What follows belongs to an exercise in optimizing a design on an open flow for small area; a production flow would make more cautious choices.
In this exercise RTL edits were held to simulation tests only and were not proved equivalent to the original.
Some runs may be left out. An edit can pass the tests and still lose a function that they never use.

==> design.v <==
`timescale 1ns / 1ps
module btle_rx #
(
  parameter SAMPLE_PER_SYMBOL = 8,
  parameter GFSK_DEMODULATION_BIT_WIDTH = 16,
  parameter LEN_UNIQUE_BIT_SEQUENCE = 32,
  parameter CHANNEL_NUMBER_BIT_WIDTH = 6,
  parameter CRC_STATE_BIT_WIDTH = 24
) (
  input wire clk,
  input wire rst,
  input wire [(LEN_UNIQUE_BIT_SEQUENCE-1) : 0] unique_bit_sequence,
  input wire [(CHANNEL_NUMBER_BIT_WIDTH-1) : 0] channel_number,
  input wire [(CRC_STATE_BIT_WIDTH-1) : 0] crc_state_init_bit,
  input wire signed [(GFSK_DEMODULATION_BIT_WIDTH-1) : 0] i,
  input wire signed [(GFSK_DEMODULATION_BIT_WIDTH-1) : 0] q,
  input wire iq_valid,
  output wire hit_flag,
  output reg  decode_run,
  output reg  decode_end,
  output reg  crc_ok,
  output reg  [2:0] best_phase,
  output reg  [6:0] payload_length,
  output reg  [7:0] pdu_octet_mem_data,
  input  wire [5:0] pdu_octet_mem_addr
);
localparam [0:0] IDLE                     = 0,
                 WAIT_DECODE_END_LONGEST  = 1;
reg signed [(GFSK_DEMODULATION_BIT_WIDTH-1) : 0] i_store [0 : (SAMPLE_PER_SYMBOL-1)];
reg signed [(GFSK_DEMODULATION_BIT_WIDTH-1) : 0] q_store [0 : (SAMPLE_PER_SYMBOL-1)];
reg [(SAMPLE_PER_SYMBOL-1) : 0] iq_valid_store;
reg [2:0] iq_phase;
wire [(SAMPLE_PER_SYMBOL-1) : 0] hit_flag_internal;
wire [6:0] payload_length_internal [0 : (SAMPLE_PER_SYMBOL-1)];
wire [(SAMPLE_PER_SYMBOL-1) : 0] payload_length_valid;
wire [(SAMPLE_PER_SYMBOL-1) : 0] bit_internal;
wire [(SAMPLE_PER_SYMBOL-1) : 0] bit_valid;
wire [7:0] octet_internal [0 : (SAMPLE_PER_SYMBOL-1)];
wire [(SAMPLE_PER_SYMBOL-1) : 0] octet_valid;
wire [(SAMPLE_PER_SYMBOL-1) : 0] decode_end_internal;
wire [(SAMPLE_PER_SYMBOL-1) : 0] crc_ok_internal;
wire [7:0] data_internal [0 : (SAMPLE_PER_SYMBOL-1)];
reg  [6:0] payload_length_store [0 : (SAMPLE_PER_SYMBOL-1)];
reg  [(SAMPLE_PER_SYMBOL-1) : 0] crc_ok_store;
reg  [(SAMPLE_PER_SYMBOL-1) : 0] decode_end_store;
wire [(SAMPLE_PER_SYMBOL-1) : 0] decode_end_and_crc_ok_store;
reg  [(SAMPLE_PER_SYMBOL-1) : 0] hit_flag_all_phase;
wire [6:0] payload_length_store_wire [0 : (SAMPLE_PER_SYMBOL-1)];
wire hit_flag_any;
reg  hit_flag_any_delay;
wire decode_end_all;
wire decode_end_any;
wire decode_end_early;
reg [0:0] decode_end_state;
assign payload_length_store_wire[0] = payload_length_store[0];
assign payload_length_store_wire[1] = payload_length_store[1];
assign payload_length_store_wire[2] = payload_length_store[2];
assign payload_length_store_wire[3] = payload_length_store[3];
assign payload_length_store_wire[4] = payload_length_store[4];
assign payload_length_store_wire[5] = payload_length_store[5];
assign payload_length_store_wire[6] = payload_length_store[6];
assign payload_length_store_wire[7] = payload_length_store[7];
assign hit_flag_any = (|hit_flag_all_phase);
assign decode_end_all = (&decode_end_store);
assign decode_end_any = (|decode_end_store);
assign decode_end_and_crc_ok_store = (decode_end_store&crc_ok_store);
assign decode_end_early = (|decode_end_and_crc_ok_store);
assign hit_flag = (hit_flag_any==1 && hit_flag_any_delay==0);
always @ (posedge clk) begin
  if (rst) begin
    decode_run <= 0;
    hit_flag_any_delay <= 0;
    decode_end <= 0;
    crc_ok <= 0;
    best_phase <= 0;
    payload_length <= 0;
    decode_end_state <= IDLE;
  end else begin
    hit_flag_any_delay <= hit_flag_any;
    if (hit_flag) begin
      decode_run <= 1;
    end else if (decode_end) begin
      decode_run <= 0;
    end
    case (decode_end_and_crc_ok_store)
      8'h01 : begin 
        best_phase <= 0;
        payload_length <= payload_length_store_wire[0];
        end
      8'h02 : begin 
        best_phase <= 1;
        payload_length <= payload_length_store_wire[1];
        end
      8'h04 : begin 
        best_phase <= 2;
        payload_length <= payload_length_store_wire[2];
        end
      8'h08 : begin 
        best_phase <= 3;
        payload_length <= payload_length_store_wire[3];
        end
      8'h10 : begin 
        best_phase <= 4;
        payload_length <= payload_length_store_wire[4];
        end
      8'h20 : begin 
        best_phase <= 5;
        payload_length <= payload_length_store_wire[5];
        end
      8'h40 : begin 
        best_phase <= 6;
        payload_length <= payload_length_store_wire[6];
        end
      8'h80 : begin 
        best_phase <= 7;
        payload_length <= payload_length_store_wire[7];
        end
      default:begin 
        best_phase <= best_phase;
        payload_length <= payload_length;
        end
    endcase
    case(decode_end_state)
      IDLE: begin
        decode_end <= 0;
        crc_ok <= 0;
        decode_end_state <= (hit_flag? WAIT_DECODE_END_LONGEST : decode_end_state);
      end
      WAIT_DECODE_END_LONGEST: begin
        if (decode_end_early) begin
          decode_end <= 1;
          crc_ok <= 1;
          decode_end_state <= IDLE;
        end else if (decode_end_all) begin  
          decode_end <= 1;
          decode_end_state <= IDLE;
        end
      end
    endcase
  end
end
always @* begin
  case (best_phase)
      3'd0 : begin 
        pdu_octet_mem_data = data_internal[0]; 
        end
      3'd1 : begin 
        pdu_octet_mem_data = data_internal[1]; 
        end
      3'd2 : begin 
        pdu_octet_mem_data = data_internal[2]; 
        end
      3'd3 : begin 
        pdu_octet_mem_data = data_internal[3]; 
        end
      3'd4 : begin 
        pdu_octet_mem_data = data_internal[4]; 
        end
      3'd5 : begin 
        pdu_octet_mem_data = data_internal[5]; 
        end
      3'd6 : begin 
        pdu_octet_mem_data = data_internal[6]; 
        end
      3'd7 : begin
        pdu_octet_mem_data = data_internal[7]; 
        end
  endcase
end
integer idx;
always @ (posedge clk) begin
  if (rst) begin
    iq_valid_store <= 0;
    iq_phase <= 0;
      for (idx=0; idx<SAMPLE_PER_SYMBOL; idx = idx + 1) begin
        i_store[idx] <= 0;
        q_store[idx] <= 0;
      end
  end else begin
    if (iq_valid) begin
      iq_phase <= iq_phase + 1;
      i_store[iq_phase] <= i;
      q_store[iq_phase] <= q;
      iq_valid_store <= (1<<iq_phase);
    end else begin
      iq_valid_store <= 0;
    end
  end
end
genvar gen_idx;
generate
  for (gen_idx=0; gen_idx<SAMPLE_PER_SYMBOL; gen_idx=gen_idx+1) begin
    btle_rx_core # (
      .GFSK_DEMODULATION_BIT_WIDTH(GFSK_DEMODULATION_BIT_WIDTH),
      .LEN_UNIQUE_BIT_SEQUENCE(LEN_UNIQUE_BIT_SEQUENCE),
      .CHANNEL_NUMBER_BIT_WIDTH(CHANNEL_NUMBER_BIT_WIDTH),
      .CRC_STATE_BIT_WIDTH(CRC_STATE_BIT_WIDTH)
    ) btle_rx_core_i (
      .clk(clk),
      .rst(rst|decode_end_early|decode_end_all),
      .unique_bit_sequence(unique_bit_sequence),
      .channel_number(channel_number),
      .crc_state_init_bit(crc_state_init_bit),
      .i(i_store[gen_idx]),
      .q(q_store[gen_idx]),
      .iq_valid(iq_valid_store[gen_idx]),
      .hit_flag(hit_flag_internal[gen_idx]),
      .payload_length(payload_length_internal[gen_idx]),
      .payload_length_valid(payload_length_valid[gen_idx]),
      .info_bit(bit_internal[gen_idx]),
      .bit_valid(bit_valid[gen_idx]),
      .octet(octet_internal[gen_idx]),
      .octet_valid(octet_valid[gen_idx]),
      .decode_end(decode_end_internal[gen_idx]),
      .crc_ok(crc_ok_internal[gen_idx])
    );
    serial_in_ram_out # (
      .DATA_WIDTH(8),
      .ADDRESS_WIDTH(6)
    ) serial_in_ram_out_i (
      .clk(clk),
      .rst(rst|hit_flag_internal[gen_idx]),
      .data_in(octet_internal[gen_idx]),
      .data_in_valid(octet_valid[gen_idx]),
      .addr(pdu_octet_mem_addr),
      .data(data_internal[gen_idx])
    );
    always @ (posedge clk) begin
      if (rst|hit_flag_internal[gen_idx]) begin
        payload_length_store[gen_idx] <= 0;
      end else if (payload_length_valid[gen_idx]) begin
        payload_length_store[gen_idx] <= payload_length_internal[gen_idx];
      end
    end
    always @ (posedge clk) begin
      if (rst|hit_flag_internal[gen_idx]) begin
        crc_ok_store[gen_idx] <= 0;
        decode_end_store[gen_idx] <= 0;
      end else if (decode_end_internal[gen_idx]) begin
        crc_ok_store[gen_idx] <= crc_ok_internal[gen_idx];
        decode_end_store[gen_idx] <= 1;
      end
    end
    always @ (posedge clk) begin
      if (rst|decode_end_internal[gen_idx]|decode_end_early|decode_end_all) begin
        hit_flag_all_phase[gen_idx] <= 0;
      end else if (hit_flag_internal[gen_idx]) begin
        hit_flag_all_phase[gen_idx] <= 1;
      end
    end
  end
endgenerate
endmodule
`timescale 1ns / 1ps
module btle_rx_core #
(
  parameter GFSK_DEMODULATION_BIT_WIDTH = 16,
  parameter LEN_UNIQUE_BIT_SEQUENCE = 32,
  parameter CHANNEL_NUMBER_BIT_WIDTH = 6,
  parameter CRC_STATE_BIT_WIDTH = 24
) (
  input wire clk,
  input wire rst,
  input wire [(LEN_UNIQUE_BIT_SEQUENCE-1) : 0] unique_bit_sequence,
  input wire [(CHANNEL_NUMBER_BIT_WIDTH-1) : 0] channel_number,
  input wire [(CRC_STATE_BIT_WIDTH-1) : 0] crc_state_init_bit,
  input wire signed [(GFSK_DEMODULATION_BIT_WIDTH-1) : 0] i,
  input wire signed [(GFSK_DEMODULATION_BIT_WIDTH-1) : 0] q,
  input wire iq_valid,
  output wire hit_flag,
  output reg  [6:0] payload_length,
  output reg  payload_length_valid,
  output wire info_bit,
  output wire bit_valid,
  output reg  [7:0] octet,
  output reg  octet_valid,
  output reg  decode_end,
  output reg  crc_ok
);
localparam [1:0] IDLE           = 0,
                 EXTRACT_LENGTH = 1,
                 CHECK_CRC      = 2;
wire adv_pdu_flag;
wire phy_bit;
wire phy_bit_valid;
wire [(CRC_STATE_BIT_WIDTH-1) : 0] lfsr;
wire [(CRC_STATE_BIT_WIDTH-1) : 0] crc24_bit;
reg        bit_valid_delay;
reg  [1:0] phy_rx_state;
reg  [9:0] bit_count;
wire [6:0] octet_count;
assign adv_pdu_flag = (channel_number==37 || channel_number==38 || channel_number==39);
assign octet_count = bit_count[9:3];
assign crc24_bit = lfsr;
always @ (posedge clk) begin
  if (rst) begin
    bit_valid_delay <= 0;
    octet <= 0;
    octet_valid <= 0;
    bit_count <= 0;
    payload_length <= 0;
    payload_length_valid <= 0;
    decode_end <= 0;
    crc_ok <= 0;
    phy_rx_state <= IDLE;
  end else begin
    bit_valid_delay <= bit_valid;
    case(phy_rx_state)
      IDLE: begin
        octet <= 0;
        octet_valid <= 0;
        bit_count <= 0;
        payload_length <= 0;
        payload_length_valid <= 0;
        decode_end <= 0;
        crc_ok <= 0;
        phy_rx_state <= (hit_flag? EXTRACT_LENGTH : phy_rx_state);
      end
      EXTRACT_LENGTH: begin
        if (bit_valid) begin
          octet[7] <= info_bit;
          octet[6:0] <= octet[7:1];
          bit_count <= bit_count + 1;
        end
        if (octet_count == 2) begin
          payload_length <= (adv_pdu_flag? octet[5:0] : octet[4:0]);
          payload_length_valid <= 1;
          bit_count <= 0;
          phy_rx_state <= CHECK_CRC;
        end
        octet_valid <= (octet_count>=1? (bit_valid_delay && bit_count[2:0] == 0) : octet_valid);
      end
      CHECK_CRC: begin
        payload_length_valid <= 0;
        if (bit_valid) begin
          octet[7] <= info_bit;
          octet[6:0] <= octet[7:1];
          bit_count <= bit_count + 1;
        end
        if (octet_count == (payload_length+3)) begin
          decode_end <= 1;
          crc_ok <= (crc24_bit == 0);
          phy_rx_state <= IDLE;
        end else if (octet_count >= 1 && octet_count <= payload_length) begin
          octet_valid <= (bit_valid_delay && bit_count[2:0] == 0);
        end else begin
          octet_valid <= 0;
        end
      end
    endcase
  end
end
gfsk_demodulation # (
  .GFSK_DEMODULATION_BIT_WIDTH(GFSK_DEMODULATION_BIT_WIDTH)
) gfsk_demodulation_i (
  .clk(clk),
  .rst(rst),
  .i(i),
  .q(q),
  .iq_valid(iq_valid),
  .signal_for_decision(),
  .signal_for_decision_valid(),
  .phy_bit(phy_bit),
  .bit_valid(phy_bit_valid)
);
search_unique_bit_sequence # (
  .LEN_UNIQUE_BIT_SEQUENCE(LEN_UNIQUE_BIT_SEQUENCE)
) search_unique_bit_sequence_i (
  .clk(clk),
  .rst(rst),
  .phy_bit(phy_bit),
  .bit_valid(phy_bit_valid),
  .unique_bit_sequence(unique_bit_sequence),
  .hit_flag(hit_flag)
);
scramble_core # (
  .CHANNEL_NUMBER_BIT_WIDTH(CHANNEL_NUMBER_BIT_WIDTH)
) scramble_core_i (
  .clk(clk),
  .rst(rst|hit_flag),
  .channel_number(channel_number),
  .channel_number_load(1'b0),
  .data_in(phy_bit),
  .data_in_valid(phy_bit_valid),
  .data_out(info_bit),
  .data_out_valid(bit_valid)
);
crc24_core # (
  .CRC_STATE_BIT_WIDTH(CRC_STATE_BIT_WIDTH)
) crc24_core_i (
  .clk(clk),
  .rst(rst|hit_flag),
  .crc_state_init_bit(crc_state_init_bit),
  .crc_state_init_bit_load(1'b0),
  .data_in(info_bit),
  .data_in_valid(bit_valid),
  .lfsr(lfsr)
);
endmodule
`timescale 1ns / 1ps
module gfsk_demodulation #
(
  parameter GFSK_DEMODULATION_BIT_WIDTH = 16
) (
  input wire clk,
  input wire rst,
  input wire signed [(GFSK_DEMODULATION_BIT_WIDTH-1) : 0] i,
  input wire signed [(GFSK_DEMODULATION_BIT_WIDTH-1) : 0] q,
  input wire iq_valid,
  output reg signed [(2*GFSK_DEMODULATION_BIT_WIDTH-1) : 0] signal_for_decision,
  output wire signal_for_decision_valid,
  output reg  phy_bit,
  output wire bit_valid
);
reg signed [(2*GFSK_DEMODULATION_BIT_WIDTH-1) : 0] i0;
reg signed [(2*GFSK_DEMODULATION_BIT_WIDTH-1) : 0] i1;
reg signed [(2*GFSK_DEMODULATION_BIT_WIDTH-1) : 0] q0;
reg signed [(2*GFSK_DEMODULATION_BIT_WIDTH-1) : 0] q1;
reg iq_valid_delay1;
reg iq_valid_delay2;
reg iq_valid_delay3;
assign signal_for_decision_valid = iq_valid_delay2;
assign bit_valid = iq_valid_delay3;
always @ (posedge clk) begin
  if (rst) begin
    i0 <= 0;
    i1 <= 0;
    q0 <= 0;
    q1 <= 0;
    signal_for_decision <= 0;
    phy_bit <= 0;
    iq_valid_delay1 <= 0;
    iq_valid_delay2 <= 0;
    iq_valid_delay3 <= 0;
  end else begin
    iq_valid_delay1 <= iq_valid;
    iq_valid_delay2 <= iq_valid_delay1;
    iq_valid_delay3 <= iq_valid_delay2;
    if (iq_valid) begin
      i1 <= {{GFSK_DEMODULATION_BIT_WIDTH{i[GFSK_DEMODULATION_BIT_WIDTH-1]}}, i};
      i0 <= i1;
      q1 <= {{GFSK_DEMODULATION_BIT_WIDTH{q[GFSK_DEMODULATION_BIT_WIDTH-1]}}, q};
      q0 <= q1;
    end
    signal_for_decision <= i0*q1 - i1*q0;
    phy_bit <= (signal_for_decision > 0);
  end
end
endmodule
`timescale 1ns / 1ps
module search_unique_bit_sequence #
(
  parameter LEN_UNIQUE_BIT_SEQUENCE = 32
) (
  input wire clk,
  input wire rst,
  input wire phy_bit,
  input wire bit_valid,
  input wire [(LEN_UNIQUE_BIT_SEQUENCE-1) : 0] unique_bit_sequence,
  output wire hit_flag
);
reg bit_valid_delay1;
reg [(LEN_UNIQUE_BIT_SEQUENCE-1) : 0] bit_store;
assign hit_flag = (bit_store == unique_bit_sequence)&bit_valid_delay1;
always @ (posedge clk) begin
  if (rst) begin
    bit_store <= 0;
    bit_valid_delay1 <= 0;
  end else begin
    bit_valid_delay1 <= bit_valid;
    if (bit_valid) begin
      bit_store[LEN_UNIQUE_BIT_SEQUENCE-1] <= phy_bit;
      bit_store[(LEN_UNIQUE_BIT_SEQUENCE-2) : 0] <= bit_store[(LEN_UNIQUE_BIT_SEQUENCE-1) : 1];
    end
  end
end
endmodule
`timescale 1ns / 1ps
module scramble_core #
(
  parameter CHANNEL_NUMBER_BIT_WIDTH = 6
) (
  input wire clk,
  input wire rst,
  input  wire [(CHANNEL_NUMBER_BIT_WIDTH-1) : 0] channel_number,  
  input  wire channel_number_load,
  input  wire data_in,
  input  wire data_in_valid,
  output reg  data_out,
  output reg  data_out_valid
);
reg [CHANNEL_NUMBER_BIT_WIDTH : 0] lfsr;
always @ (posedge clk) begin
  if (rst) begin
    data_out <= 0;
    data_out_valid <= 0;
    lfsr[0] <= 1;
    lfsr[1] <= channel_number[5];
    lfsr[2] <= channel_number[4];
    lfsr[3] <= channel_number[3];
    lfsr[4] <= channel_number[2];
    lfsr[5] <= channel_number[1];
    lfsr[6] <= channel_number[0];
  end else begin
    if (channel_number_load) begin
      lfsr[0] <= 1;
      lfsr[1] <= channel_number[5];
      lfsr[2] <= channel_number[4];
      lfsr[3] <= channel_number[3];
      lfsr[4] <= channel_number[2];
      lfsr[5] <= channel_number[1];
      lfsr[6] <= channel_number[0];
    end else begin
      if (data_in_valid) begin
        lfsr[0] <= lfsr[6];
        lfsr[1] <= lfsr[0];
        lfsr[2] <= lfsr[1];
        lfsr[3] <= lfsr[2];
        lfsr[4] <= lfsr[3]^lfsr[6];
        lfsr[5] <= lfsr[4];
        lfsr[6] <= lfsr[5];
        data_out <= lfsr[6]^data_in;
        data_out_valid <= 1;
      end else begin
        data_out_valid <= 0;
      end
    end
  end
end
endmodule
`timescale 1ns / 1ps
module crc24_core #
(
  parameter CRC_STATE_BIT_WIDTH = 24
) (
  input wire clk,
  input wire rst,
  input  wire [(CRC_STATE_BIT_WIDTH-1) : 0] crc_state_init_bit,  
  input  wire crc_state_init_bit_load,
  input  wire data_in,
  input  wire data_in_valid,
  output reg  [(CRC_STATE_BIT_WIDTH-1) : 0] lfsr
);
wire [(CRC_STATE_BIT_WIDTH-1) : 0] crc_state_init_bit_switch;
wire new_bit;
assign crc_state_init_bit_switch[7:0] = crc_state_init_bit[(16+7):(16+0)];
assign crc_state_init_bit_switch[(8+7):(8+0)] = crc_state_init_bit[(8+7):(8+0)];
assign crc_state_init_bit_switch[(16+7):(16+0)] = crc_state_init_bit[7:0];
assign new_bit = lfsr[23]^data_in;
always @ (posedge clk) begin
  if (rst) begin
    lfsr <= crc_state_init_bit_switch;
  end else begin
    if (crc_state_init_bit_load) begin
      lfsr <= crc_state_init_bit_switch;
    end else begin
      if (data_in_valid) begin
        lfsr[0] <= new_bit;
        lfsr[1] <= lfsr[0]^new_bit;
        lfsr[2] <= lfsr[1];
        lfsr[3] <= lfsr[2]^new_bit;
        lfsr[4] <= lfsr[3]^new_bit;
        lfsr[5] <= lfsr[4];
        lfsr[6] <= lfsr[5]^new_bit;
        lfsr[7] <= lfsr[6];
        lfsr[8] <= lfsr[7];
        lfsr[9] <= lfsr[8]^new_bit;
        lfsr[10] <= lfsr[9]^new_bit;
        lfsr[23:11] <= lfsr[22:10];
      end
    end
  end
end
endmodule
`timescale 1ns / 1ps
module serial_in_ram_out #
(
  parameter DATA_WIDTH = 8,
  parameter ADDRESS_WIDTH = 6
) (
  input wire clk,
  input wire rst,
  input  wire [(DATA_WIDTH-1) : 0] data_in,
  input  wire data_in_valid,
  input  wire [(ADDRESS_WIDTH-1) : 0] addr,
  output wire [(DATA_WIDTH-1) : 0] data
);
reg [(ADDRESS_WIDTH-1) : 0] addr_internal;
always @ (posedge clk) begin
  if (rst) begin
    addr_internal <= 0;
  end else begin
    if (data_in_valid) begin
      addr_internal <= addr_internal + 1;
    end
  end
end
dpram # (
  .DATA_WIDTH(DATA_WIDTH),
  .ADDRESS_WIDTH(ADDRESS_WIDTH)
) cos_table_dpram_i (
  .clk(clk),
  .rst(rst),
  .write_address(addr_internal),
  .write_data(data_in),
  .write_enable(1'b1),
  .read_address(addr),
  .read_data(data)
);
endmodule
`timescale 1ns / 1ps
module dpram #
(
  parameter DATA_WIDTH = 8,
  parameter ADDRESS_WIDTH = 11
) (
  input wire clk,
  input wire rst,
  input wire [ADDRESS_WIDTH-1:0] write_address,
  input wire [DATA_WIDTH-1:0] write_data,
  input wire write_enable,
  input wire [ADDRESS_WIDTH-1:0] read_address,
  output wire [DATA_WIDTH-1:0] read_data
);
reg [DATA_WIDTH-1:0] memory [0:(1<<ADDRESS_WIDTH)-1];
integer i;
assign read_data = memory[read_address];
always @ (posedge clk) begin
  if (rst) begin
  end else begin
    if (write_enable) begin
      memory[write_address] <= write_data;
    end
  end
end
endmodule
==> run.sh <==
#!/bin/bash
# synth_recipe.tcl (not shown) runs the flow's synth.tcl, then flattens the netlist and writes it again
# the make line also repeats each setting of config.mk as NAME=value (left out here)
make -C /OpenROAD-flow-scripts/flow DESIGN_CONFIG=/design/flow/config.mk WORK_HOME=/design/flow/orfs CLKGATE_MAP_FILE= SYNTH_SCRIPT=/design/flow/synth_recipe.tcl finish
==> config.mk <==
export PLATFORM = sky130hd
export DESIGN_NAME = btle_rx
export DESIGN_NICKNAME = btle_rx
export VERILOG_FILES = /design/flow/design.v
export SDC_FILE = /design/flow/constraint.sdc
export NUM_CORES = 4
export LEC_CHECK = 0
export CAP_MARGIN = 20
export CORE_MARGIN = 2
export CORE_UTILIZATION = 35
export PLACE_DENSITY = 0.5
export SLEW_MARGIN = 20
==> constraint.sdc <==
create_clock -name core_clock -period 20.0 [get_ports {clk}]
set_input_delay 4.0000 -clock core_clock [delete_from_list [all_inputs] [get_ports {clk}]]
set_output_delay 4.0000 -clock core_clock [all_outputs]
set_load 0.01 [all_outputs]
==> flow_metrics.py, run 1 <==
metrics = {
    "yosys": {
        "synth-simple-area-share_pct": 9.85,
        "post_syn_instances": 31300,
        "synthDominantCellAreaShare_pct": 34.7,
        "ys_top_cells_by_area": "edfxtp_1 35%, fa_1 23%, dfxtp_1 7.5%, mux4_2 6.6%, inv_1 5.1%",
        "number_of_synthesized_flops_with_an_enable_pin": 4592,
        "yosysSeqAreaShare_pct": 42.2,
        "postSynthAreaPerCell_um2": 12.7,
        "flip_flop_and_latch_count_after_synthesis": 6073,
        "synth-warning-count": 10,
        "synth.net_count": 37400,
    },
    "clock_tree": {
        "cts_root_buf": "clkbuf_16",
        "cts_made_buffers": 693,
        "cts_max_path_buffers": 5,
        "cts_tree": "built",
        "cts_setup_buffers": 0,
    },
    "global_routing": {
        "grt_util_all_layers_pct": 19.4,
        "pin_count_of_the_biggest_net_entering_global_routing": 164,
        "antenna_violations_before_repair": 86,
    },
    "floorplanning": {
        "die_y_um": 1070,
        "row_count": 391,
        "num_io_pins": 125,
        "die_area_mm2": 1.14,
    },
    "critical_path": {
        "critical-path-top-cell-by-count": "buf_4",
        "critPathArrivalTime_ns": 10.07,
        "crit_path_max_fanout": 86,
        "data_required_time_of_the_worst_path_ns": 16.00,
        "register_to_register_path_setup_slack_ns": 10.80,
        "path_delay_family": "buffers and inverters",
    },
    "timing": {
        "least_setup_slack_across_all_paths_after_layout_ns": 5.93,
        "clock_skew_ns": 0.147,
        "setup_viol_count_final": 0,
        "portion_of_the_clock_cycle_consumed_by_the_worst_path_in_the_final_layout_pct": 70.3,
        "finalWorstPathRequiredPeriod_ns": 14.07,
        "max_clock_freq_mhz": 71.1,
        "total_neg_setup_slack_ns": 0,
    },
    "finish": {
        "final_nets": 37400,
        "layout.cells.most_common": "inv_1",
    },
    "run_status": {
        "outcome": "timing/DRC/antenna clean",
    },
    "drt": {
        "firstDrtPassIters": 6,
        "wl_met3_um": 60600,
        "wl_met2_um": 545000,
        "number_of_nets_still_failing_antenna_checks_after_routing": 0,
    },
    "placement": {
        "dp_hpwl_um": 796000,
        "routabilityCongestion": 0.827,
        "place_worst_setup_slack_ns": 5.76,
    },
    "job": {
        "drv.max_cap_violation_count": 0,
    },
    "hold_path": {
        "hold_class": "reg -> reg",
    },
}
-- run 1: per-stage QoR --
step	util [%]	instances	hold WS (ns)	area (µm²)
after floorplan	-	31300	0.376	397000
after global placement	36.7	45700	0.389	416000
after detailed placement	36.8	45700	0.381	416000
after CTS	38.8	47000	0.391	439000
after global routing	38.8	47100	0.407	440000
final	38.8	47200	0.389	440000
-- run 1: metal layers --
| layer | global-route usage (%) | up-vias |
|---|---|---|
| met5 | 0 | - |
| met4 | 5.55 | 14 |
| met3 | 2.33 | 1309 |
| met2 | 33.0 | 6190 |
| met1 | 26.3 | 125000 |
| li1 | - | 103000 |
-- run 1: layout make-up --
type	instances	share of cell area [%]
clock buffers	891	4.22
well taps	15100	4.30
repair buffers	667	1.26
inverters	5345	4.56
flip-flops and latches	6073	38.1
diodes	160	0.0910
clock inverters	383	0.996
multi-input cells	18500	46.4
-- run 1: flip-flops by register name, indices dropped and copies added, names as in the netlist, 16 cells and up, named ones only --
signal / flops
genblk1.btle_rx_core_i.gfsk_demodulation_i.i1: 128
genblk1.btle_rx_core_i.gfsk_demodulation_i.q1: 128
genblk1.serial_in_ram_out_i.addr_internal: 48
i_store: 128
genblk1.btle_rx_core_i.gfsk_demodulation_i.q0: 128
genblk1.btle_rx_core_i.phy_rx_state: 16
genblk1.btle_rx_core_i.payload_length: 48
q_store: 128
genblk1.btle_rx_core_i.gfsk_demodulation_i.i0: 128
genblk1.serial_in_ram_out_i.cos_table_dpram_i.memory: 4096
genblk1.btle_rx_core_i.scramble_core_i.lfsr: 56
genblk1.btle_rx_core_i.octet: 64
genblk1.btle_rx_core_i.crc24_core_i.lfsr: 192
payload_length_store: 48
genblk1.btle_rx_core_i.bit_count: 80
-- run 1: worst reg2reg max path: cells and delay by family, from the launching register on --
family          cells  cell delay (ns)
fa+ha+maj           9             4.43
flops               1             0.89
simple gates        2             0.62
buf+inv             4             0.91
compound gates      7             2.26
-- run 1: cells in the mapped netlist (all sizes together) (223+ instances only) --
master	count
buf	304
and2	2518
o21ai	244
nand3	223
inv	5345
a22oi	252
dfxtp	1481
clkbuf	1089
nand2	2082
mux2i	875
xnor2	445
xor2	417
nor2	2029
fa	4616
ha	1388
a21oi	374
mux4	1170
edfxtp	4592
-- run 1: worst max-delay path by stage --
stage / startpoint / endpoint / cells past startpoint
final: pdu_octet_mem_addr[1] / pdu_octet_mem_data[4] / 13
after global routing: pdu_octet_mem_addr[0] / pdu_octet_mem_data[0] / 11
after CTS: pdu_octet_mem_addr[0] / pdu_octet_mem_data[0] / 11
after detailed placement: pdu_octet_mem_addr[0] / pdu_octet_mem_data[0] / 11
after global placement: pdu_octet_mem_addr[3] / pdu_octet_mem_data[7] / 14
after floorplan: pdu_octet_mem_addr[0] / pdu_octet_mem_data[7] / 12
-- run 1: kinds of logic after synthesis --
logic type / after synthesis
AO/OA/AOI/OAI: 1487
AND/OR/NAND/NOR: 7923
other: 1
multiplexers: 2234
buffers and inverters: 6738
XOR/XNOR: 866
adder cells (fa/ha/maj): 6004
flip-flops: 6073
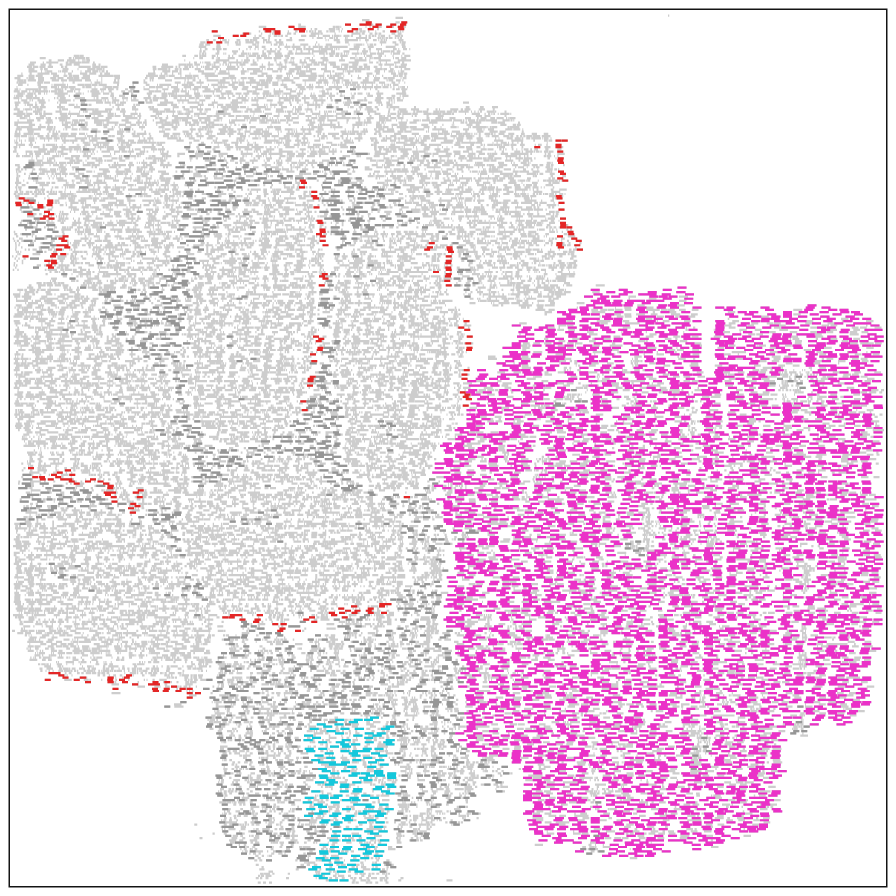
**Above:** run 1 (where the registers sit).
[cyan] `genblk1.btle_rx_core_i.crc24_core_i.lfsr` | placed flops: 192 | where: bottom centre
[red] `genblk1.btle_rx_core_i.gfsk_demodulation_i.signal_for_decision` | placed flops: 256
[magenta] `genblk1.serial_in_ram_out_i.cos_table_dpram_i.memory` | placed flops: 4,096

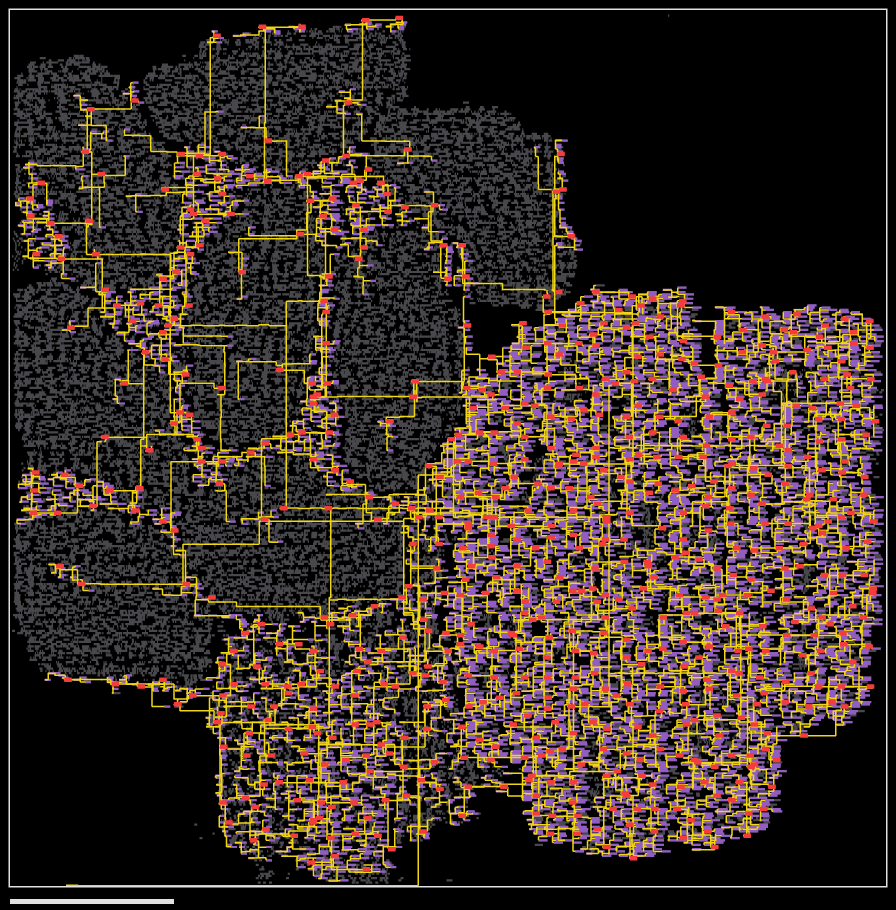
**Above:** run 1 (routed clock nets over the placement).
Bar = 200 µm.
[purple] flip-flops | count: 6,073
[yellow] clock wires | length: 83.0 mm
[red] clock-net drivers | count: 693
routed clock nets: 694
clock latency on the worst-skew pair: 1.17 ns

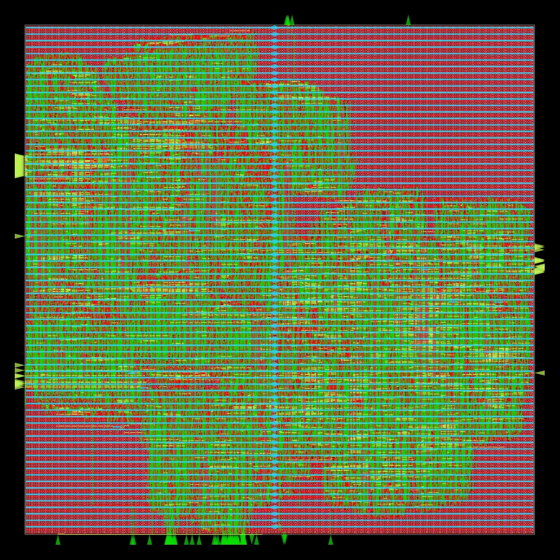
**Above:** run 1 (finished layout with every layer on).
final routed wirelength across all metal layers: 1,110,000 µm
Final Util: 38.8%
final std cell area, no fill: 0.440 mm²
count of placed standard cells in the final layout, fillers left out: 47.2k

**Run 1: close-up of the layout**

Window x 242 to 292, y 777 to 827 µm. Cells in grey, sequential cells in the stronger grey; small squares are vias.
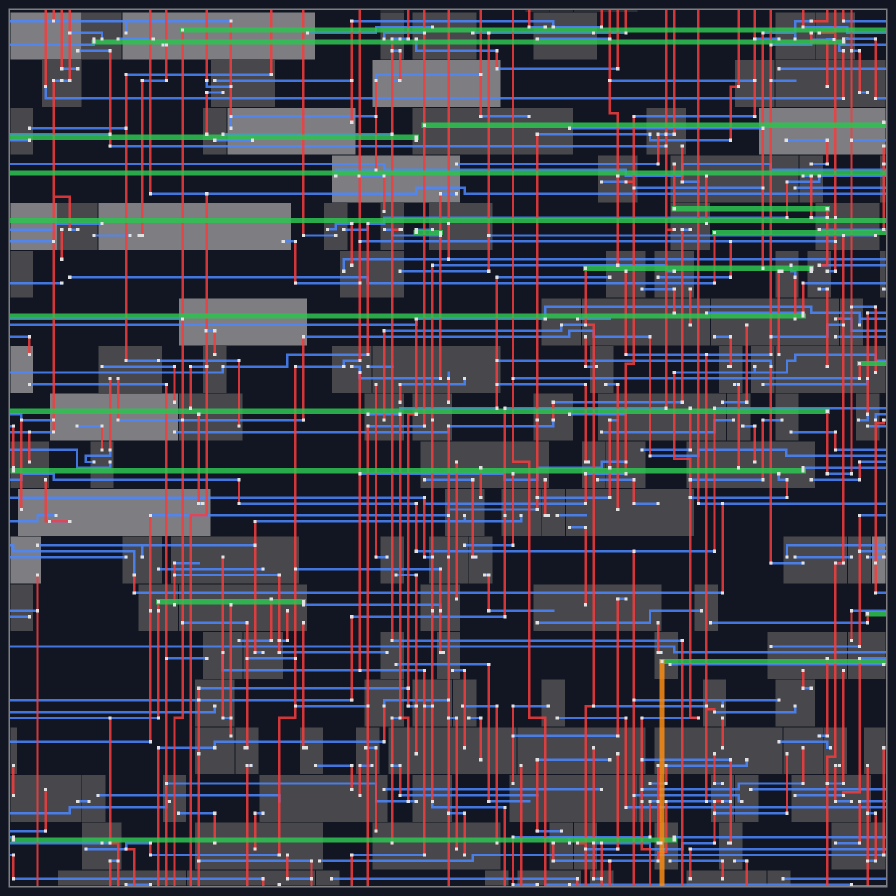

--- run 2 (changed files replaced; the others as in run 1) ---
==> design.v <==
`timescale 1ns / 1ps
module btle_rx #
(
  parameter SAMPLE_PER_SYMBOL = 8,
  parameter GFSK_DEMODULATION_BIT_WIDTH = 16,
  parameter LEN_UNIQUE_BIT_SEQUENCE = 32,
  parameter CHANNEL_NUMBER_BIT_WIDTH = 6,
  parameter CRC_STATE_BIT_WIDTH = 24
) (
  input wire clk,
  input wire rst,
  input wire [(LEN_UNIQUE_BIT_SEQUENCE-1) : 0] unique_bit_sequence,
  input wire [(CHANNEL_NUMBER_BIT_WIDTH-1) : 0] channel_number,
  input wire [(CRC_STATE_BIT_WIDTH-1) : 0] crc_state_init_bit,
  input wire signed [(GFSK_DEMODULATION_BIT_WIDTH-1) : 0] i,
  input wire signed [(GFSK_DEMODULATION_BIT_WIDTH-1) : 0] q,
  input wire iq_valid,
  output wire hit_flag,
  output reg  decode_run,
  output reg  decode_end,
  output reg  crc_ok,
  output reg  [2:0] best_phase,
  output reg  [6:0] payload_length,
  output reg  [7:0] pdu_octet_mem_data,
  input  wire [5:0] pdu_octet_mem_addr
);
localparam [0:0] IDLE                     = 0,
                 WAIT_DECODE_END_LONGEST  = 1;
wire [7:0] hit_flag_internal;
wire [6:0] payload_length_internal [0:7];
wire [7:0] payload_length_valid;
wire [7:0] octet_internal [0:7];
wire [7:0] octet_valid;
wire [7:0] decode_end_internal;
wire [7:0] crc_ok_internal;
reg  [6:0] payload_length_store [0:7];
reg  [7:0] crc_ok_store;
reg  [7:0] decode_end_store;
wire [7:0] decode_end_and_crc_ok_store;
reg  [7:0] hit_flag_all_phase;
wire hit_flag_any;
reg  hit_flag_any_delay;
wire decode_end_all;
wire decode_end_early;
reg  [0:0] decode_end_state;
wire crst;
assign hit_flag_any = (|hit_flag_all_phase);
assign decode_end_all = (&decode_end_store);
assign decode_end_and_crc_ok_store = (decode_end_store&crc_ok_store);
assign decode_end_early = (|decode_end_and_crc_ok_store);
assign crst = rst|decode_end_early|decode_end_all;
assign hit_flag = (hit_flag_any==1 && hit_flag_any_delay==0);
always @ (posedge clk) begin
  if (rst) begin
    decode_run <= 0;
    hit_flag_any_delay <= 0;
    decode_end <= 0;
    crc_ok <= 0;
    best_phase <= 0;
    payload_length <= 0;
    decode_end_state <= IDLE;
  end else begin
    hit_flag_any_delay <= hit_flag_any;
    if (hit_flag) begin
      decode_run <= 1;
    end else if (decode_end) begin
      decode_run <= 0;
    end
    case (decode_end_and_crc_ok_store)
      8'h01 : begin best_phase <= 0; payload_length <= payload_length_store[0]; end
      8'h02 : begin best_phase <= 1; payload_length <= payload_length_store[1]; end
      8'h04 : begin best_phase <= 2; payload_length <= payload_length_store[2]; end
      8'h08 : begin best_phase <= 3; payload_length <= payload_length_store[3]; end
      8'h10 : begin best_phase <= 4; payload_length <= payload_length_store[4]; end
      8'h20 : begin best_phase <= 5; payload_length <= payload_length_store[5]; end
      8'h40 : begin best_phase <= 6; payload_length <= payload_length_store[6]; end
      8'h80 : begin best_phase <= 7; payload_length <= payload_length_store[7]; end
      default: ;
    endcase
    case(decode_end_state)
      IDLE: begin
        decode_end <= 0;
        crc_ok <= 0;
        decode_end_state <= (hit_flag? WAIT_DECODE_END_LONGEST : decode_end_state);
      end
      WAIT_DECODE_END_LONGEST: begin
        if (decode_end_early) begin
          decode_end <= 1;
          crc_ok <= 1;
          decode_end_state <= IDLE;
        end else if (decode_end_all) begin
          decode_end <= 1;
          decode_end_state <= IDLE;
        end
      end
    endcase
  end
end
reg [31:0] h [0:7];
reg [31:0] pr;             
reg [2:0]  iq_phase;
reg        v1, v2, v3, v4, v5, v6;
reg [2:0]  tag1, tag2, tag3, tag4, tag5, tag6;
reg        b2, b3, b4;
reg        info5;
integer k;
always @ (posedge clk) begin
  if (rst) begin
    for (k=0; k<8; k=k+1) h[k] <= 0;
    iq_phase <= 0;
  end else begin
    if (iq_valid) begin
      iq_phase <= iq_phase + 1;
      h[0] <= {i, q};
      for (k=1; k<8; k=k+1) h[k] <= crst ? 32'd0 : h[k-1];
    end else if (crst) begin
      for (k=0; k<8; k=k+1) h[k] <= 0;
    end
  end
end
always @ (posedge clk) begin
  pr <= crst ? 32'd0 : h[7];
  v1 <= iq_valid & ~rst;
  tag1 <= iq_phase;
end
wire signed [15:0] new_i = h[0][31:16];
wire signed [15:0] new_q = h[0][15:0];
wire signed [15:0] old_i = pr[31:16];
wire signed [15:0] old_q = pr[15:0];
wire signed [31:0] prod_a = old_i * new_q;
wire signed [31:0] prod_b = new_i * old_q;
wire cross_pos = (prod_a > prod_b);
always @ (posedge clk) begin
  b2 <= cross_pos;
  b3 <= b2;
  b4 <= b3;
  v2 <= v1 & ~crst;
  v3 <= v2 & ~crst;
  v4 <= v3 & ~crst;
  v5 <= v4 & ~crst;
  v6 <= v5 & ~crst;
  tag2 <= tag1;
  tag3 <= tag2;
  tag4 <= tag3;
  tag5 <= tag4;
  tag6 <= tag5;
end
reg  [255:0] sr;
wire [31:0]  view;
genvar g;
generate
  for (g=0; g<32; g=g+1) begin : g_view
    assign view[31-g] = sr[8*g];
  end
endgenerate
always @ (posedge clk) begin
  if (crst) begin
    sr <= 0;
  end else if (v4) begin
    sr <= {sr[254:0], b4};
  end
end
wire aa_match = (view == unique_bit_sequence);
wire [6:0] wl_init = {channel_number[0], channel_number[1], channel_number[2],
                      channel_number[3], channel_number[4], channel_number[5], 1'b1};
reg  [6:0] wl [0:7];
reg  [7:0] wl6;
always @* begin
  for (k=0; k<8; k=k+1) wl6[k] = wl[k][6];
end
always @ (posedge clk) begin
  info5 <= wl6[tag4] ^ b4;
end
wire [23:0] crc_init_sw = {crc_state_init_bit[7:0], crc_state_init_bit[15:8],
                           crc_state_init_bit[23:16]};
wire adv_pdu_flag = (channel_number==37 || channel_number==38 || channel_number==39);
reg [5:0] mcnt;
always @ (posedge clk) begin
  if (rst) mcnt <= 0;
  else mcnt <= mcnt + 1;
end
wire [5:0] rd_slot = pdu_octet_mem_addr + mcnt;
reg [511:0] ring [0:7];
generate
  for (g=0; g<8; g=g+1) begin : g_phase
    wire bv  = v5 & (tag5 == g);
    wire bvd = v6 & (tag6 == g);
    assign hit_flag_internal[g] = aa_match & bv;
    always @ (posedge clk) begin
      if (crst | hit_flag_internal[g]) begin
        wl[g] <= wl_init;
      end else if (v4 & (tag4 == g)) begin
        wl[g] <= {wl[g][5], wl[g][4], wl[g][3] ^ wl[g][6], wl[g][2], wl[g][1], wl[g][0], wl[g][6]};
      end
    end
    btle_rx_core btle_rx_core_i (
      .clk(clk),
      .rst(crst),
      .hit_flag(hit_flag_internal[g]),
      .adv_pdu_flag(adv_pdu_flag),
      .crc_init(crc_init_sw),
      .bit_valid(bv),
      .info_bit(info5),
      .bit_valid_delay(bvd),
      .payload_length(payload_length_internal[g]),
      .payload_length_valid(payload_length_valid[g]),
      .octet(octet_internal[g]),
      .octet_valid(octet_valid[g]),
      .decode_end(decode_end_internal[g]),
      .crc_ok(crc_ok_internal[g])
    );
    reg [5:0] addr_internal;
    reg       pend;
    reg [5:0] paddr;
    reg [7:0] pdata;
    wire      mrst = rst | hit_flag_internal[g];
    wire      we = pend & (paddr == ~mcnt);
    always @ (posedge clk) begin
      if (mrst) begin
        addr_internal <= 0;
      end else if (octet_valid[g]) begin
        addr_internal <= addr_internal + 1;
      end
    end
    always @ (posedge clk) begin
      if (rst) begin
        pend <= 0;
      end else if (octet_valid[g] & ~hit_flag_internal[g]) begin
        pend <= 1;
      end else if (we) begin
        pend <= 0;
      end
      if (~mrst & octet_valid[g]) begin
        paddr <= addr_internal;
        pdata <= octet_internal[g];
      end
    end
    always @ (posedge clk) begin
      ring[g] <= {ring[g][503:0], (we ? pdata : ring[g][511:504])};
    end
    always @ (posedge clk) begin
      if (rst|hit_flag_internal[g]) begin
        payload_length_store[g] <= 0;
      end else if (payload_length_valid[g]) begin
        payload_length_store[g] <= payload_length_internal[g];
      end
    end
    always @ (posedge clk) begin
      if (rst|hit_flag_internal[g]) begin
        crc_ok_store[g] <= 0;
        decode_end_store[g] <= 0;
      end else if (decode_end_internal[g]) begin
        crc_ok_store[g] <= crc_ok_internal[g];
        decode_end_store[g] <= 1;
      end
    end
    always @ (posedge clk) begin
      if (rst|decode_end_internal[g]|decode_end_early|decode_end_all) begin
        hit_flag_all_phase[g] <= 0;
      end else if (hit_flag_internal[g]) begin
        hit_flag_all_phase[g] <= 1;
      end
    end
  end
endgenerate
wire [511:0] ring_sel = ring[best_phase];
always @* begin
  pdu_octet_mem_data = ring_sel[8*rd_slot +: 8];
end
endmodule
`timescale 1ns / 1ps
module btle_rx_core (
  input wire clk,
  input wire rst,
  input wire hit_flag,
  input wire adv_pdu_flag,
  input wire [23:0] crc_init,
  input wire bit_valid,
  input wire info_bit,
  input wire bit_valid_delay,
  output reg  [6:0] payload_length,
  output reg  payload_length_valid,
  output reg  [7:0] octet,
  output reg  octet_valid,
  output reg  decode_end,
  output reg  crc_ok
);
localparam [1:0] IDLE           = 0,
                 EXTRACT_LENGTH = 1,
                 CHECK_CRC      = 2;
reg  [1:0] phy_rx_state;
reg  [9:0] bit_count;
wire [6:0] octet_count = bit_count[9:3];
reg  [23:0] lfsr;
wire new_bit = lfsr[23]^info_bit;
always @ (posedge clk) begin
  if (rst | hit_flag) begin
    lfsr <= crc_init;
  end else if (bit_valid) begin
    lfsr[0] <= new_bit;
    lfsr[1] <= lfsr[0]^new_bit;
    lfsr[2] <= lfsr[1];
    lfsr[3] <= lfsr[2]^new_bit;
    lfsr[4] <= lfsr[3]^new_bit;
    lfsr[5] <= lfsr[4];
    lfsr[6] <= lfsr[5]^new_bit;
    lfsr[7] <= lfsr[6];
    lfsr[8] <= lfsr[7];
    lfsr[9] <= lfsr[8]^new_bit;
    lfsr[10] <= lfsr[9]^new_bit;
    lfsr[23:11] <= lfsr[22:10];
  end
end
always @ (posedge clk) begin
  if (rst) begin
    octet <= 0;
    octet_valid <= 0;
    bit_count <= 0;
    payload_length <= 0;
    payload_length_valid <= 0;
    decode_end <= 0;
    crc_ok <= 0;
    phy_rx_state <= IDLE;
  end else begin
    case(phy_rx_state)
      IDLE: begin
        octet <= 0;
        octet_valid <= 0;
        bit_count <= 0;
        payload_length <= 0;
        payload_length_valid <= 0;
        decode_end <= 0;
        crc_ok <= 0;
        phy_rx_state <= (hit_flag? EXTRACT_LENGTH : phy_rx_state);
      end
      EXTRACT_LENGTH: begin
        if (bit_valid) begin
          octet[7] <= info_bit;
          octet[6:0] <= octet[7:1];
          bit_count <= bit_count + 1;
        end
        if (octet_count == 2) begin
          payload_length <= (adv_pdu_flag? octet[5:0] : octet[4:0]);
          payload_length_valid <= 1;
          bit_count <= 0;
          phy_rx_state <= CHECK_CRC;
        end
        octet_valid <= (octet_count>=1? (bit_valid_delay && bit_count[2:0] == 0) : octet_valid);
      end
      CHECK_CRC: begin
        payload_length_valid <= 0;
        if (bit_valid) begin
          octet[7] <= info_bit;
          octet[6:0] <= octet[7:1];
          bit_count <= bit_count + 1;
        end
        if (octet_count == (payload_length+3)) begin
          decode_end <= 1;
          crc_ok <= (lfsr == 0);
          phy_rx_state <= IDLE;
        end else if (octet_count >= 1 && octet_count <= payload_length) begin
          octet_valid <= (bit_valid_delay && bit_count[2:0] == 0);
        end else begin
          octet_valid <= 0;
        end
      end
      default: ;
    endcase
  end
end
endmodule
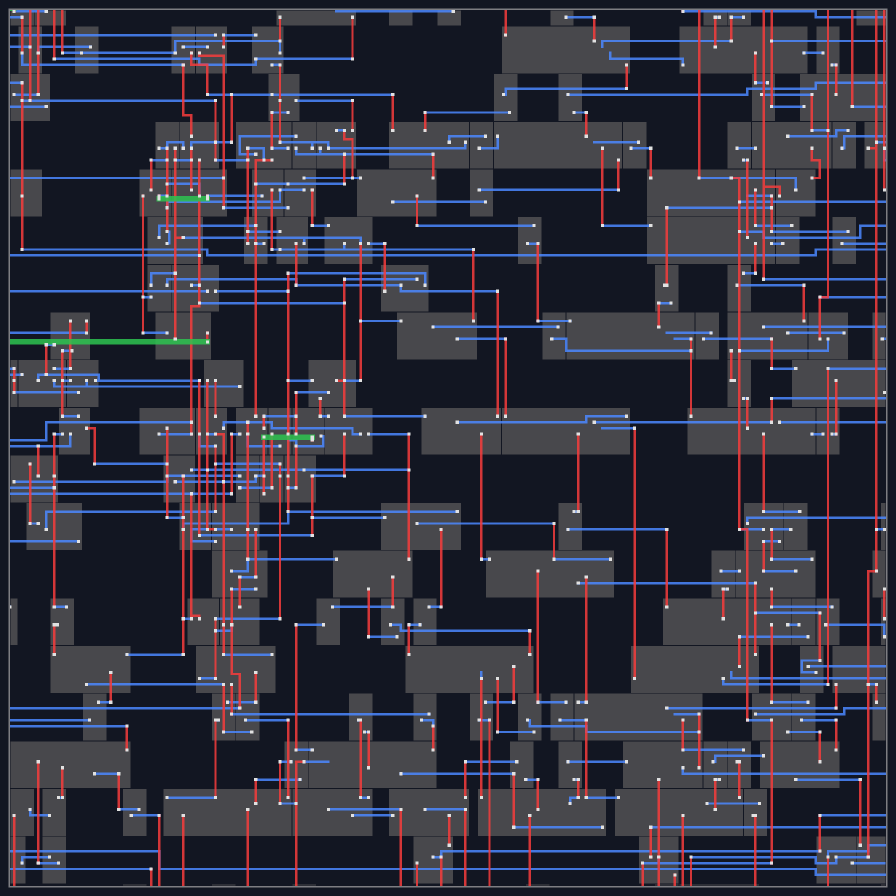
**Above:** run 2 (close-up of the layout).
Window x 161 to 211, y 533 to 583 µm. Cells in grey, sequential cells in the stronger grey; small squares are vias.
[red] M2
[green] M3
[blue] M1
cells with their middle in the window: 140
sequential cells in the window: 0
most frequent: inv_1 (48), fa_1 (20), ha_1 (16)

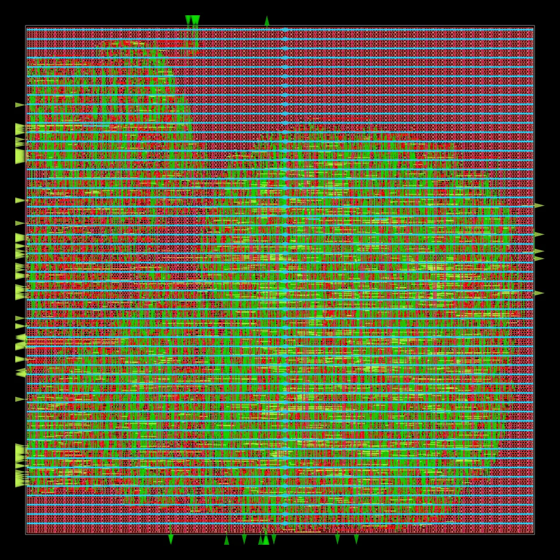
**Above:** run 2 (finished layout with every layer on).
io pins: 125
Die X-Extent: 743 µm
Die H: 743 µm
count of placed standard cells in the final layout, fillers left out: 24.3k
std cell rows: 271

==> flow_metrics.py, run 2 <==
metrics = {
    "placement": {
        "routabilityCongestion": 0.822,
        "dp_hpwl_um": 369000,
        "cells_after_dpl": 23300,
    },
    "global_routing": {
        "antenna_violations_before_repair": 23,
        "grt_util_all_layers_pct": 20.3,
        "pin_count_of_the_biggest_net_entering_global_routing": 186,
    },
    "finish": {
        "number_of_flip_flops_under_the_largest_register_name": 4096,
        "layout.cells.most_common": "dfxtp_1",
        "registers.top_by_ff_count": "ring",
    },
    "floorplanning": {
        "die_area_mm2": 0.553,
    },
    "clock_tree": {
        "cts_tree": "built",
        "cts_setup_buffers": 0,
        "cts_root_buf": "clkbuf_16",
        "cts_made_buffers": 565,
    },
    "timing": {
        "fin_worst_hold_slack_ns": 0.294,
        "finalWorstPathRequiredPeriod_ns": 13.78,
        "max_clock_freq_mhz": 72.6,
        "total_neg_setup_slack_ns": 0,
    },
    "yosys": {
        "number_of_synthesized_flops_with_an_enable_pin": 352,
        "synth-warning-count": 10,
        "synth.net_count": 17600,
        "synth_most_common_cell": "dfxtp_1",
    },
    "critical_path": {
        "register_to_register_path_setup_slack_ns": 10.75,
    },
    "drt": {
        "firstDrtPassIters": 7,
    },
    "hold_path": {
        "hold_class": "reg -> reg",
    },
    "run_status": {
        "outcome": "timing/DRC/antenna clean",
    },
}
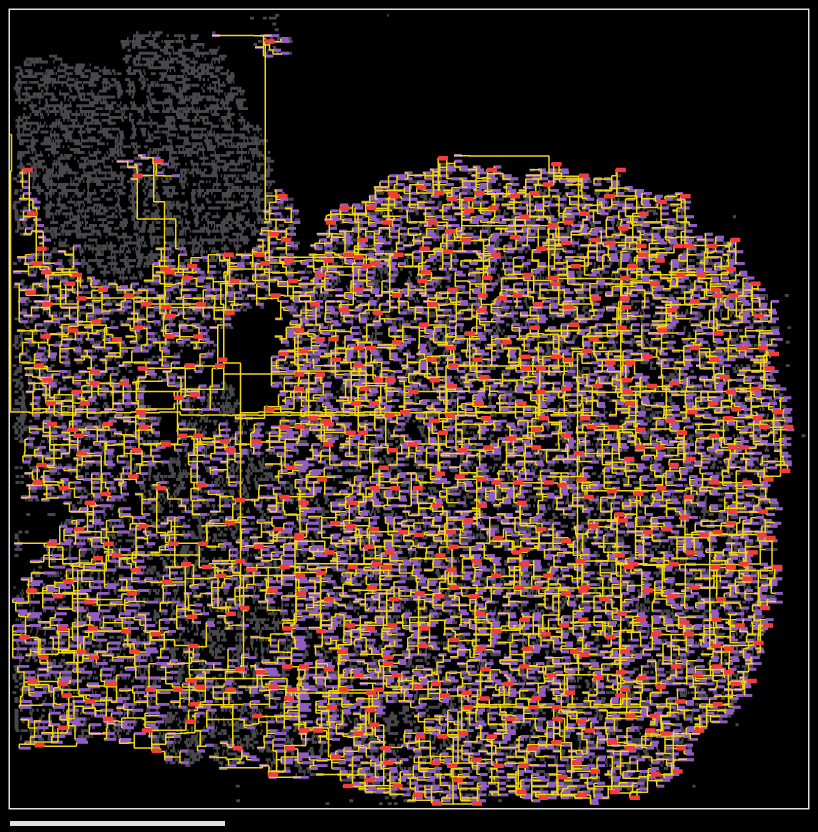
**Above:** run 2 (routed clock nets over the placement).
Bar = 200 µm.
[red] clock-net drivers | count: 565
[yellow] clock wires | length: 63.3 mm
[purple] flip-flops | count: 5,412
routed clock nets: 566
Clock Skews: 0.0660 ns

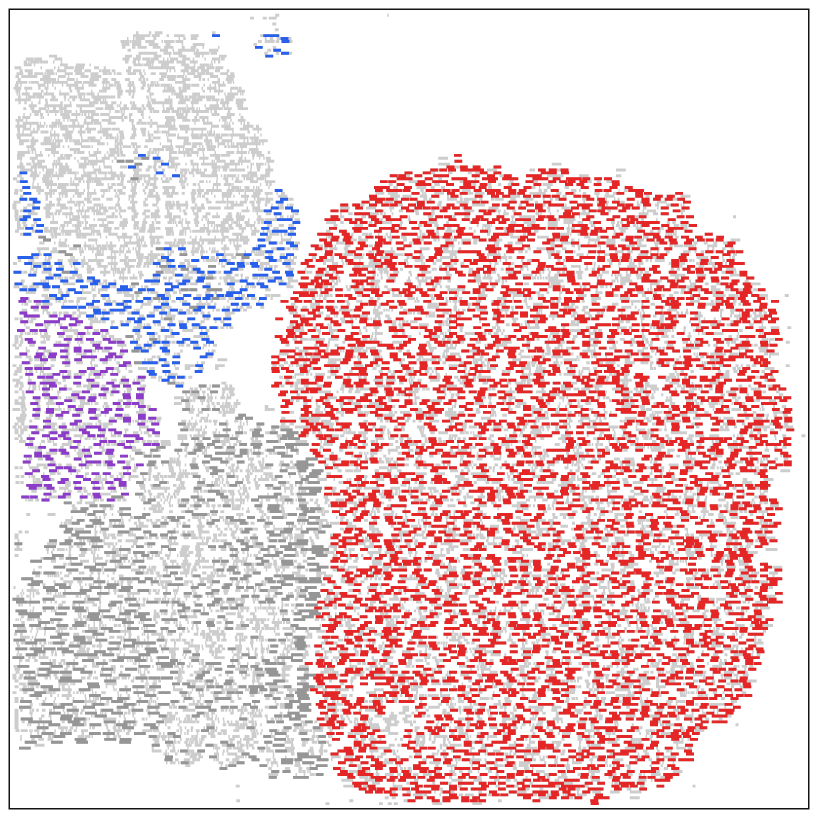
**Above:** run 2 (where the registers sit).
[red] `ring` | placed flops: 4,096
[purple] `sr` | placed flops: 249 | where: middle left
[blue] `h` | placed flops: 256
not coloured: 811
register fraction of the total cell area: 51.3%
sequential cell area: 0.112 mm²
Final Util: 40.0%

run 2: cell count changes in the layout (fill, tap and decap cells not counted), sizes merged, moves of 1073 or more:
cell    delta
and2    -2233
fa      -4091
dfxtp   +3579
ha      -1073
edfxtp  -4240
inv     -4621
run 2: cell type report:
class | instances | area [µm²] | share of cell area (%)
repair buffers | 369 | 3360 | 1.54
clock inverters | 157 | 1840 | 0.843
well taps | 7234 | 9050 | 4.15
diodes | 10 | 25.0 | 0.0115
inverters | 732 | 2780 | 1.28
flip-flops and latches | 5412 | 112000 | 51.3
multi-input cells | 9535 | 72000 | 33.0
clock buffers | 857 | 17100 | 7.83
run 2: worst max-delay path by stage:
stage	from	slack [ns]	to	cells after the start
floorplan	pdu_octet_mem_addr[0]	9.29	pdu_octet_mem_data[7]	11
global placement	pdu_octet_mem_addr[0]	6.24	pdu_octet_mem_data[1]	13
detailed placement	pdu_octet_mem_addr[0]	6.27	pdu_octet_mem_data[1]	13
CTS	pdu_octet_mem_addr[0]	6.28	pdu_octet_mem_data[1]	13
global route	pdu_octet_mem_addr[0]	6.21	pdu_octet_mem_data[4]	14
finish	pdu_octet_mem_addr[0]	6.22	pdu_octet_mem_data[4]	14
run 2: critical path, cell delays in order:
cell             delay, ns
clkdlybuf4s50_1       0.49
ha_4                  0.73
buf_12                0.47
buf_4                 0.62
a221o_1               0.21
a221oi_1              0.04
o21ai_0               0.16
nand3_1               0.14
o21ai_0               0.13
o21ai_1               0.09
a2111oi_2             0.64
nor3_1                0.29
nor4_2                0.90
clkdlybuf4s50_1       0.71
run 2: cells by family after synthesis:
group                      after synthesis  synth area share (%)
AOI/OAI and AO/OA                     3075                  10.9
xor gates and xnor gates               412                  1.89
adders and majority gates              840                  7.55
buffers and inverters                 1735                  4.10
DFF                                   5412                  58.5
muxes                                 1471                  8.60
other                                    1               0.00196
and+or+nand+nor                       3736                  8.52
run 2: through the flow:
step	area, µm²	setup slack, ns
after floorplan	191000	9.29
after global placement	199000	6.24
after detailed placement	199000	6.27
after CTS	218000	6.28
after global routing	218000	6.21
final	218000	6.22
run 2: routing by layer:
metal	track usage, %	share of wire, %	up-vias	wire (µm)
li1	-	-	57900	-
met1	28.9	47	62200	272000
met2	32.4	45	3349	260000
met3	2.77	5.3	813	30700
met4	5.36	2.5	8	14500
met5	0	0.0099	-	57
==> run 3: too many edits to list; what changed since run 2 <==
design.v: 371 -> 1333 lines; modules unchanged: 0
  btle_rx: edited, 269 -> 314 lines
  btle_rx_core: edited, 100 -> 98 lines
  cross_sign: new, 918 lines
==> module btle_rx_core as of run 3 <==
module btle_rx_core (
  input wire clk,
  input wire rst,
  input wire hit_flag,
  input wire adv_pdu_flag,
  input wire [23:0] crc_init,
  input wire bit_valid,
  input wire info_bit,
  input wire bit_valid_delay,
  output reg  [6:0] payload_length,
  output reg  payload_length_valid,
  output reg  [7:0] octet,
  output reg  octet_valid,
  output reg  decode_end,
  output reg  crc_ok
);
localparam [1:0] IDLE           = 0,
                 EXTRACT_LENGTH = 1,
                 CHECK_CRC      = 2;
reg  [1:0] phy_rx_state;
reg  [9:0] bit_count;
wire [6:0] octet_count = bit_count[9:3];
reg  [23:0] lfsr;
wire new_bit = lfsr[23]^info_bit;
always @ (posedge clk) begin
  if (rst | hit_flag) begin
    lfsr <= crc_init;
  end else if (bit_valid) begin
    lfsr[0] <= new_bit;
    lfsr[1] <= lfsr[0]^new_bit;
    lfsr[2] <= lfsr[1];
    lfsr[3] <= lfsr[2]^new_bit;
    lfsr[4] <= lfsr[3]^new_bit;
    lfsr[5] <= lfsr[4];
    lfsr[6] <= lfsr[5]^new_bit;
    lfsr[7] <= lfsr[6];
    lfsr[8] <= lfsr[7];
    lfsr[9] <= lfsr[8]^new_bit;
    lfsr[10] <= lfsr[9]^new_bit;
    lfsr[23:11] <= lfsr[22:10];
  end
end
always @ (posedge clk) begin
  if (rst) begin
    octet <= 0;
    octet_valid <= 0;
    bit_count <= 0;
    payload_length_valid <= 0;
    decode_end <= 0;
    crc_ok <= 0;
    phy_rx_state <= IDLE;
  end else begin
    case(phy_rx_state)
      IDLE: begin
        octet <= 0;
        octet_valid <= 0;
        bit_count <= 0;
        payload_length_valid <= 0;
        decode_end <= 0;
        crc_ok <= 0;
        phy_rx_state <= (hit_flag? EXTRACT_LENGTH : phy_rx_state);
      end
      EXTRACT_LENGTH: begin
        if (bit_valid) begin
          octet[7] <= info_bit;
          octet[6:0] <= octet[7:1];
          bit_count <= bit_count + 1;
        end
        if (octet_count == 2) begin
          payload_length <= (adv_pdu_flag? octet[5:0] : octet[4:0]);
          payload_length_valid <= 1;
          bit_count <= 0;
          phy_rx_state <= CHECK_CRC;
        end
        octet_valid <= (octet_count>=1? (bit_valid_delay && bit_count[2:0] == 0) : octet_valid);
      end
      CHECK_CRC: begin
        payload_length_valid <= 0;
        if (bit_valid) begin
          octet[7] <= info_bit;
          octet[6:0] <= octet[7:1];
          bit_count <= bit_count + 1;
        end
        if (octet_count == (payload_length+3)) begin
          decode_end <= 1;
          crc_ok <= (lfsr == 0);
          phy_rx_state <= IDLE;
        end else if (octet_count >= 1 && octet_count <= payload_length) begin
          octet_valid <= (bit_valid_delay && bit_count[2:0] == 0);
        end else begin
          octet_valid <= 0;
        end
      end
      default: ;
    endcase
  end
end
endmodule
==> module btle_rx as of run 3 <==
module btle_rx #
(
  parameter SAMPLE_PER_SYMBOL = 8,
  parameter GFSK_DEMODULATION_BIT_WIDTH = 16,
  parameter LEN_UNIQUE_BIT_SEQUENCE = 32,
  parameter CHANNEL_NUMBER_BIT_WIDTH = 6,
  parameter CRC_STATE_BIT_WIDTH = 24
) (
  input wire clk,
  input wire rst,
  input wire [(LEN_UNIQUE_BIT_SEQUENCE-1) : 0] unique_bit_sequence,
  input wire [(CHANNEL_NUMBER_BIT_WIDTH-1) : 0] channel_number,
  input wire [(CRC_STATE_BIT_WIDTH-1) : 0] crc_state_init_bit,
  input wire signed [(GFSK_DEMODULATION_BIT_WIDTH-1) : 0] i,
  input wire signed [(GFSK_DEMODULATION_BIT_WIDTH-1) : 0] q,
  input wire iq_valid,
  output wire hit_flag,
  output reg  decode_run,
  output reg  decode_end,
  output reg  crc_ok,
  output reg  [2:0] best_phase,
  output reg  [6:0] payload_length,
  output reg  [7:0] pdu_octet_mem_data,
  input  wire [5:0] pdu_octet_mem_addr
);
localparam [0:0] IDLE                     = 0,
                 WAIT_DECODE_END_LONGEST  = 1;
wire [7:0] hit_flag_internal;
wire [6:0] payload_length_internal [0:7];
wire [7:0] payload_length_valid;
wire [7:0] octet_internal [0:7];
wire [7:0] octet_valid;
wire [7:0] decode_end_internal;
wire [7:0] crc_ok_internal;
reg  [7:0] payload_length_stored;
wire [6:0] payload_length_store [0:7];
reg  [7:0] crc_ok_store;
reg  [7:0] decode_end_store;
wire [7:0] decode_end_and_crc_ok_store;
reg  [7:0] hit_flag_all_phase;
wire hit_flag_any;
reg  hit_flag_any_delay;
wire decode_end_all;
wire decode_end_early;
reg  [0:0] decode_end_state;
wire crst;
assign hit_flag_any = (|hit_flag_all_phase);
assign decode_end_all = (&decode_end_store);
assign decode_end_and_crc_ok_store = (decode_end_store&crc_ok_store);
assign decode_end_early = (|decode_end_and_crc_ok_store);
assign crst = rst|decode_end_early|decode_end_all;
assign hit_flag = (hit_flag_any==1 && hit_flag_any_delay==0);
always @ (posedge clk) begin
  if (rst) begin
    decode_run <= 0;
    hit_flag_any_delay <= 0;
    decode_end <= 0;
    crc_ok <= 0;
    best_phase <= 0;
    payload_length <= 0;
    decode_end_state <= IDLE;
  end else begin
    hit_flag_any_delay <= hit_flag_any;
    if (hit_flag) begin
      decode_run <= 1;
    end else if (decode_end) begin
      decode_run <= 0;
    end
    case (decode_end_and_crc_ok_store)
      8'h01 : begin best_phase <= 0; payload_length <= payload_length_store[0]; end
      8'h02 : begin best_phase <= 1; payload_length <= payload_length_store[1]; end
      8'h04 : begin best_phase <= 2; payload_length <= payload_length_store[2]; end
      8'h08 : begin best_phase <= 3; payload_length <= payload_length_store[3]; end
      8'h10 : begin best_phase <= 4; payload_length <= payload_length_store[4]; end
      8'h20 : begin best_phase <= 5; payload_length <= payload_length_store[5]; end
      8'h40 : begin best_phase <= 6; payload_length <= payload_length_store[6]; end
      8'h80 : begin best_phase <= 7; payload_length <= payload_length_store[7]; end
      default: ;
    endcase
    case(decode_end_state)
      IDLE: begin
        decode_end <= 0;
        crc_ok <= 0;
        decode_end_state <= (hit_flag? WAIT_DECODE_END_LONGEST : decode_end_state);
      end
      WAIT_DECODE_END_LONGEST: begin
        if (decode_end_early) begin
          decode_end <= 1;
          crc_ok <= 1;
          decode_end_state <= IDLE;
        end else if (decode_end_all) begin
          decode_end <= 1;
          decode_end_state <= IDLE;
        end
      end
    endcase
  end
end
reg [31:0] h [0:7];
reg [7:0]  hv;
reg [31:0] pr;             
reg        pv;
reg [2:0]  iq_phase;
reg        v1, v2, v3, v4, v5, v6;
reg [2:0]  tag1, tag2, tag3, tag4, tag5, tag6;
reg        b2, b3, b4;
reg        info5;
integer k;
always @ (posedge clk) begin
  if (iq_valid) begin
    h[0] <= {i, q};
    for (k=1; k<8; k=k+1) h[k] <= h[k-1];
  end
end
always @ (posedge clk) begin
  if (rst) begin
    hv <= 0;
    iq_phase <= 0;
  end else if (iq_valid) begin
    hv <= {(crst ? 7'd0 : hv[6:0]), 1'b1};
    iq_phase <= iq_phase + 1;
  end else if (crst) begin
    hv <= 0;
  end
end
always @ (posedge clk) begin
  pr <= h[7];
  pv <= hv[7] & ~crst;
  v1 <= iq_valid & ~rst;
  tag1 <= iq_phase;
end
wire cross_pos;
cross_sign cross_sign_i (
  .a(pr[31:16]),    
  .b(pr[15:0]),     
  .c(h[0][31:16]),  
  .d(h[0][15:0]),   
  .out(cross_pos)   
);
always @ (posedge clk) begin
  b2 <= cross_pos & pv;
  b3 <= b2;
  b4 <= b3;
  v2 <= v1 & ~crst;
  v3 <= v2 & ~crst;
  v4 <= v3 & ~crst;
  v5 <= v4 & ~crst;
  v6 <= v5 & ~crst;
  tag2 <= tag1;
  tag3 <= tag2;
  tag4 <= tag3;
  tag5 <= tag4;
  tag6 <= tag5;
end
reg  [255:0] sr;
reg  [7:0]   sn;
wire [31:0]  view;
genvar g;
generate
  for (g=0; g<32; g=g+1) begin : g_view
    assign view[31-g] = sr[8*g] & (sn > 8*g);
  end
endgenerate
always @ (posedge clk) begin
  if (v4) begin
    sr <= {sr[254:0], b4};
  end
end
always @ (posedge clk) begin
  if (crst) begin
    sn <= 0;
  end else if (v4 && sn != 8'hff) begin
    sn <= sn + 1;
  end
end
wire aa_match = (view == unique_bit_sequence);
wire [6:0] wl_init = {channel_number[0], channel_number[1], channel_number[2],
                      channel_number[3], channel_number[4], channel_number[5], 1'b1};
reg  [6:0] wl [0:7];
reg  [7:0] wl6;
always @* begin
  for (k=0; k<8; k=k+1) wl6[k] = wl[k][6];
end
always @ (posedge clk) begin
  info5 <= wl6[tag4] ^ b4;
end
wire [23:0] crc_init_sw = {crc_state_init_bit[7:0], crc_state_init_bit[15:8],
                           crc_state_init_bit[23:16]};
wire adv_pdu_flag = (channel_number==37 || channel_number==38 || channel_number==39);
reg [5:0] mcnt;
always @ (posedge clk) begin
  if (rst) mcnt <= 0;
  else mcnt <= mcnt + 1;
end
wire [5:0] rd_slot = pdu_octet_mem_addr + mcnt;
wire [5:0] mslot = -mcnt;
reg [511:0] ring [0:7];
generate
  for (g=0; g<8; g=g+1) begin : g_phase
    wire bv  = v5 & (tag5 == g);
    wire bvd = v6 & (tag6 == g);
    assign hit_flag_internal[g] = aa_match & bv;
    always @ (posedge clk) begin
      if (crst | hit_flag_internal[g]) begin
        wl[g] <= wl_init;
      end else if (v4 & (tag4 == g)) begin
        wl[g] <= {wl[g][5], wl[g][4], wl[g][3] ^ wl[g][6], wl[g][2], wl[g][1], wl[g][0], wl[g][6]};
      end
    end
    btle_rx_core btle_rx_core_i (
      .clk(clk),
      .rst(crst),
      .hit_flag(hit_flag_internal[g]),
      .adv_pdu_flag(adv_pdu_flag),
      .crc_init(crc_init_sw),
      .bit_valid(bv),
      .info_bit(info5),
      .bit_valid_delay(bvd),
      .payload_length(payload_length_internal[g]),
      .payload_length_valid(payload_length_valid[g]),
      .octet(octet_internal[g]),
      .octet_valid(octet_valid[g]),
      .decode_end(decode_end_internal[g]),
      .crc_ok(crc_ok_internal[g])
    );
    reg [5:0] addr;
    reg       pend;
    reg       hr;
    reg [7:0] pdata;
    wire      we = pend & (addr == mslot);
    always @ (posedge clk) begin
      if (rst) begin
        addr <= 0;
        pend <= 0;
        hr <= 0;
      end else if (hit_flag_internal[g]) begin
        if (pend & ~we) begin
          hr <= 1;
        end else begin
          addr <= 0;
          hr <= 0;
          pend <= 0;
        end
      end else if (octet_valid[g]) begin
        pend <= 1;
        addr <= ((we & hr) ? 6'd0 : addr) + 6'd1;
        hr <= 0;
      end else if (we) begin
        pend <= 0;
        if (hr) begin
          addr <= 0;
          hr <= 0;
        end
      end
    end
    always @ (posedge clk) begin
      if (~rst & ~hit_flag_internal[g] & octet_valid[g]) begin
        pdata <= octet_internal[g];
      end
    end
    always @ (posedge clk) begin
      ring[g] <= {ring[g][503:0], (we ? pdata : ring[g][511:504])};
    end
    always @ (posedge clk) begin
      if (rst|hit_flag_internal[g]) begin
        payload_length_stored[g] <= 0;
      end else if (payload_length_valid[g]) begin
        payload_length_stored[g] <= 1;
      end
    end
    assign payload_length_store[g] = payload_length_stored[g] ? payload_length_internal[g] : 7'd0;
    always @ (posedge clk) begin
      if (rst|hit_flag_internal[g]) begin
        crc_ok_store[g] <= 0;
        decode_end_store[g] <= 0;
      end else if (decode_end_internal[g]) begin
        crc_ok_store[g] <= crc_ok_internal[g];
        decode_end_store[g] <= 1;
      end
    end
    always @ (posedge clk) begin
      if (rst|decode_end_internal[g]|decode_end_early|decode_end_all) begin
        hit_flag_all_phase[g] <= 0;
      end else if (hit_flag_internal[g]) begin
        hit_flag_all_phase[g] <= 1;
      end
    end
  end
endgenerate
wire [63:0] sel_wd = 64'd1 << rd_slot;
wire [7:0]  sel_ph = 8'd1 << best_phase;
wire [21:0] grp [0:63];
wire [7:0]  pd [0:7];
genvar gb, gg, gp;
generate
  for (gp=0; gp<8; gp=gp+1) begin : g_ph
    for (gb=0; gb<8; gb=gb+1) begin : g_bit
      for (gg=0; gg<22; gg=gg+1) begin : g_grp
        if (3*gg+2 < 64) begin : g3
          assign grp[8*gp+gb][gg] = (ring[gp][8*(3*gg)+gb] & sel_wd[3*gg]) |
                                    (ring[gp][8*(3*gg+1)+gb] & sel_wd[3*gg+1]) |
                                    (ring[gp][8*(3*gg+2)+gb] & sel_wd[3*gg+2]);
        end else begin : g1
          assign grp[8*gp+gb][gg] = (ring[gp][8*(3*gg)+gb] & sel_wd[3*gg]);
        end
      end
      assign pd[gp][gb] = (|grp[8*gp+gb]) & sel_ph[gp];
    end
  end
endgenerate
always @* begin
  pdu_octet_mem_data = pd[0] | pd[1] | pd[2] | pd[3] | pd[4] | pd[5] | pd[6] | pd[7];
end
endmodule
==> flow/run.sh (new file) <==
#!/bin/bash
# Layout flow: the standard ORFS flow (standard.sh), with one change in
# synthesis: ABC maps the logic with an area-oriented script (flow/area.abc)
# instead of ORFS's delay-oriented one. Everything else (Yosys passes, flip-flop
# mapping, floorplan, placement, CTS, routing) is the standard flow.
set -euo pipefail
W=$(pwd)
{
  echo "proc abc {args} {"
  echo "  set i [lsearch -exact \$args -script]"
  echo "  if {\$i >= 0} { lset args [expr {\$i+1}] $W/flow/area.abc }"
  echo "  yosys abc {*}\$args"
  echo "}"
  cat "$W/synth_recipe.tcl"
} > "$W/area_synth.tcl"
bash "$W/standard.sh" SYNTH_SCRIPT="$W/area_synth.tcl" finish > "$W/standard_flow.log" 2>&1
==> flow/area.abc (new file) <==
&get -n
&st
&dch
&nf -R 1000
&put
topo
stime -c
==> standard.sh (new file) <==
#!/bin/bash
# synth_recipe.tcl (not shown) runs the flow's synth.tcl, then flattens the netlist and writes it again
# the make line also repeats each setting of config.mk as NAME=value (left out here)
make -C /OpenROAD-flow-scripts/flow DESIGN_CONFIG=/design/flow/config.mk WORK_HOME=/design/flow/orfs CLKGATE_MAP_FILE= SYNTH_SCRIPT=/design/flow/synth_recipe.tcl "${@:-finish}"
--- a/config.mk
+++ b/config.mk
@@ -8,5 +8,8 @@
 export CAP_MARGIN = 20
 export CORE_MARGIN = 2
-export CORE_UTILIZATION = 35
-export PLACE_DENSITY = 0.5
+export CORE_UTILIZATION = 70
+export CTS_BUF_LIST = sky130_fd_sc_hd__clkbuf_8
+export CTS_CLUSTER_DIAMETER = 45
+export CTS_CLUSTER_SIZE = 18
+export PLACE_DENSITY = 0.8
 export SLEW_MARGIN = 20
removed: run.sh
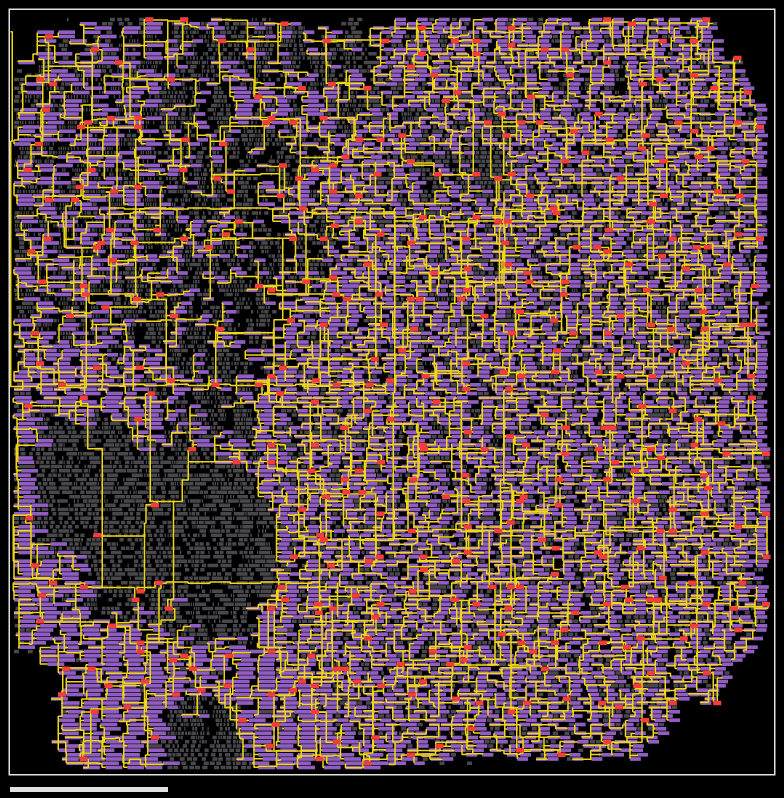
**Above:** run 3 (routed clock nets over the placement).
Bar = 100 µm.
[yellow] clock wires | length: 47.9 mm
[red] clock-net drivers | count: 434
[purple] flip-flops | count: 5,349
flops lie: all over the die
routed clock nets: 435

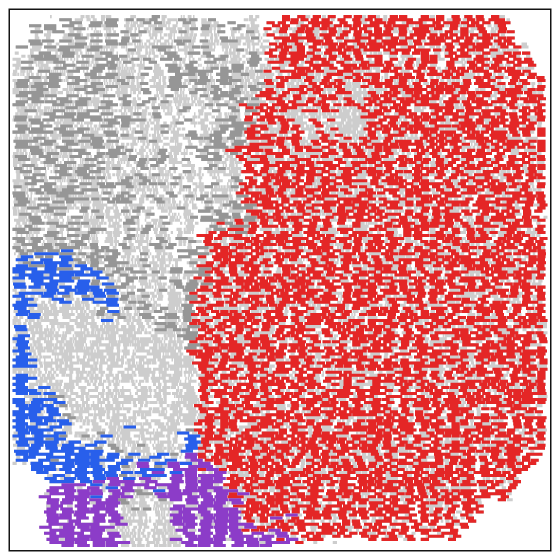
**Above:** run 3 (where the registers sit).
[purple] `sr` | placed flops: 249
[red] `ring` | placed flops: 4,096
[blue] `h` | placed flops: 256
not coloured: 748

==> flow_metrics.py, run 3 <==
metrics = {
    "floorplanning": {
        "die_y_um": 483,
        "num_io_pins": 125,
        "die_w_um": 483,
        "die_area_mm2": 0.234,
    },
    "yosys": {
        "number_of_synthesized_flops_with_an_enable_pin": 857,
        "synth.cells.most_frequent": "4,492 x dfxtp_1, 1,344 x a222oi_1, 857 x edfxtp_1",
        "postSynthAreaPerCell_um2": 14.2,
        "post_syn_instances": 11300,
        "flip_flop_and_latch_count_after_synthesis": 5349,
        "synth-warning-count": 8,
        "yosysSeqAreaShare_pct": 71.9,
        "synth_most_common_cell": "dfxtp_1",
        "ys_top_cells_by_area": "dfxtp_1 56%, edfxtp_1 16%, a222oi_1 8.4%, fa_1 3.1%, nand2_1 1.8%",
        "synthDominantCellAreaShare_pct": 55.9,
    },
    "critical_path": {
        "register_to_register_path_setup_slack_ns": 4.88,
        "data_required_time_of_the_worst_path_ns": 20.99,
        "timing.critical_path.slowest_cell_delay_ns": 0.88,
        "crit_path_max_fanout": 15,
        "critical-path-top-cell-by-count": "fa_1",
    },
    "finish": {
        "layout.cells.most_common": "dfxtp_1",
        "number_of_flip_flops_under_the_largest_register_name": 4096,
        "registers.top_by_ff_count": "ring",
        "final_nets": 12700,
    },
    "drt": {
        "number_of_nets_still_failing_antenna_checks_after_routing": 0,
        "firstDrtPassIters": 13,
    },
    "timing": {
        "portion_of_the_clock_cycle_consumed_by_the_worst_path_in_the_final_layout_pct": 75.6,
        "max_clock_freq_mhz": 66.1,
        "setup_viol_count_final": 0,
        "clock_skew_ns": 0.0975,
        "finalWorstPathRequiredPeriod_ns": 15.12,
        "fin_worst_hold_slack_ns": 0.292,
        "total_neg_setup_slack_ns": 0,
    },
    "global_routing": {
        "antenna_violations_before_repair": 26,
        "grt_util_all_layers_pct": 36.5,
    },
    "clock_tree": {
        "clock_insertion_delay_worst_skew_ns": 1.14,
        "cts_max_path_buffers": 4,
        "cts_made_buffers": 434,
        "cts_root_buf": "clkbuf_8",
    },
    "run_status": {
        "outcome": "timing/DRC/antenna clean",
    },
    "job": {
        "drv.max_cap_violation_count": 0,
    },
    "placement": {
        "routabilityCongestion": 0.936,
    },
    "hold_path": {
        "hold_class": "reg -> reg",
    },
}
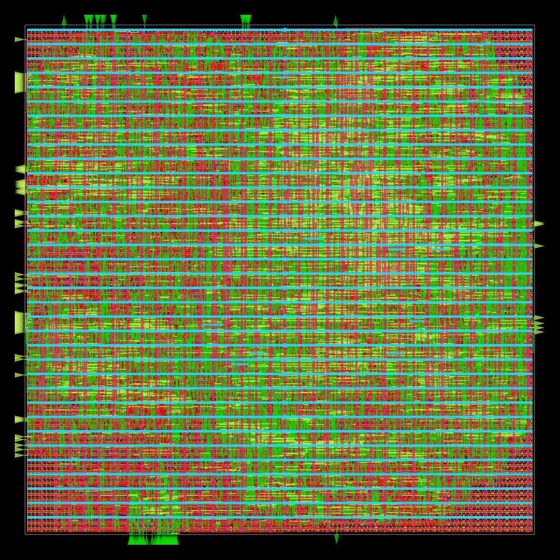
**Above:** run 3 (finished layout with every layer on).
final routed wirelength across all metal layers: 438,000 µm
final std cell area, no fill: 0.178 mm²

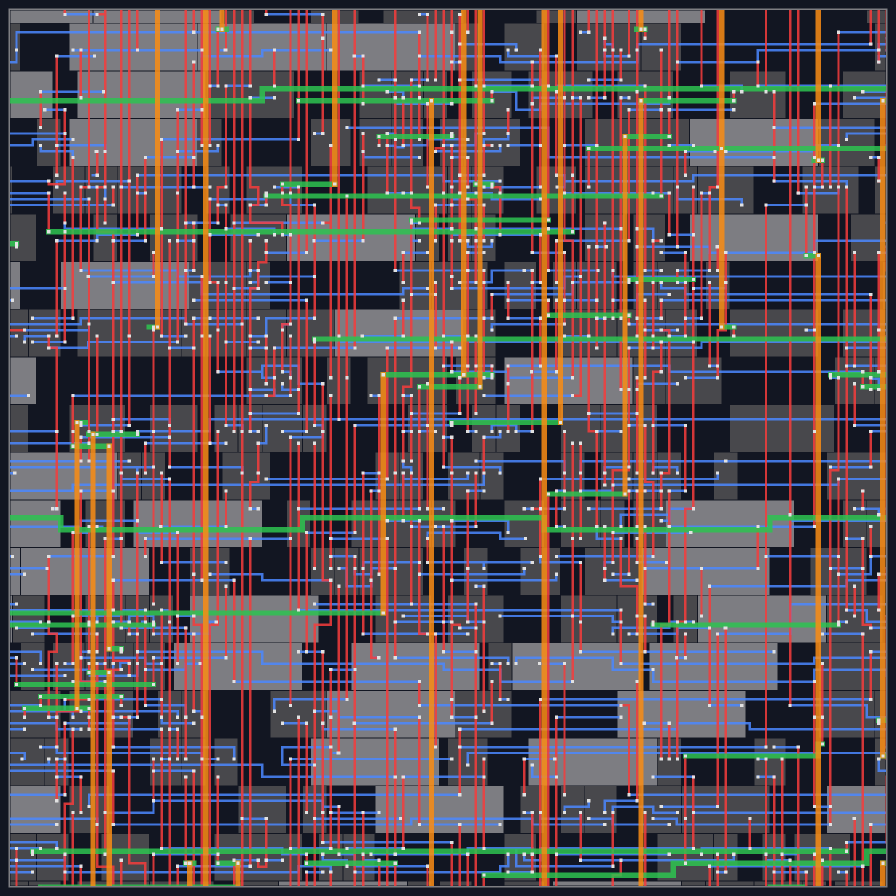
**Above:** run 3 (close-up of the layout).
Window x 96 to 146, y 337 to 387 µm. Cells in grey, sequential cells in the stronger grey; small squares are vias.
[orange] M4
[blue] M1
[green] M3
[red] M2
netlist names of flops here include: `g_phase.btle_rx_core_i.bit_count` (10), `tag6` (3), `best_phase` (2)
sequential cells in the window: 27
cells with their middle in the window: 197
most frequent: nor2_1 (37), dfxtp_1 (27), nand2_1 (15)

[run 3: worst max-delay path: cells and delay by family, from the launching register on]
family / cells / cell delay [ns]
DFF: 1 / 0.72
xor gates and xnor gates: 1 / 0.19
adders and majority gates: 31 / 10.77
and+or+nand+nor: 5 / 2.06
buffers and inverters: 8 / 1.11
AOI/OAI and AO/OA: 1 / 0.19
[run 3: cells by family after synthesis]
group                      synth area share (%)
AOI/OAI and AO/OA                          12.1
and+or+nand+nor                            6.98
buffers and inverters                     0.803
other                                   0.00233
xor gates and xnor gates                   3.18
adders and majority gates                  4.28
DFF                                        71.9
muxes                                     0.722
[run 3: layout make-up]
type	count	area (µm²)
inverters	342	1280
fillers	13200	49700
clock inverters	265	3180
well taps	3009	3760
repair buffers	375	3190
clock buffers	478	6580
diodes	13	32.5
multi-input cells	5656	44500
flip-flops and latches	5349	116000
[run 3: worst paths after layout]
path                              startpoint      endpoint  cells past startpoint
worst min-delay path            ring[7][223]  ring[7][231]                      0
worst max-delay path                   pr[1]            b2                     46
worst max register to register         pr[1]            b2                     46
worst min register to register  ring[7][223]  ring[7][231]                      0
[run 3: metrics by stage]
step / setup WS [ns] / utilization (%) / cell area [µm²]
after floorplan: 4.54 / - / 161000
after global placement: 4.89 / 73.8 / 168000
after detailed placement: 4.88 / 73.9 / 168000
after CTS: 4.87 / 78.1 / 178000
after global routing: 4.12 / 78.2 / 178000
final: 4.88 / 78.2 / 178000
[run 3: routing by layer]
metal / wire, µm / up-vias / global-route usage [%]
li1: - / 45600 / -
met1: 162000 / 52500 / 46.5
met2: 202000 / 6502 / 58.0
met3: 46500 / 1532 / 8.07
met4: 27100 / 18 / 21.1
met5: 122 / - / 0
==> run 4, diff against run 3 <==
--- a/config.mk
+++ b/config.mk
@@ -9,7 +9,7 @@
 export CORE_MARGIN = 2
-export CORE_UTILIZATION = 70
+export CORE_UTILIZATION = 55
 export CTS_BUF_LIST = sky130_fd_sc_hd__clkbuf_8
-export CTS_CLUSTER_DIAMETER = 45
-export CTS_CLUSTER_SIZE = 18
-export PLACE_DENSITY = 0.8
+export CTS_CLUSTER_DIAMETER = 50
+export CTS_CLUSTER_SIZE = 16
+export PLACE_DENSITY = 0.65
 export SLEW_MARGIN = 20
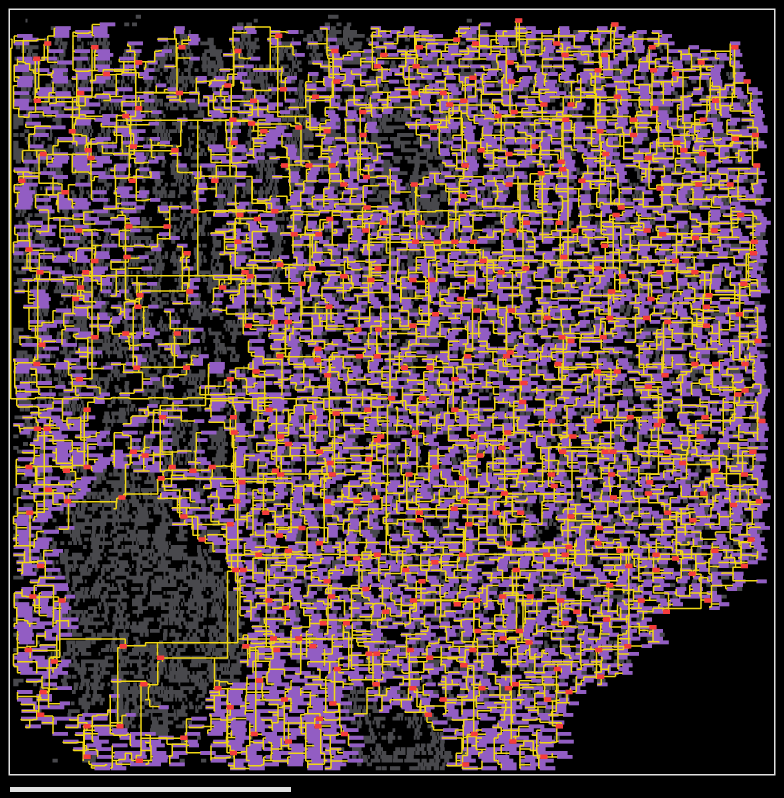
**Above:** run 4 (routed clock nets over the placement).
Bar = 200 µm.
[red] clock-net drivers | count: 430
[yellow] clock wires | length: 50.9 mm
[purple] flip-flops | count: 5,349
flops lie: all over the die

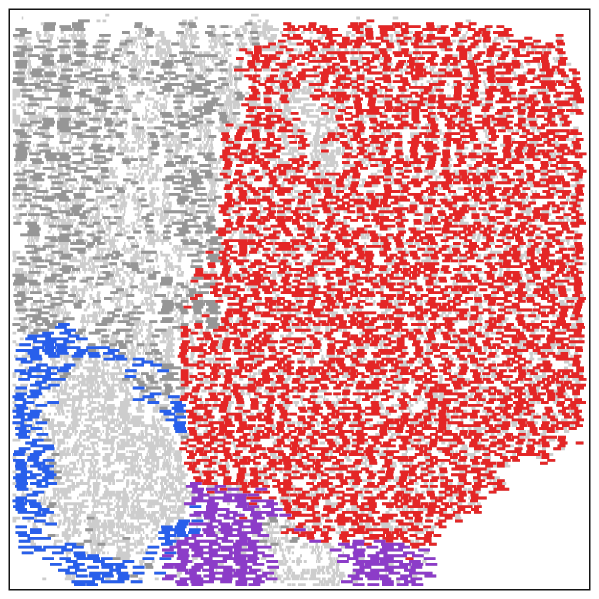
**Above:** run 4 (where the registers sit).
[red] `ring` | placed flops: 4,096
[purple] `sr` | placed flops: 249
[blue] `h` | placed flops: 256
Final Util: 61.3%
sequential cell area: 0.116 mm²
register fraction of the total cell area: 64.9%

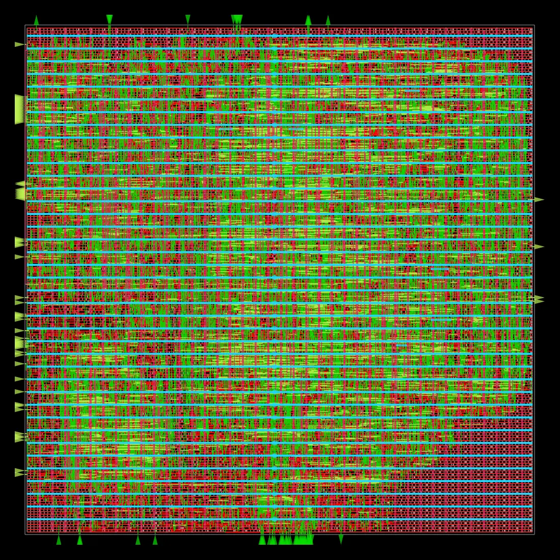
**Above:** run 4 (finished layout with every layer on).
Die H: 545 µm
final routed wirelength across all metal layers: 447,000 µm
Die X-Extent: 545 µm

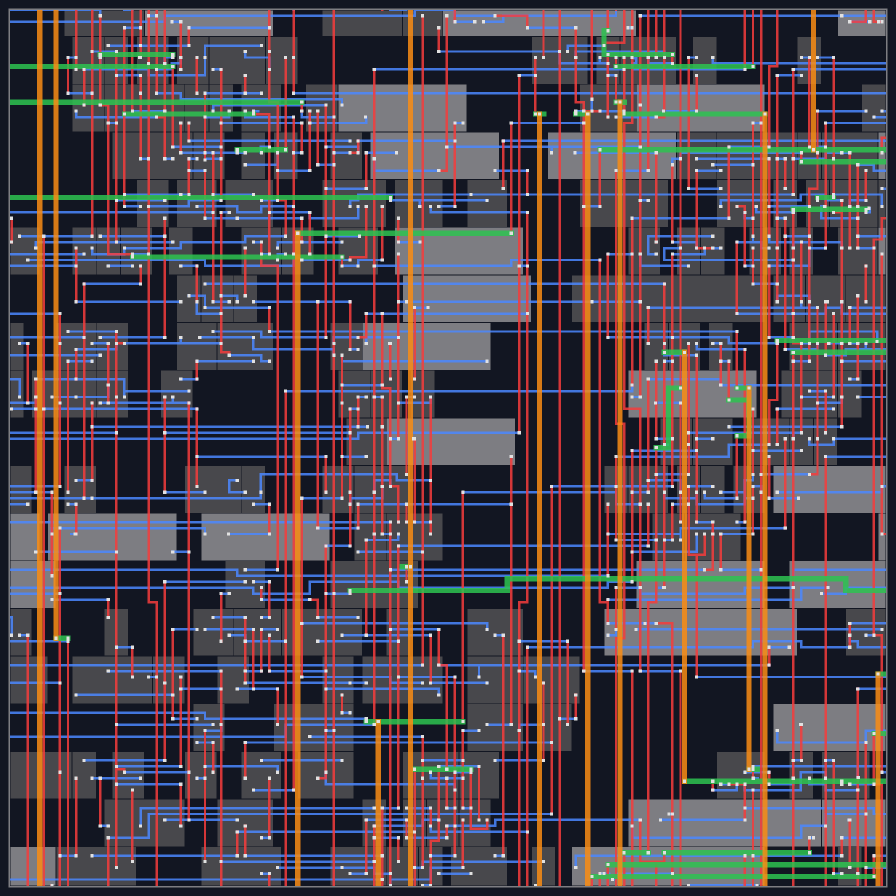
**Above:** run 4 (close-up of the layout).
Window x 111 to 161, y 384 to 434 µm. Cells in grey, sequential cells in the stronger grey; small squares are vias.
[red] M2
[blue] M1
[orange] M4
[green] M3
netlist names of flops here include: `g_phase.btle_rx_core_i.bit_count` (5), `g_phase.btle_rx_core_i.payload_length` (4), `g_phase.addr` (3)
most frequent: nor2_1 (15), dfxtp_1 (15), a21oi_1 (14)
cells with their middle in the window: 168
sequential cells in the window: 19

==> flow_metrics.py, run 4 <==
metrics = {
    "critical_path": {
        "r2r_startpoint": "pr[1]",
        "crit_path_max_fanout": 15,
        "register_to_register_path_setup_slack_ns": 4.56,
        "timing.critical_path.slowest_cell_delay_ns": 0.89,
        "critical-path-top-cell-by-count": "fa_1",
        "critPathArrivalTime_ns": 16.43,
        "worst_r2r_endpoint": "b2",
    },
    "yosys": {
        "flip_flop_and_latch_count_after_synthesis": 5349,
        "number_of_synthesized_flops_with_an_enable_pin": 857,
        "synth.net_count": 11900,
        "synth-warning-count": 8,
    },
    "finish": {
        "multiInputGateArea_mm2": 0.0445,
        "registers.top_by_ff_count": "ring",
        "post-route-cell-area_mm2": 0.178,
        "layout.filler_cells": 22300,
    },
    "timing": {
        "clock_skew_ns": 0.136,
        "total_neg_setup_slack_ns": 0,
        "setup_viol_count_final": 0,
    },
    "hold_path": {
        "worstHoldPathCells": 0,
    },
    "floorplanning": {
        "die_area_mm2": 0.297,
    },
    "clock_tree": {
        "cts_setup_buffers": 0,
    },
    "run_status": {
        "outcome": "timing/DRC/antenna clean",
    },
    "global_routing": {
        "antenna_violations_before_repair": 27,
        "pin_count_of_the_biggest_net_entering_global_routing": 100,
    },
    "placement": {
        "dp_hpwl_um": 285000,
    },
}
[run 4: worst max-delay path by stage]
stage / start / to / depth (start not counted)
after floorplan: pdu_octet_mem_addr[2] / pdu_octet_mem_data[6] / 13
after global placement: pr[1] / b2 / 46
after detailed placement: pr[1] / b2 / 46
after CTS: pr[1] / b2 / 46
after global routing: pr[1] / b2 / 46
final: pr[1] / b2 / 46
[run 4: critical path, delay by kind of cell (launching register included)]
kind / cells / cell delay [ns]
AO/OA/AOI/OAI: 1 / 0.21
XOR/XNOR: 1 / 0.20
adder cells (fa/ha/maj): 31 / 10.87
buffers and inverters: 8 / 1.15
flip-flops: 1 / 0.79
AND/OR/NAND/NOR: 5 / 2.15
[run 4: layout make-up]
cell class	count	share of cell area, %
flip-flops and latches	5349	64.9
multi-input cells	5656	25.0
clock buffers	467	3.61
well taps	3900	2.74
repair buffers	368	1.88
clock inverters	210	1.16
inverters	342	0.720
diodes	13	0.0183
[run 4: kinds of logic after synthesis]
kind of cell    share of synthesized area [%]
mux                                     0.722
compound gates                           12.1
other cells                           0.00233
fa+ha+maj                                4.28
buf+inv                                 0.803
flops                                    71.9
simple gates                             6.98
xor+xnor                                 3.18
[run 4: layer usage]
| layer | wire length, µm | GRT usage [%] | vias to the layer above |
|---|---|---|---|
| li1 | - | - | 45500 |
| met1 | 183000 | 39.8 | 51600 |
| met2 | 206000 | 47.4 | 4901 |
| met3 | 40100 | 5.43 | 894 |
| met4 | 17700 | 11.3 | 12 |
| met5 | 86 | 0 | - |
[run 4: through the flow]
stage	setup slack, ns	instances	hold slack [ns]
after global routing	3.98	16300	0.261
after floorplan	4.54	11300	0.310
final	4.56	16300	0.250
after global placement	4.87	15600	0.310
after detailed placement	4.64	15600	0.312
after CTS	4.59	16300	0.251
==> run 5, diff against run 4 <==
==> flow/run.sh (replaced) <==
#!/bin/bash
set -euo pipefail
W=$(pwd)
{
  echo "proc abc {args} {"
  echo "  set i [lsearch -exact \$args -script]"
  echo "  if {\$i >= 0} { lset args [expr {\$i+1}] $W/flow/area.abc }"
  echo "  yosys abc {*}\$args"
  echo "}"
  cat "$W/synth_recipe.tcl"
} > "$W/area_synth.tcl"
CTS="-sink_clustering_enable -repair_clock_nets -sink_clustering_size 16"
CTS="$CTS -sink_clustering_max_diameter 50 -buf_list sky130_fd_sc_hd__clkbuf_8 -dont_use_dummy_load"
bash "$W/standard.sh" SYNTH_SCRIPT="$W/area_synth.tcl" "CTS_ARGS=$CTS" finish > "$W/standard_flow.log" 2>&1
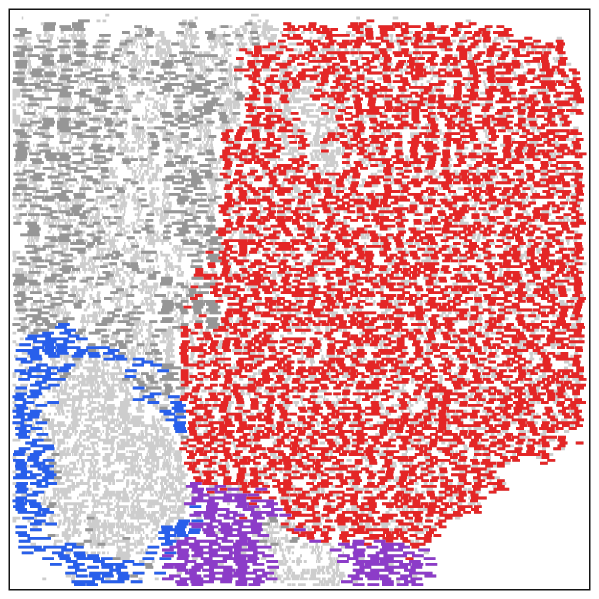
**Above:** run 5 (where the registers sit).
[red] `ring` | placed flops: 4,096
[purple] `sr` | placed flops: 249
[blue] `h` | placed flops: 256
not coloured: 748
Final Util: 60.4%
register fraction of the total cell area: 65.9%

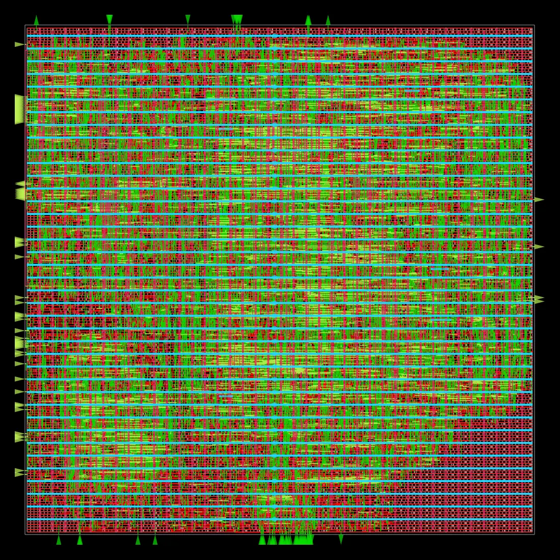
**Above:** run 5 (finished layout with every layer on).
final routed wirelength across all metal layers: 446,000 µm
final std cell area, no fill: 0.176 mm²

==> flow_metrics.py, run 5 <==
metrics = {
    "critical_path": {
        "r2r_startpoint": "pr[1]",
        "critical-path-top-cell-by-count": "fa_1",
        "worst-r2r-cell-count": 46,
        "worst_r2r_endpoint": "b2",
        "timing.critical_path.slowest_cell_delay_ns": 0.87,
        "register_to_register_path_setup_slack_ns": 4.63,
        "critPathArrivalTime_ns": 16.34,
    },
    "yosys": {
        "synth_most_common_cell": "dfxtp_1",
        "post_syn_instances": 11300,
        "synthDominantCellAreaShare_pct": 55.9,
        "yosysSeqAreaShare_pct": 71.9,
        "flip_flop_and_latch_count_after_synthesis": 5349,
        "number_of_synthesized_flops_with_an_enable_pin": 857,
        "synth.net_count": 11900,
        "postSynthAreaPerCell_um2": 14.2,
        "synth-warning-count": 8,
    },
    "placement": {
        "dp_hpwl_um": 285000,
        "place_worst_setup_slack_ns": 4.64,
        "routabilityCongestion": 0.893,
    },
    "floorplanning": {
        "num_io_pins": 125,
        "die_y_um": 545,
        "row_count": 198,
        "die_area_mm2": 0.297,
        "die_w_um": 545,
    },
    "hold_path": {
        "min-delay-start": "ring[7][497]",
        "worstHoldPathCells": 0,
    },
    "global_routing": {
        "antenna_violations_before_repair": 27,
        "pin_count_of_the_biggest_net_entering_global_routing": 100,
    },
    "clock_tree": {
        "cts_tree": "built",
        "cts_root_buf": "clkbuf_8",
        "clock_insertion_delay_worst_skew_ns": 1.18,
        "cts_made_buffers": 430,
    },
    "run_status": {
        "outcome": "timing/DRC/antenna clean",
    },
    "finish": {
        "registers.top_by_ff_count": "ring",
        "number_of_flip_flops_under_the_largest_register_name": 4096,
        "final_nets": 12700,
        "biggestRegsByFlops": "ring: 4096 flops, h: 256 flops, sr: 249 flops",
        "layout.filler_cells": 22500,
        "layout.cells.most_common": "dfxtp_1",
    },
    "timing": {
        "max_clock_freq_mhz": 65.1,
        "setup_viol_count_final": 0,
    },
    "job": {
        "drv.max_cap_violation_count": 0,
    },
    "drt": {
        "firstDrtPassIters": 13,
    },
}
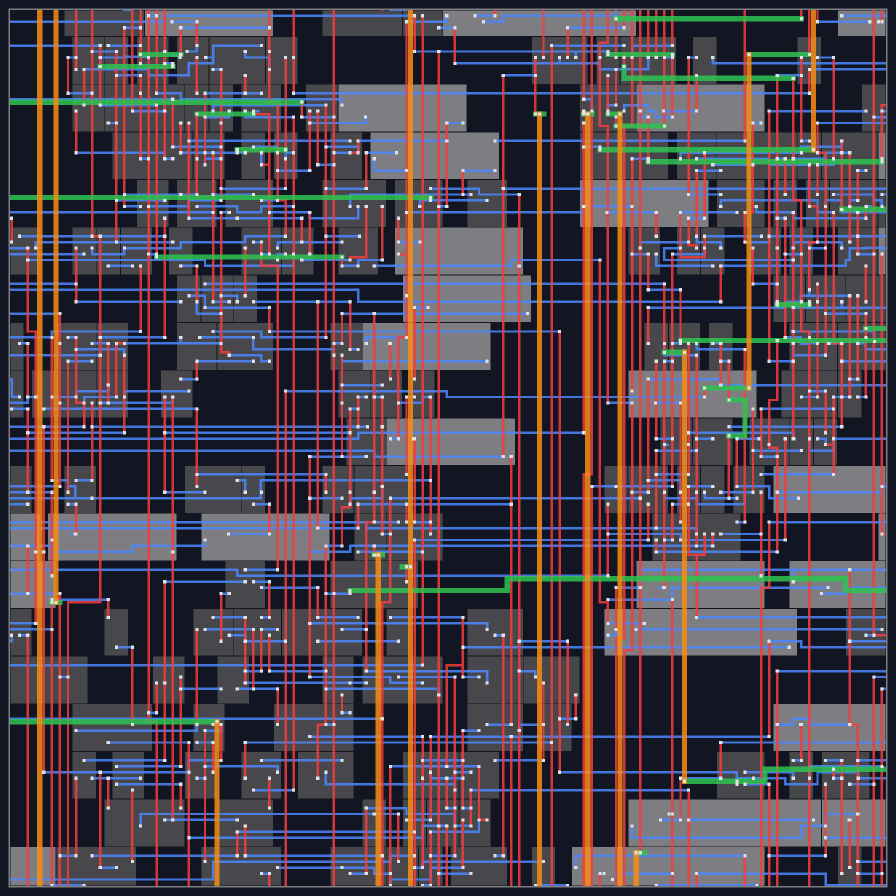
**Above:** run 5 (close-up of the layout).
Window x 111 to 161, y 384 to 434 µm. Cells in grey, sequential cells in the stronger grey; small squares are vias.
[orange] M4
[green] M3
[blue] M1
[red] M2
sequential cells in the window: 19
most frequent: nor2_1 (15), dfxtp_1 (15), a21oi_1 (14)
netlist names of flops here include: `g_phase.btle_rx_core_i.bit_count` (5), `g_phase.btle_rx_core_i.payload_length` (4), `g_phase.addr` (3)
cells with their middle in the window: 166

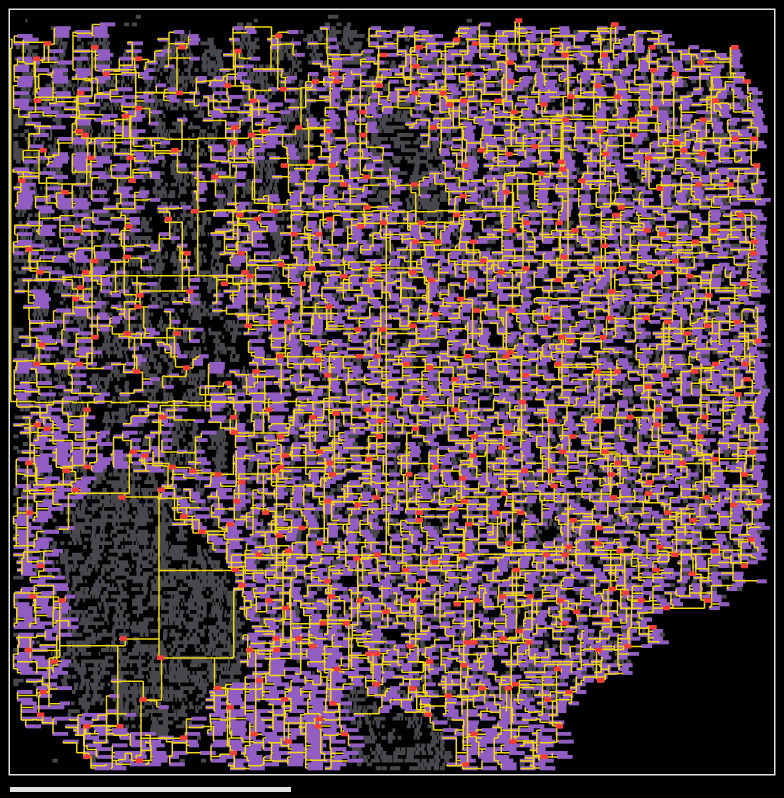
**Above:** run 5 (routed clock nets over the placement).
Bar = 200 µm.
[red] clock-net drivers | count: 430
[yellow] clock wires | length: 50.1 mm
[purple] flip-flops | count: 5,349
flops lie: all over the die

==> run 5: how the worst max path moves through the flow <==
stage,start,endpoint,slack (ns),cells past startpoint
after global placement,pr[1],b2,4.87,46
final,pr[1],b2,4.63,46
after global routing,pr[1],b2,4.00,46
after detailed placement,pr[1],b2,4.64,46
after CTS,pr[1],b2,4.61,46
after floorplan,pdu_octet_mem_addr[2],pdu_octet_mem_data[6],4.54,13
==> run 5: routing by layer <==
layer	part of all wire (%)	vias to the layer above	wire length (µm)	global-route usage, %
met5	0.017	-	77	0
met4	4.0	10	17900	11.6
met3	9.1	932	40500	5.35
met2	46	4984	206000	47.1
met1	41	51300	182000	39.8
li1	-	45200	-	-
==> run 5: metrics by stage <==
| step | hold WS, ns | area [µm²] |
|---|---|---|
| detailed placement | 0.312 | 170000 |
| finish | 0.237 | 176000 |
| floorplan | 0.310 | 161000 |
| global placement | 0.310 | 170000 |
| global route | 0.253 | 176000 |
| CTS | 0.235 | 176000 |
==> run 5: final cells by class <==
type / instances / area (µm²) / area share [%]
multi-input combinational: 5656 / 44500 / 25.3
timing repair buffer: 368 / 3360 / 1.91
tap: 3900 / 4880 / 2.78
inverter: 342 / 1280 / 0.731
clock buffer: 430 / 5920 / 3.37
sequential: 5349 / 116000 / 65.9
antenna: 10 / 25.0 / 0.0143
==> run 5: kinds of logic after synthesis <==
group	synth area share [%]
muxes	0.722
buffers and inverters	0.803
and+or+nand+nor	6.98
adders and majority gates	4.28
AOI/OAI and AO/OA	12.1
other	0.00233
xor gates and xnor gates	3.18
DFF	71.9
==> run 5: critical path, delay by kind of cell (launching register included) <==
kind / cells / cell delay [ns]
AO/OA/AOI/OAI: 1 / 0.20
XOR/XNOR: 1 / 0.19
adder cells (fa/ha/maj): 31 / 10.84
buffers and inverters: 8 / 1.14
flip-flops: 1 / 0.77
AND/OR/NAND/NOR: 5 / 2.12
==> run 6, diff against run 5 <==
--- a/design.v
+++ b/design.v
@@ -198,2 +198,3 @@
 reg [511:0] ring [0:7];
+wire [5:0] addr_phase [0:7];
 generate
@@ -227,2 +228,3 @@
     reg [5:0] addr;
+    assign addr_phase[g] = addr;
     reg       pend;
@@ -311,4 +313,6 @@
 endgenerate
+wire [5:0] addr_best = addr_phase[best_phase];
 always @* begin
   pdu_octet_mem_data = pd[0] | pd[1] | pd[2] | pd[3] | pd[4] | pd[5] | pd[6] | pd[7];
+  if (pdu_octet_mem_addr == addr_best) pdu_octet_mem_data = 8'd0;
 end
--- a/flow/run.sh
+++ b/flow/run.sh
@@ -1,2 +1,8 @@
 #!/bin/bash
+# Layout flow: the standard ORFS flow (standard.sh) with these changes:
+# * synthesis: ABC maps the logic with an area-oriented script (flow/area.abc)
+#   instead of ORFS's delay-oriented one; the Yosys passes and flip-flop
+#   mapping are the standard ones, so the registers are the same;
+# * port buffers: every input and output still gets its buffer, of the
+#   smallest buffer cell (buf_1; repair_design resizes it where needed).
 set -euo pipefail
@@ -13,2 +19,3 @@
 CTS="$CTS -sink_clustering_max_diameter 50 -buf_list sky130_fd_sc_hd__clkbuf_8 -dont_use_dummy_load"
-bash "$W/standard.sh" SYNTH_SCRIPT="$W/area_synth.tcl" "CTS_ARGS=$CTS" finish > "$W/standard_flow.log" 2>&1
+bash "$W/standard.sh" SYNTH_SCRIPT="$W/area_synth.tcl" "CTS_ARGS=$CTS" \
+  "BUFFER_PORTS_ARGS=-buffer_cell sky130_fd_sc_hd__buf_1" finish > "$W/standard_flow.log" 2>&1
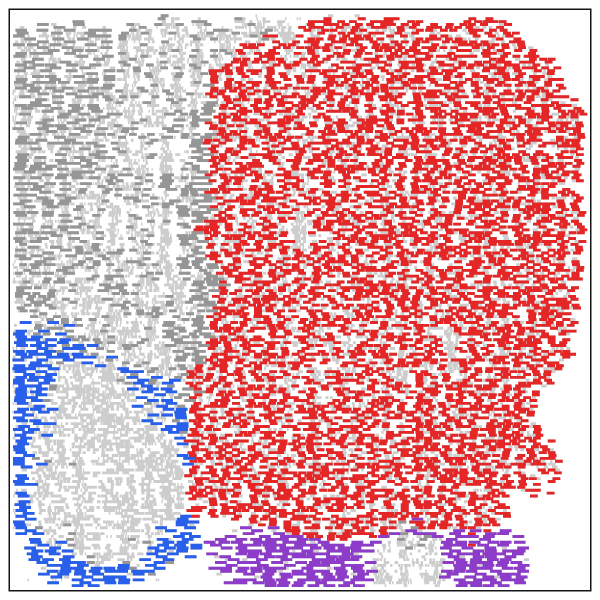
**Above:** run 6 (where the registers sit).
[red] `ring` | placed flops: 4,096
[blue] `h` | placed flops: 256
[purple] `sr` | placed flops: 249
not coloured: 748
Final Util: 60.1%
register fraction of the total cell area: 66.0%

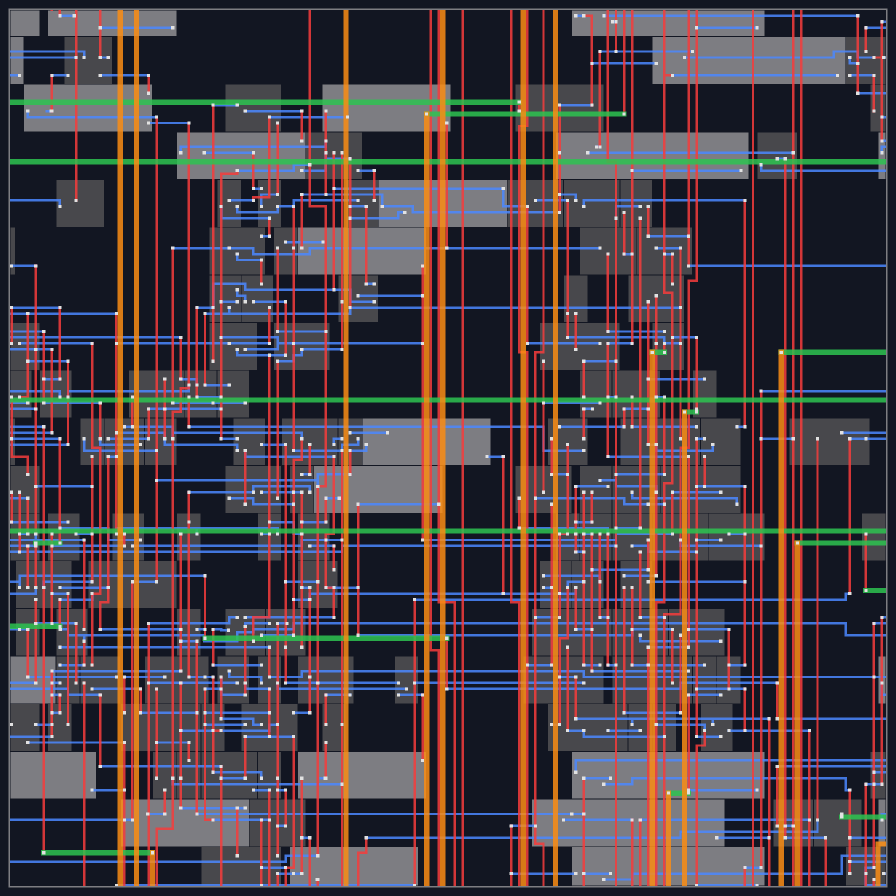
**Above:** run 6 (close-up of the layout).
Window x 111 to 161, y 384 to 434 µm. Cells in grey, sequential cells in the stronger grey; small squares are vias.
[red] M2
[green] M3
[orange] M4
[blue] M1
cells with their middle in the window: 125
most frequent: nor2_1 (12), xnor2_1 (12), dfxtp_1 (12)
netlist names of flops here include: `g_phase.btle_rx_core_i.bit_count` (9), `g_phase.btle_rx_core_i.payload_length` (6), `payload_length_stored` (2)
sequential cells in the window: 18

==> flow_metrics.py, run 6 <==
metrics = {
    "run_status": {
        "outcome": "timing/DRC/antenna clean",
    },
    "yosys": {
        "number_of_synthesized_flops_with_an_enable_pin": 857,
        "yosysSeqAreaShare_pct": 71.7,
        "synth.cells.most_frequent": "4,492 x dfxtp_1, 1,347 x a222oi_1, 857 x edfxtp_1",
        "synth-warning-count": 8,
        "synth.net_count": 11700,
        "synth_most_common_cell": "dfxtp_1",
        "post_syn_instances": 11200,
        "flip_flop_and_latch_count_after_synthesis": 5349,
        "synthDominantCellAreaShare_pct": 55.8,
    },
    "timing": {
        "clock_skew_ns": 0.136,
        "portion_of_the_clock_cycle_consumed_by_the_worst_path_in_the_final_layout_pct": 76.8,
        "fin_worst_hold_slack_ns": 0.274,
        "max_clock_freq_mhz": 65.1,
        "total_neg_setup_slack_ns": 0,
        "finalWorstPathRequiredPeriod_ns": 15.36,
    },
    "placement": {
        "routabilityCongestion": 0.893,
        "dp_hpwl_um": 300000,
        "total_cell_area_at_the_placement_stage_mm2": 0.169,
    },
    "drt": {
        "detail_route.wirelength_um": 446000,
        "firstDrtPassIters": 13,
    },
    "finish": {
        "number_of_flip_flops_under_the_largest_register_name": 4096,
        "registers.top_by_ff_count": "ring",
        "post-route-cell-area_mm2": 0.175,
        "layout.cells.most_common": "dfxtp_1",
        "final_nets": 12500,
    },
    "floorplanning": {
        "num_io_pins": 125,
    },
    "hold_path": {
        "hold_class": "reg -> reg",
        "worstHoldPathCells": 0,
        "min-delay-start": "ring[5][108]",
    },
    "clock_tree": {
        "cts_tree": "built",
        "cts_max_path_buffers": 4,
        "cts_root_buf": "clkbuf_8",
    },
    "global_routing": {
        "antenna_violations_before_repair": 30,
        "pin_count_of_the_biggest_net_entering_global_routing": 89,
        "grt_util_all_layers_pct": 29.1,
    },
    "critical_path": {
        "register_to_register_path_setup_slack_ns": 4.64,
        "critical_path.slowest_cell": "nor2_1",
        "critPathArrivalTime_ns": 16.24,
        "crit_path_max_fanout": 15,
        "worst-r2r-cell-count": 46,
        "critical-path-top-cell-by-count": "fa_1",
        "data_required_time_of_the_worst_path_ns": 20.88,
        "worst_r2r_endpoint": "b2",
    },
}
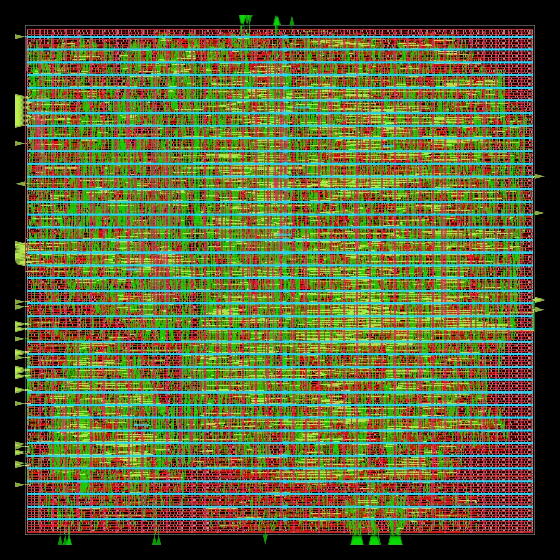
**Above:** run 6 (finished layout with every layer on).
Die X-Extent: 545 µm
std cell rows: 198
die area: 0.297 mm²
Die H: 545 µm

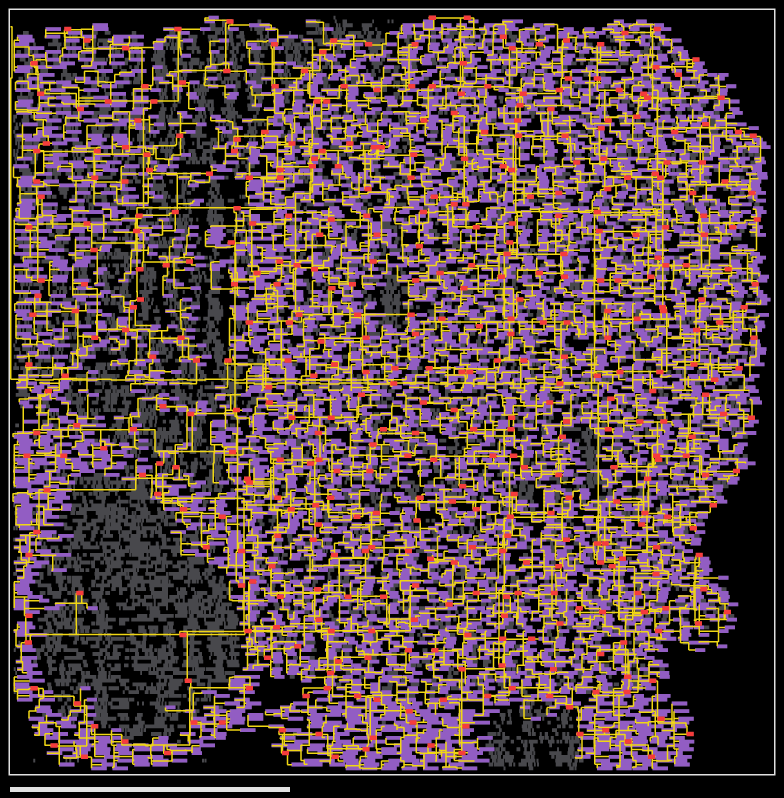
**Above:** run 6 (routed clock nets over the placement).
Bar = 200 µm.
[purple] flip-flops | count: 5,349
[red] clock-net drivers | count: 431
[yellow] clock wires | length: 50.2 mm
routed clock nets: 432
flops lie: all over the die

==> run 6: changes by cell type after synthesis, sizes merged, moves of 14 or more <==
cell | before | now
nand2 | 792 | 381
a22o | 8 | 22
mux2 | 76 | 203
nor2 | 452 | 522
a21oi | 223 | 278
o21ai | 180 | 132
==> run 6: worst max path at each step <==
| stage | start | end | slack, ns | cells after the start |
|---|---|---|---|---|
| 6_report | pr[1] | b2 | 4.64 | 46 |
| 5_1_grt | pr[1] | b2 | 3.89 | 46 |
| 4_1_cts | pr[1] | b2 | 4.63 | 46 |
| 3_5_place_dp | h[0][1] | b2 | 4.67 | 49 |
| 3_3_place_gp | pr[1] | b2 | 4.67 | 46 |
| 2_1_floorplan | pdu_octet_mem_addr[0] | pdu_octet_mem_data[3] | 4.31 | 11 |
==> run 6: kinds of logic (layout without fill, tap and decap cells) <==
logic type      Yosys count  count (layout)  synth area share, %
flops                  5349            5349                 71.7
simple gates           1939            1939                 6.10
compound gates         2310            2310                 12.3
fa+ha+maj               401             401                 4.27
other cells               1               8              0.00233
buf+inv                 341            1158                0.796
mux                     235             235                 1.63
xor+xnor                587             587                 3.19
==> run 6: per-stage QoR <==
step	utilization, %	cells
global placement	58.0	15400
global route	60.1	15900
detailed placement	58.0	15400
CTS	60.1	15900
finish	60.1	15900
floorplan	-	11200
==> run 6: worst max-delay path, delay by kind of cell (launching register included) <==
kind / cells / cell delay (ns)
XOR/XNOR: 1 / 0.19
buffers and inverters: 8 / 1.14
adder cells (fa/ha/maj): 31 / 10.81
flip-flops: 1 / 0.79
AND/OR/NAND/NOR: 5 / 2.09
AO/OA/AOI/OAI: 1 / 0.19
==> run 6: area by class of cell <==
class,count,area [µm²]
Timing Repair Buffer,387,2530
Sequential cell,5349,116000
Antenna cell,7,17.5
Clock buffer,431,5930
Multi-Input combinational cell,5473,44900
Inverter,340,1280
Tap cell,3900,4880
Fill cell,22700,116000
==> run 6: routing by layer <==
layer	global-route usage, %	wire length, µm	vias to the layer above
met3	5.69	43400	704
met4	9.25	14000	10
met2	43.5	195000	4799
li1	-	-	44800
met5	0	61	-
met1	42.6	193000	51400

==> afterwards: timing with drivers on the ports <==
How much do the figures lean on ideal ports? The routed layouts below were timed once more, with nothing changed but the port constraints. Step 1 assumes that a clkbuf_16 drives the clock port and a buf_2 every other input. Step 2 also shifts input and output timing later by t, the mid clock arrival at the registers, as if the neighbouring blocks saw the same clock. Slacks: ideal / step 1 / step 2; pairs: ideal / step 1.
| run | t, ns | setup WS [ns] | worst setup path at the end | clock arrival spread, ns |
|---|---|---|---|---|
| run 1 | 1.251 | 5.930 / 5.880 / 5.880 | input to output | 0.151 / 0.150 |
| run 2 | 1.125 | 6.225 / 6.205 / 6.205 | input to output | 0.078 / 0.078 |
| run 3 | 1.200 | 4.879 / 4.879 / 4.879 | register to register | 0.137 / 0.137 |
| run 4 | 1.202 | 4.563 / 4.563 / 4.563 | register to register | 0.147 / 0.146 |
| run 5 | 1.186 | 4.628 / 4.628 / 4.628 | register to register | 0.220 / 0.220 |
| run 6 | 1.154 | 4.641 / 4.641 / 4.641 | register to register | 0.143 / 0.144 |
After both steps setup and hold are still met in every run listed. For run 1, which loses most, drivers alone change the setup slack by -0.050 ns; drivers and shift together by -0.050 ns.
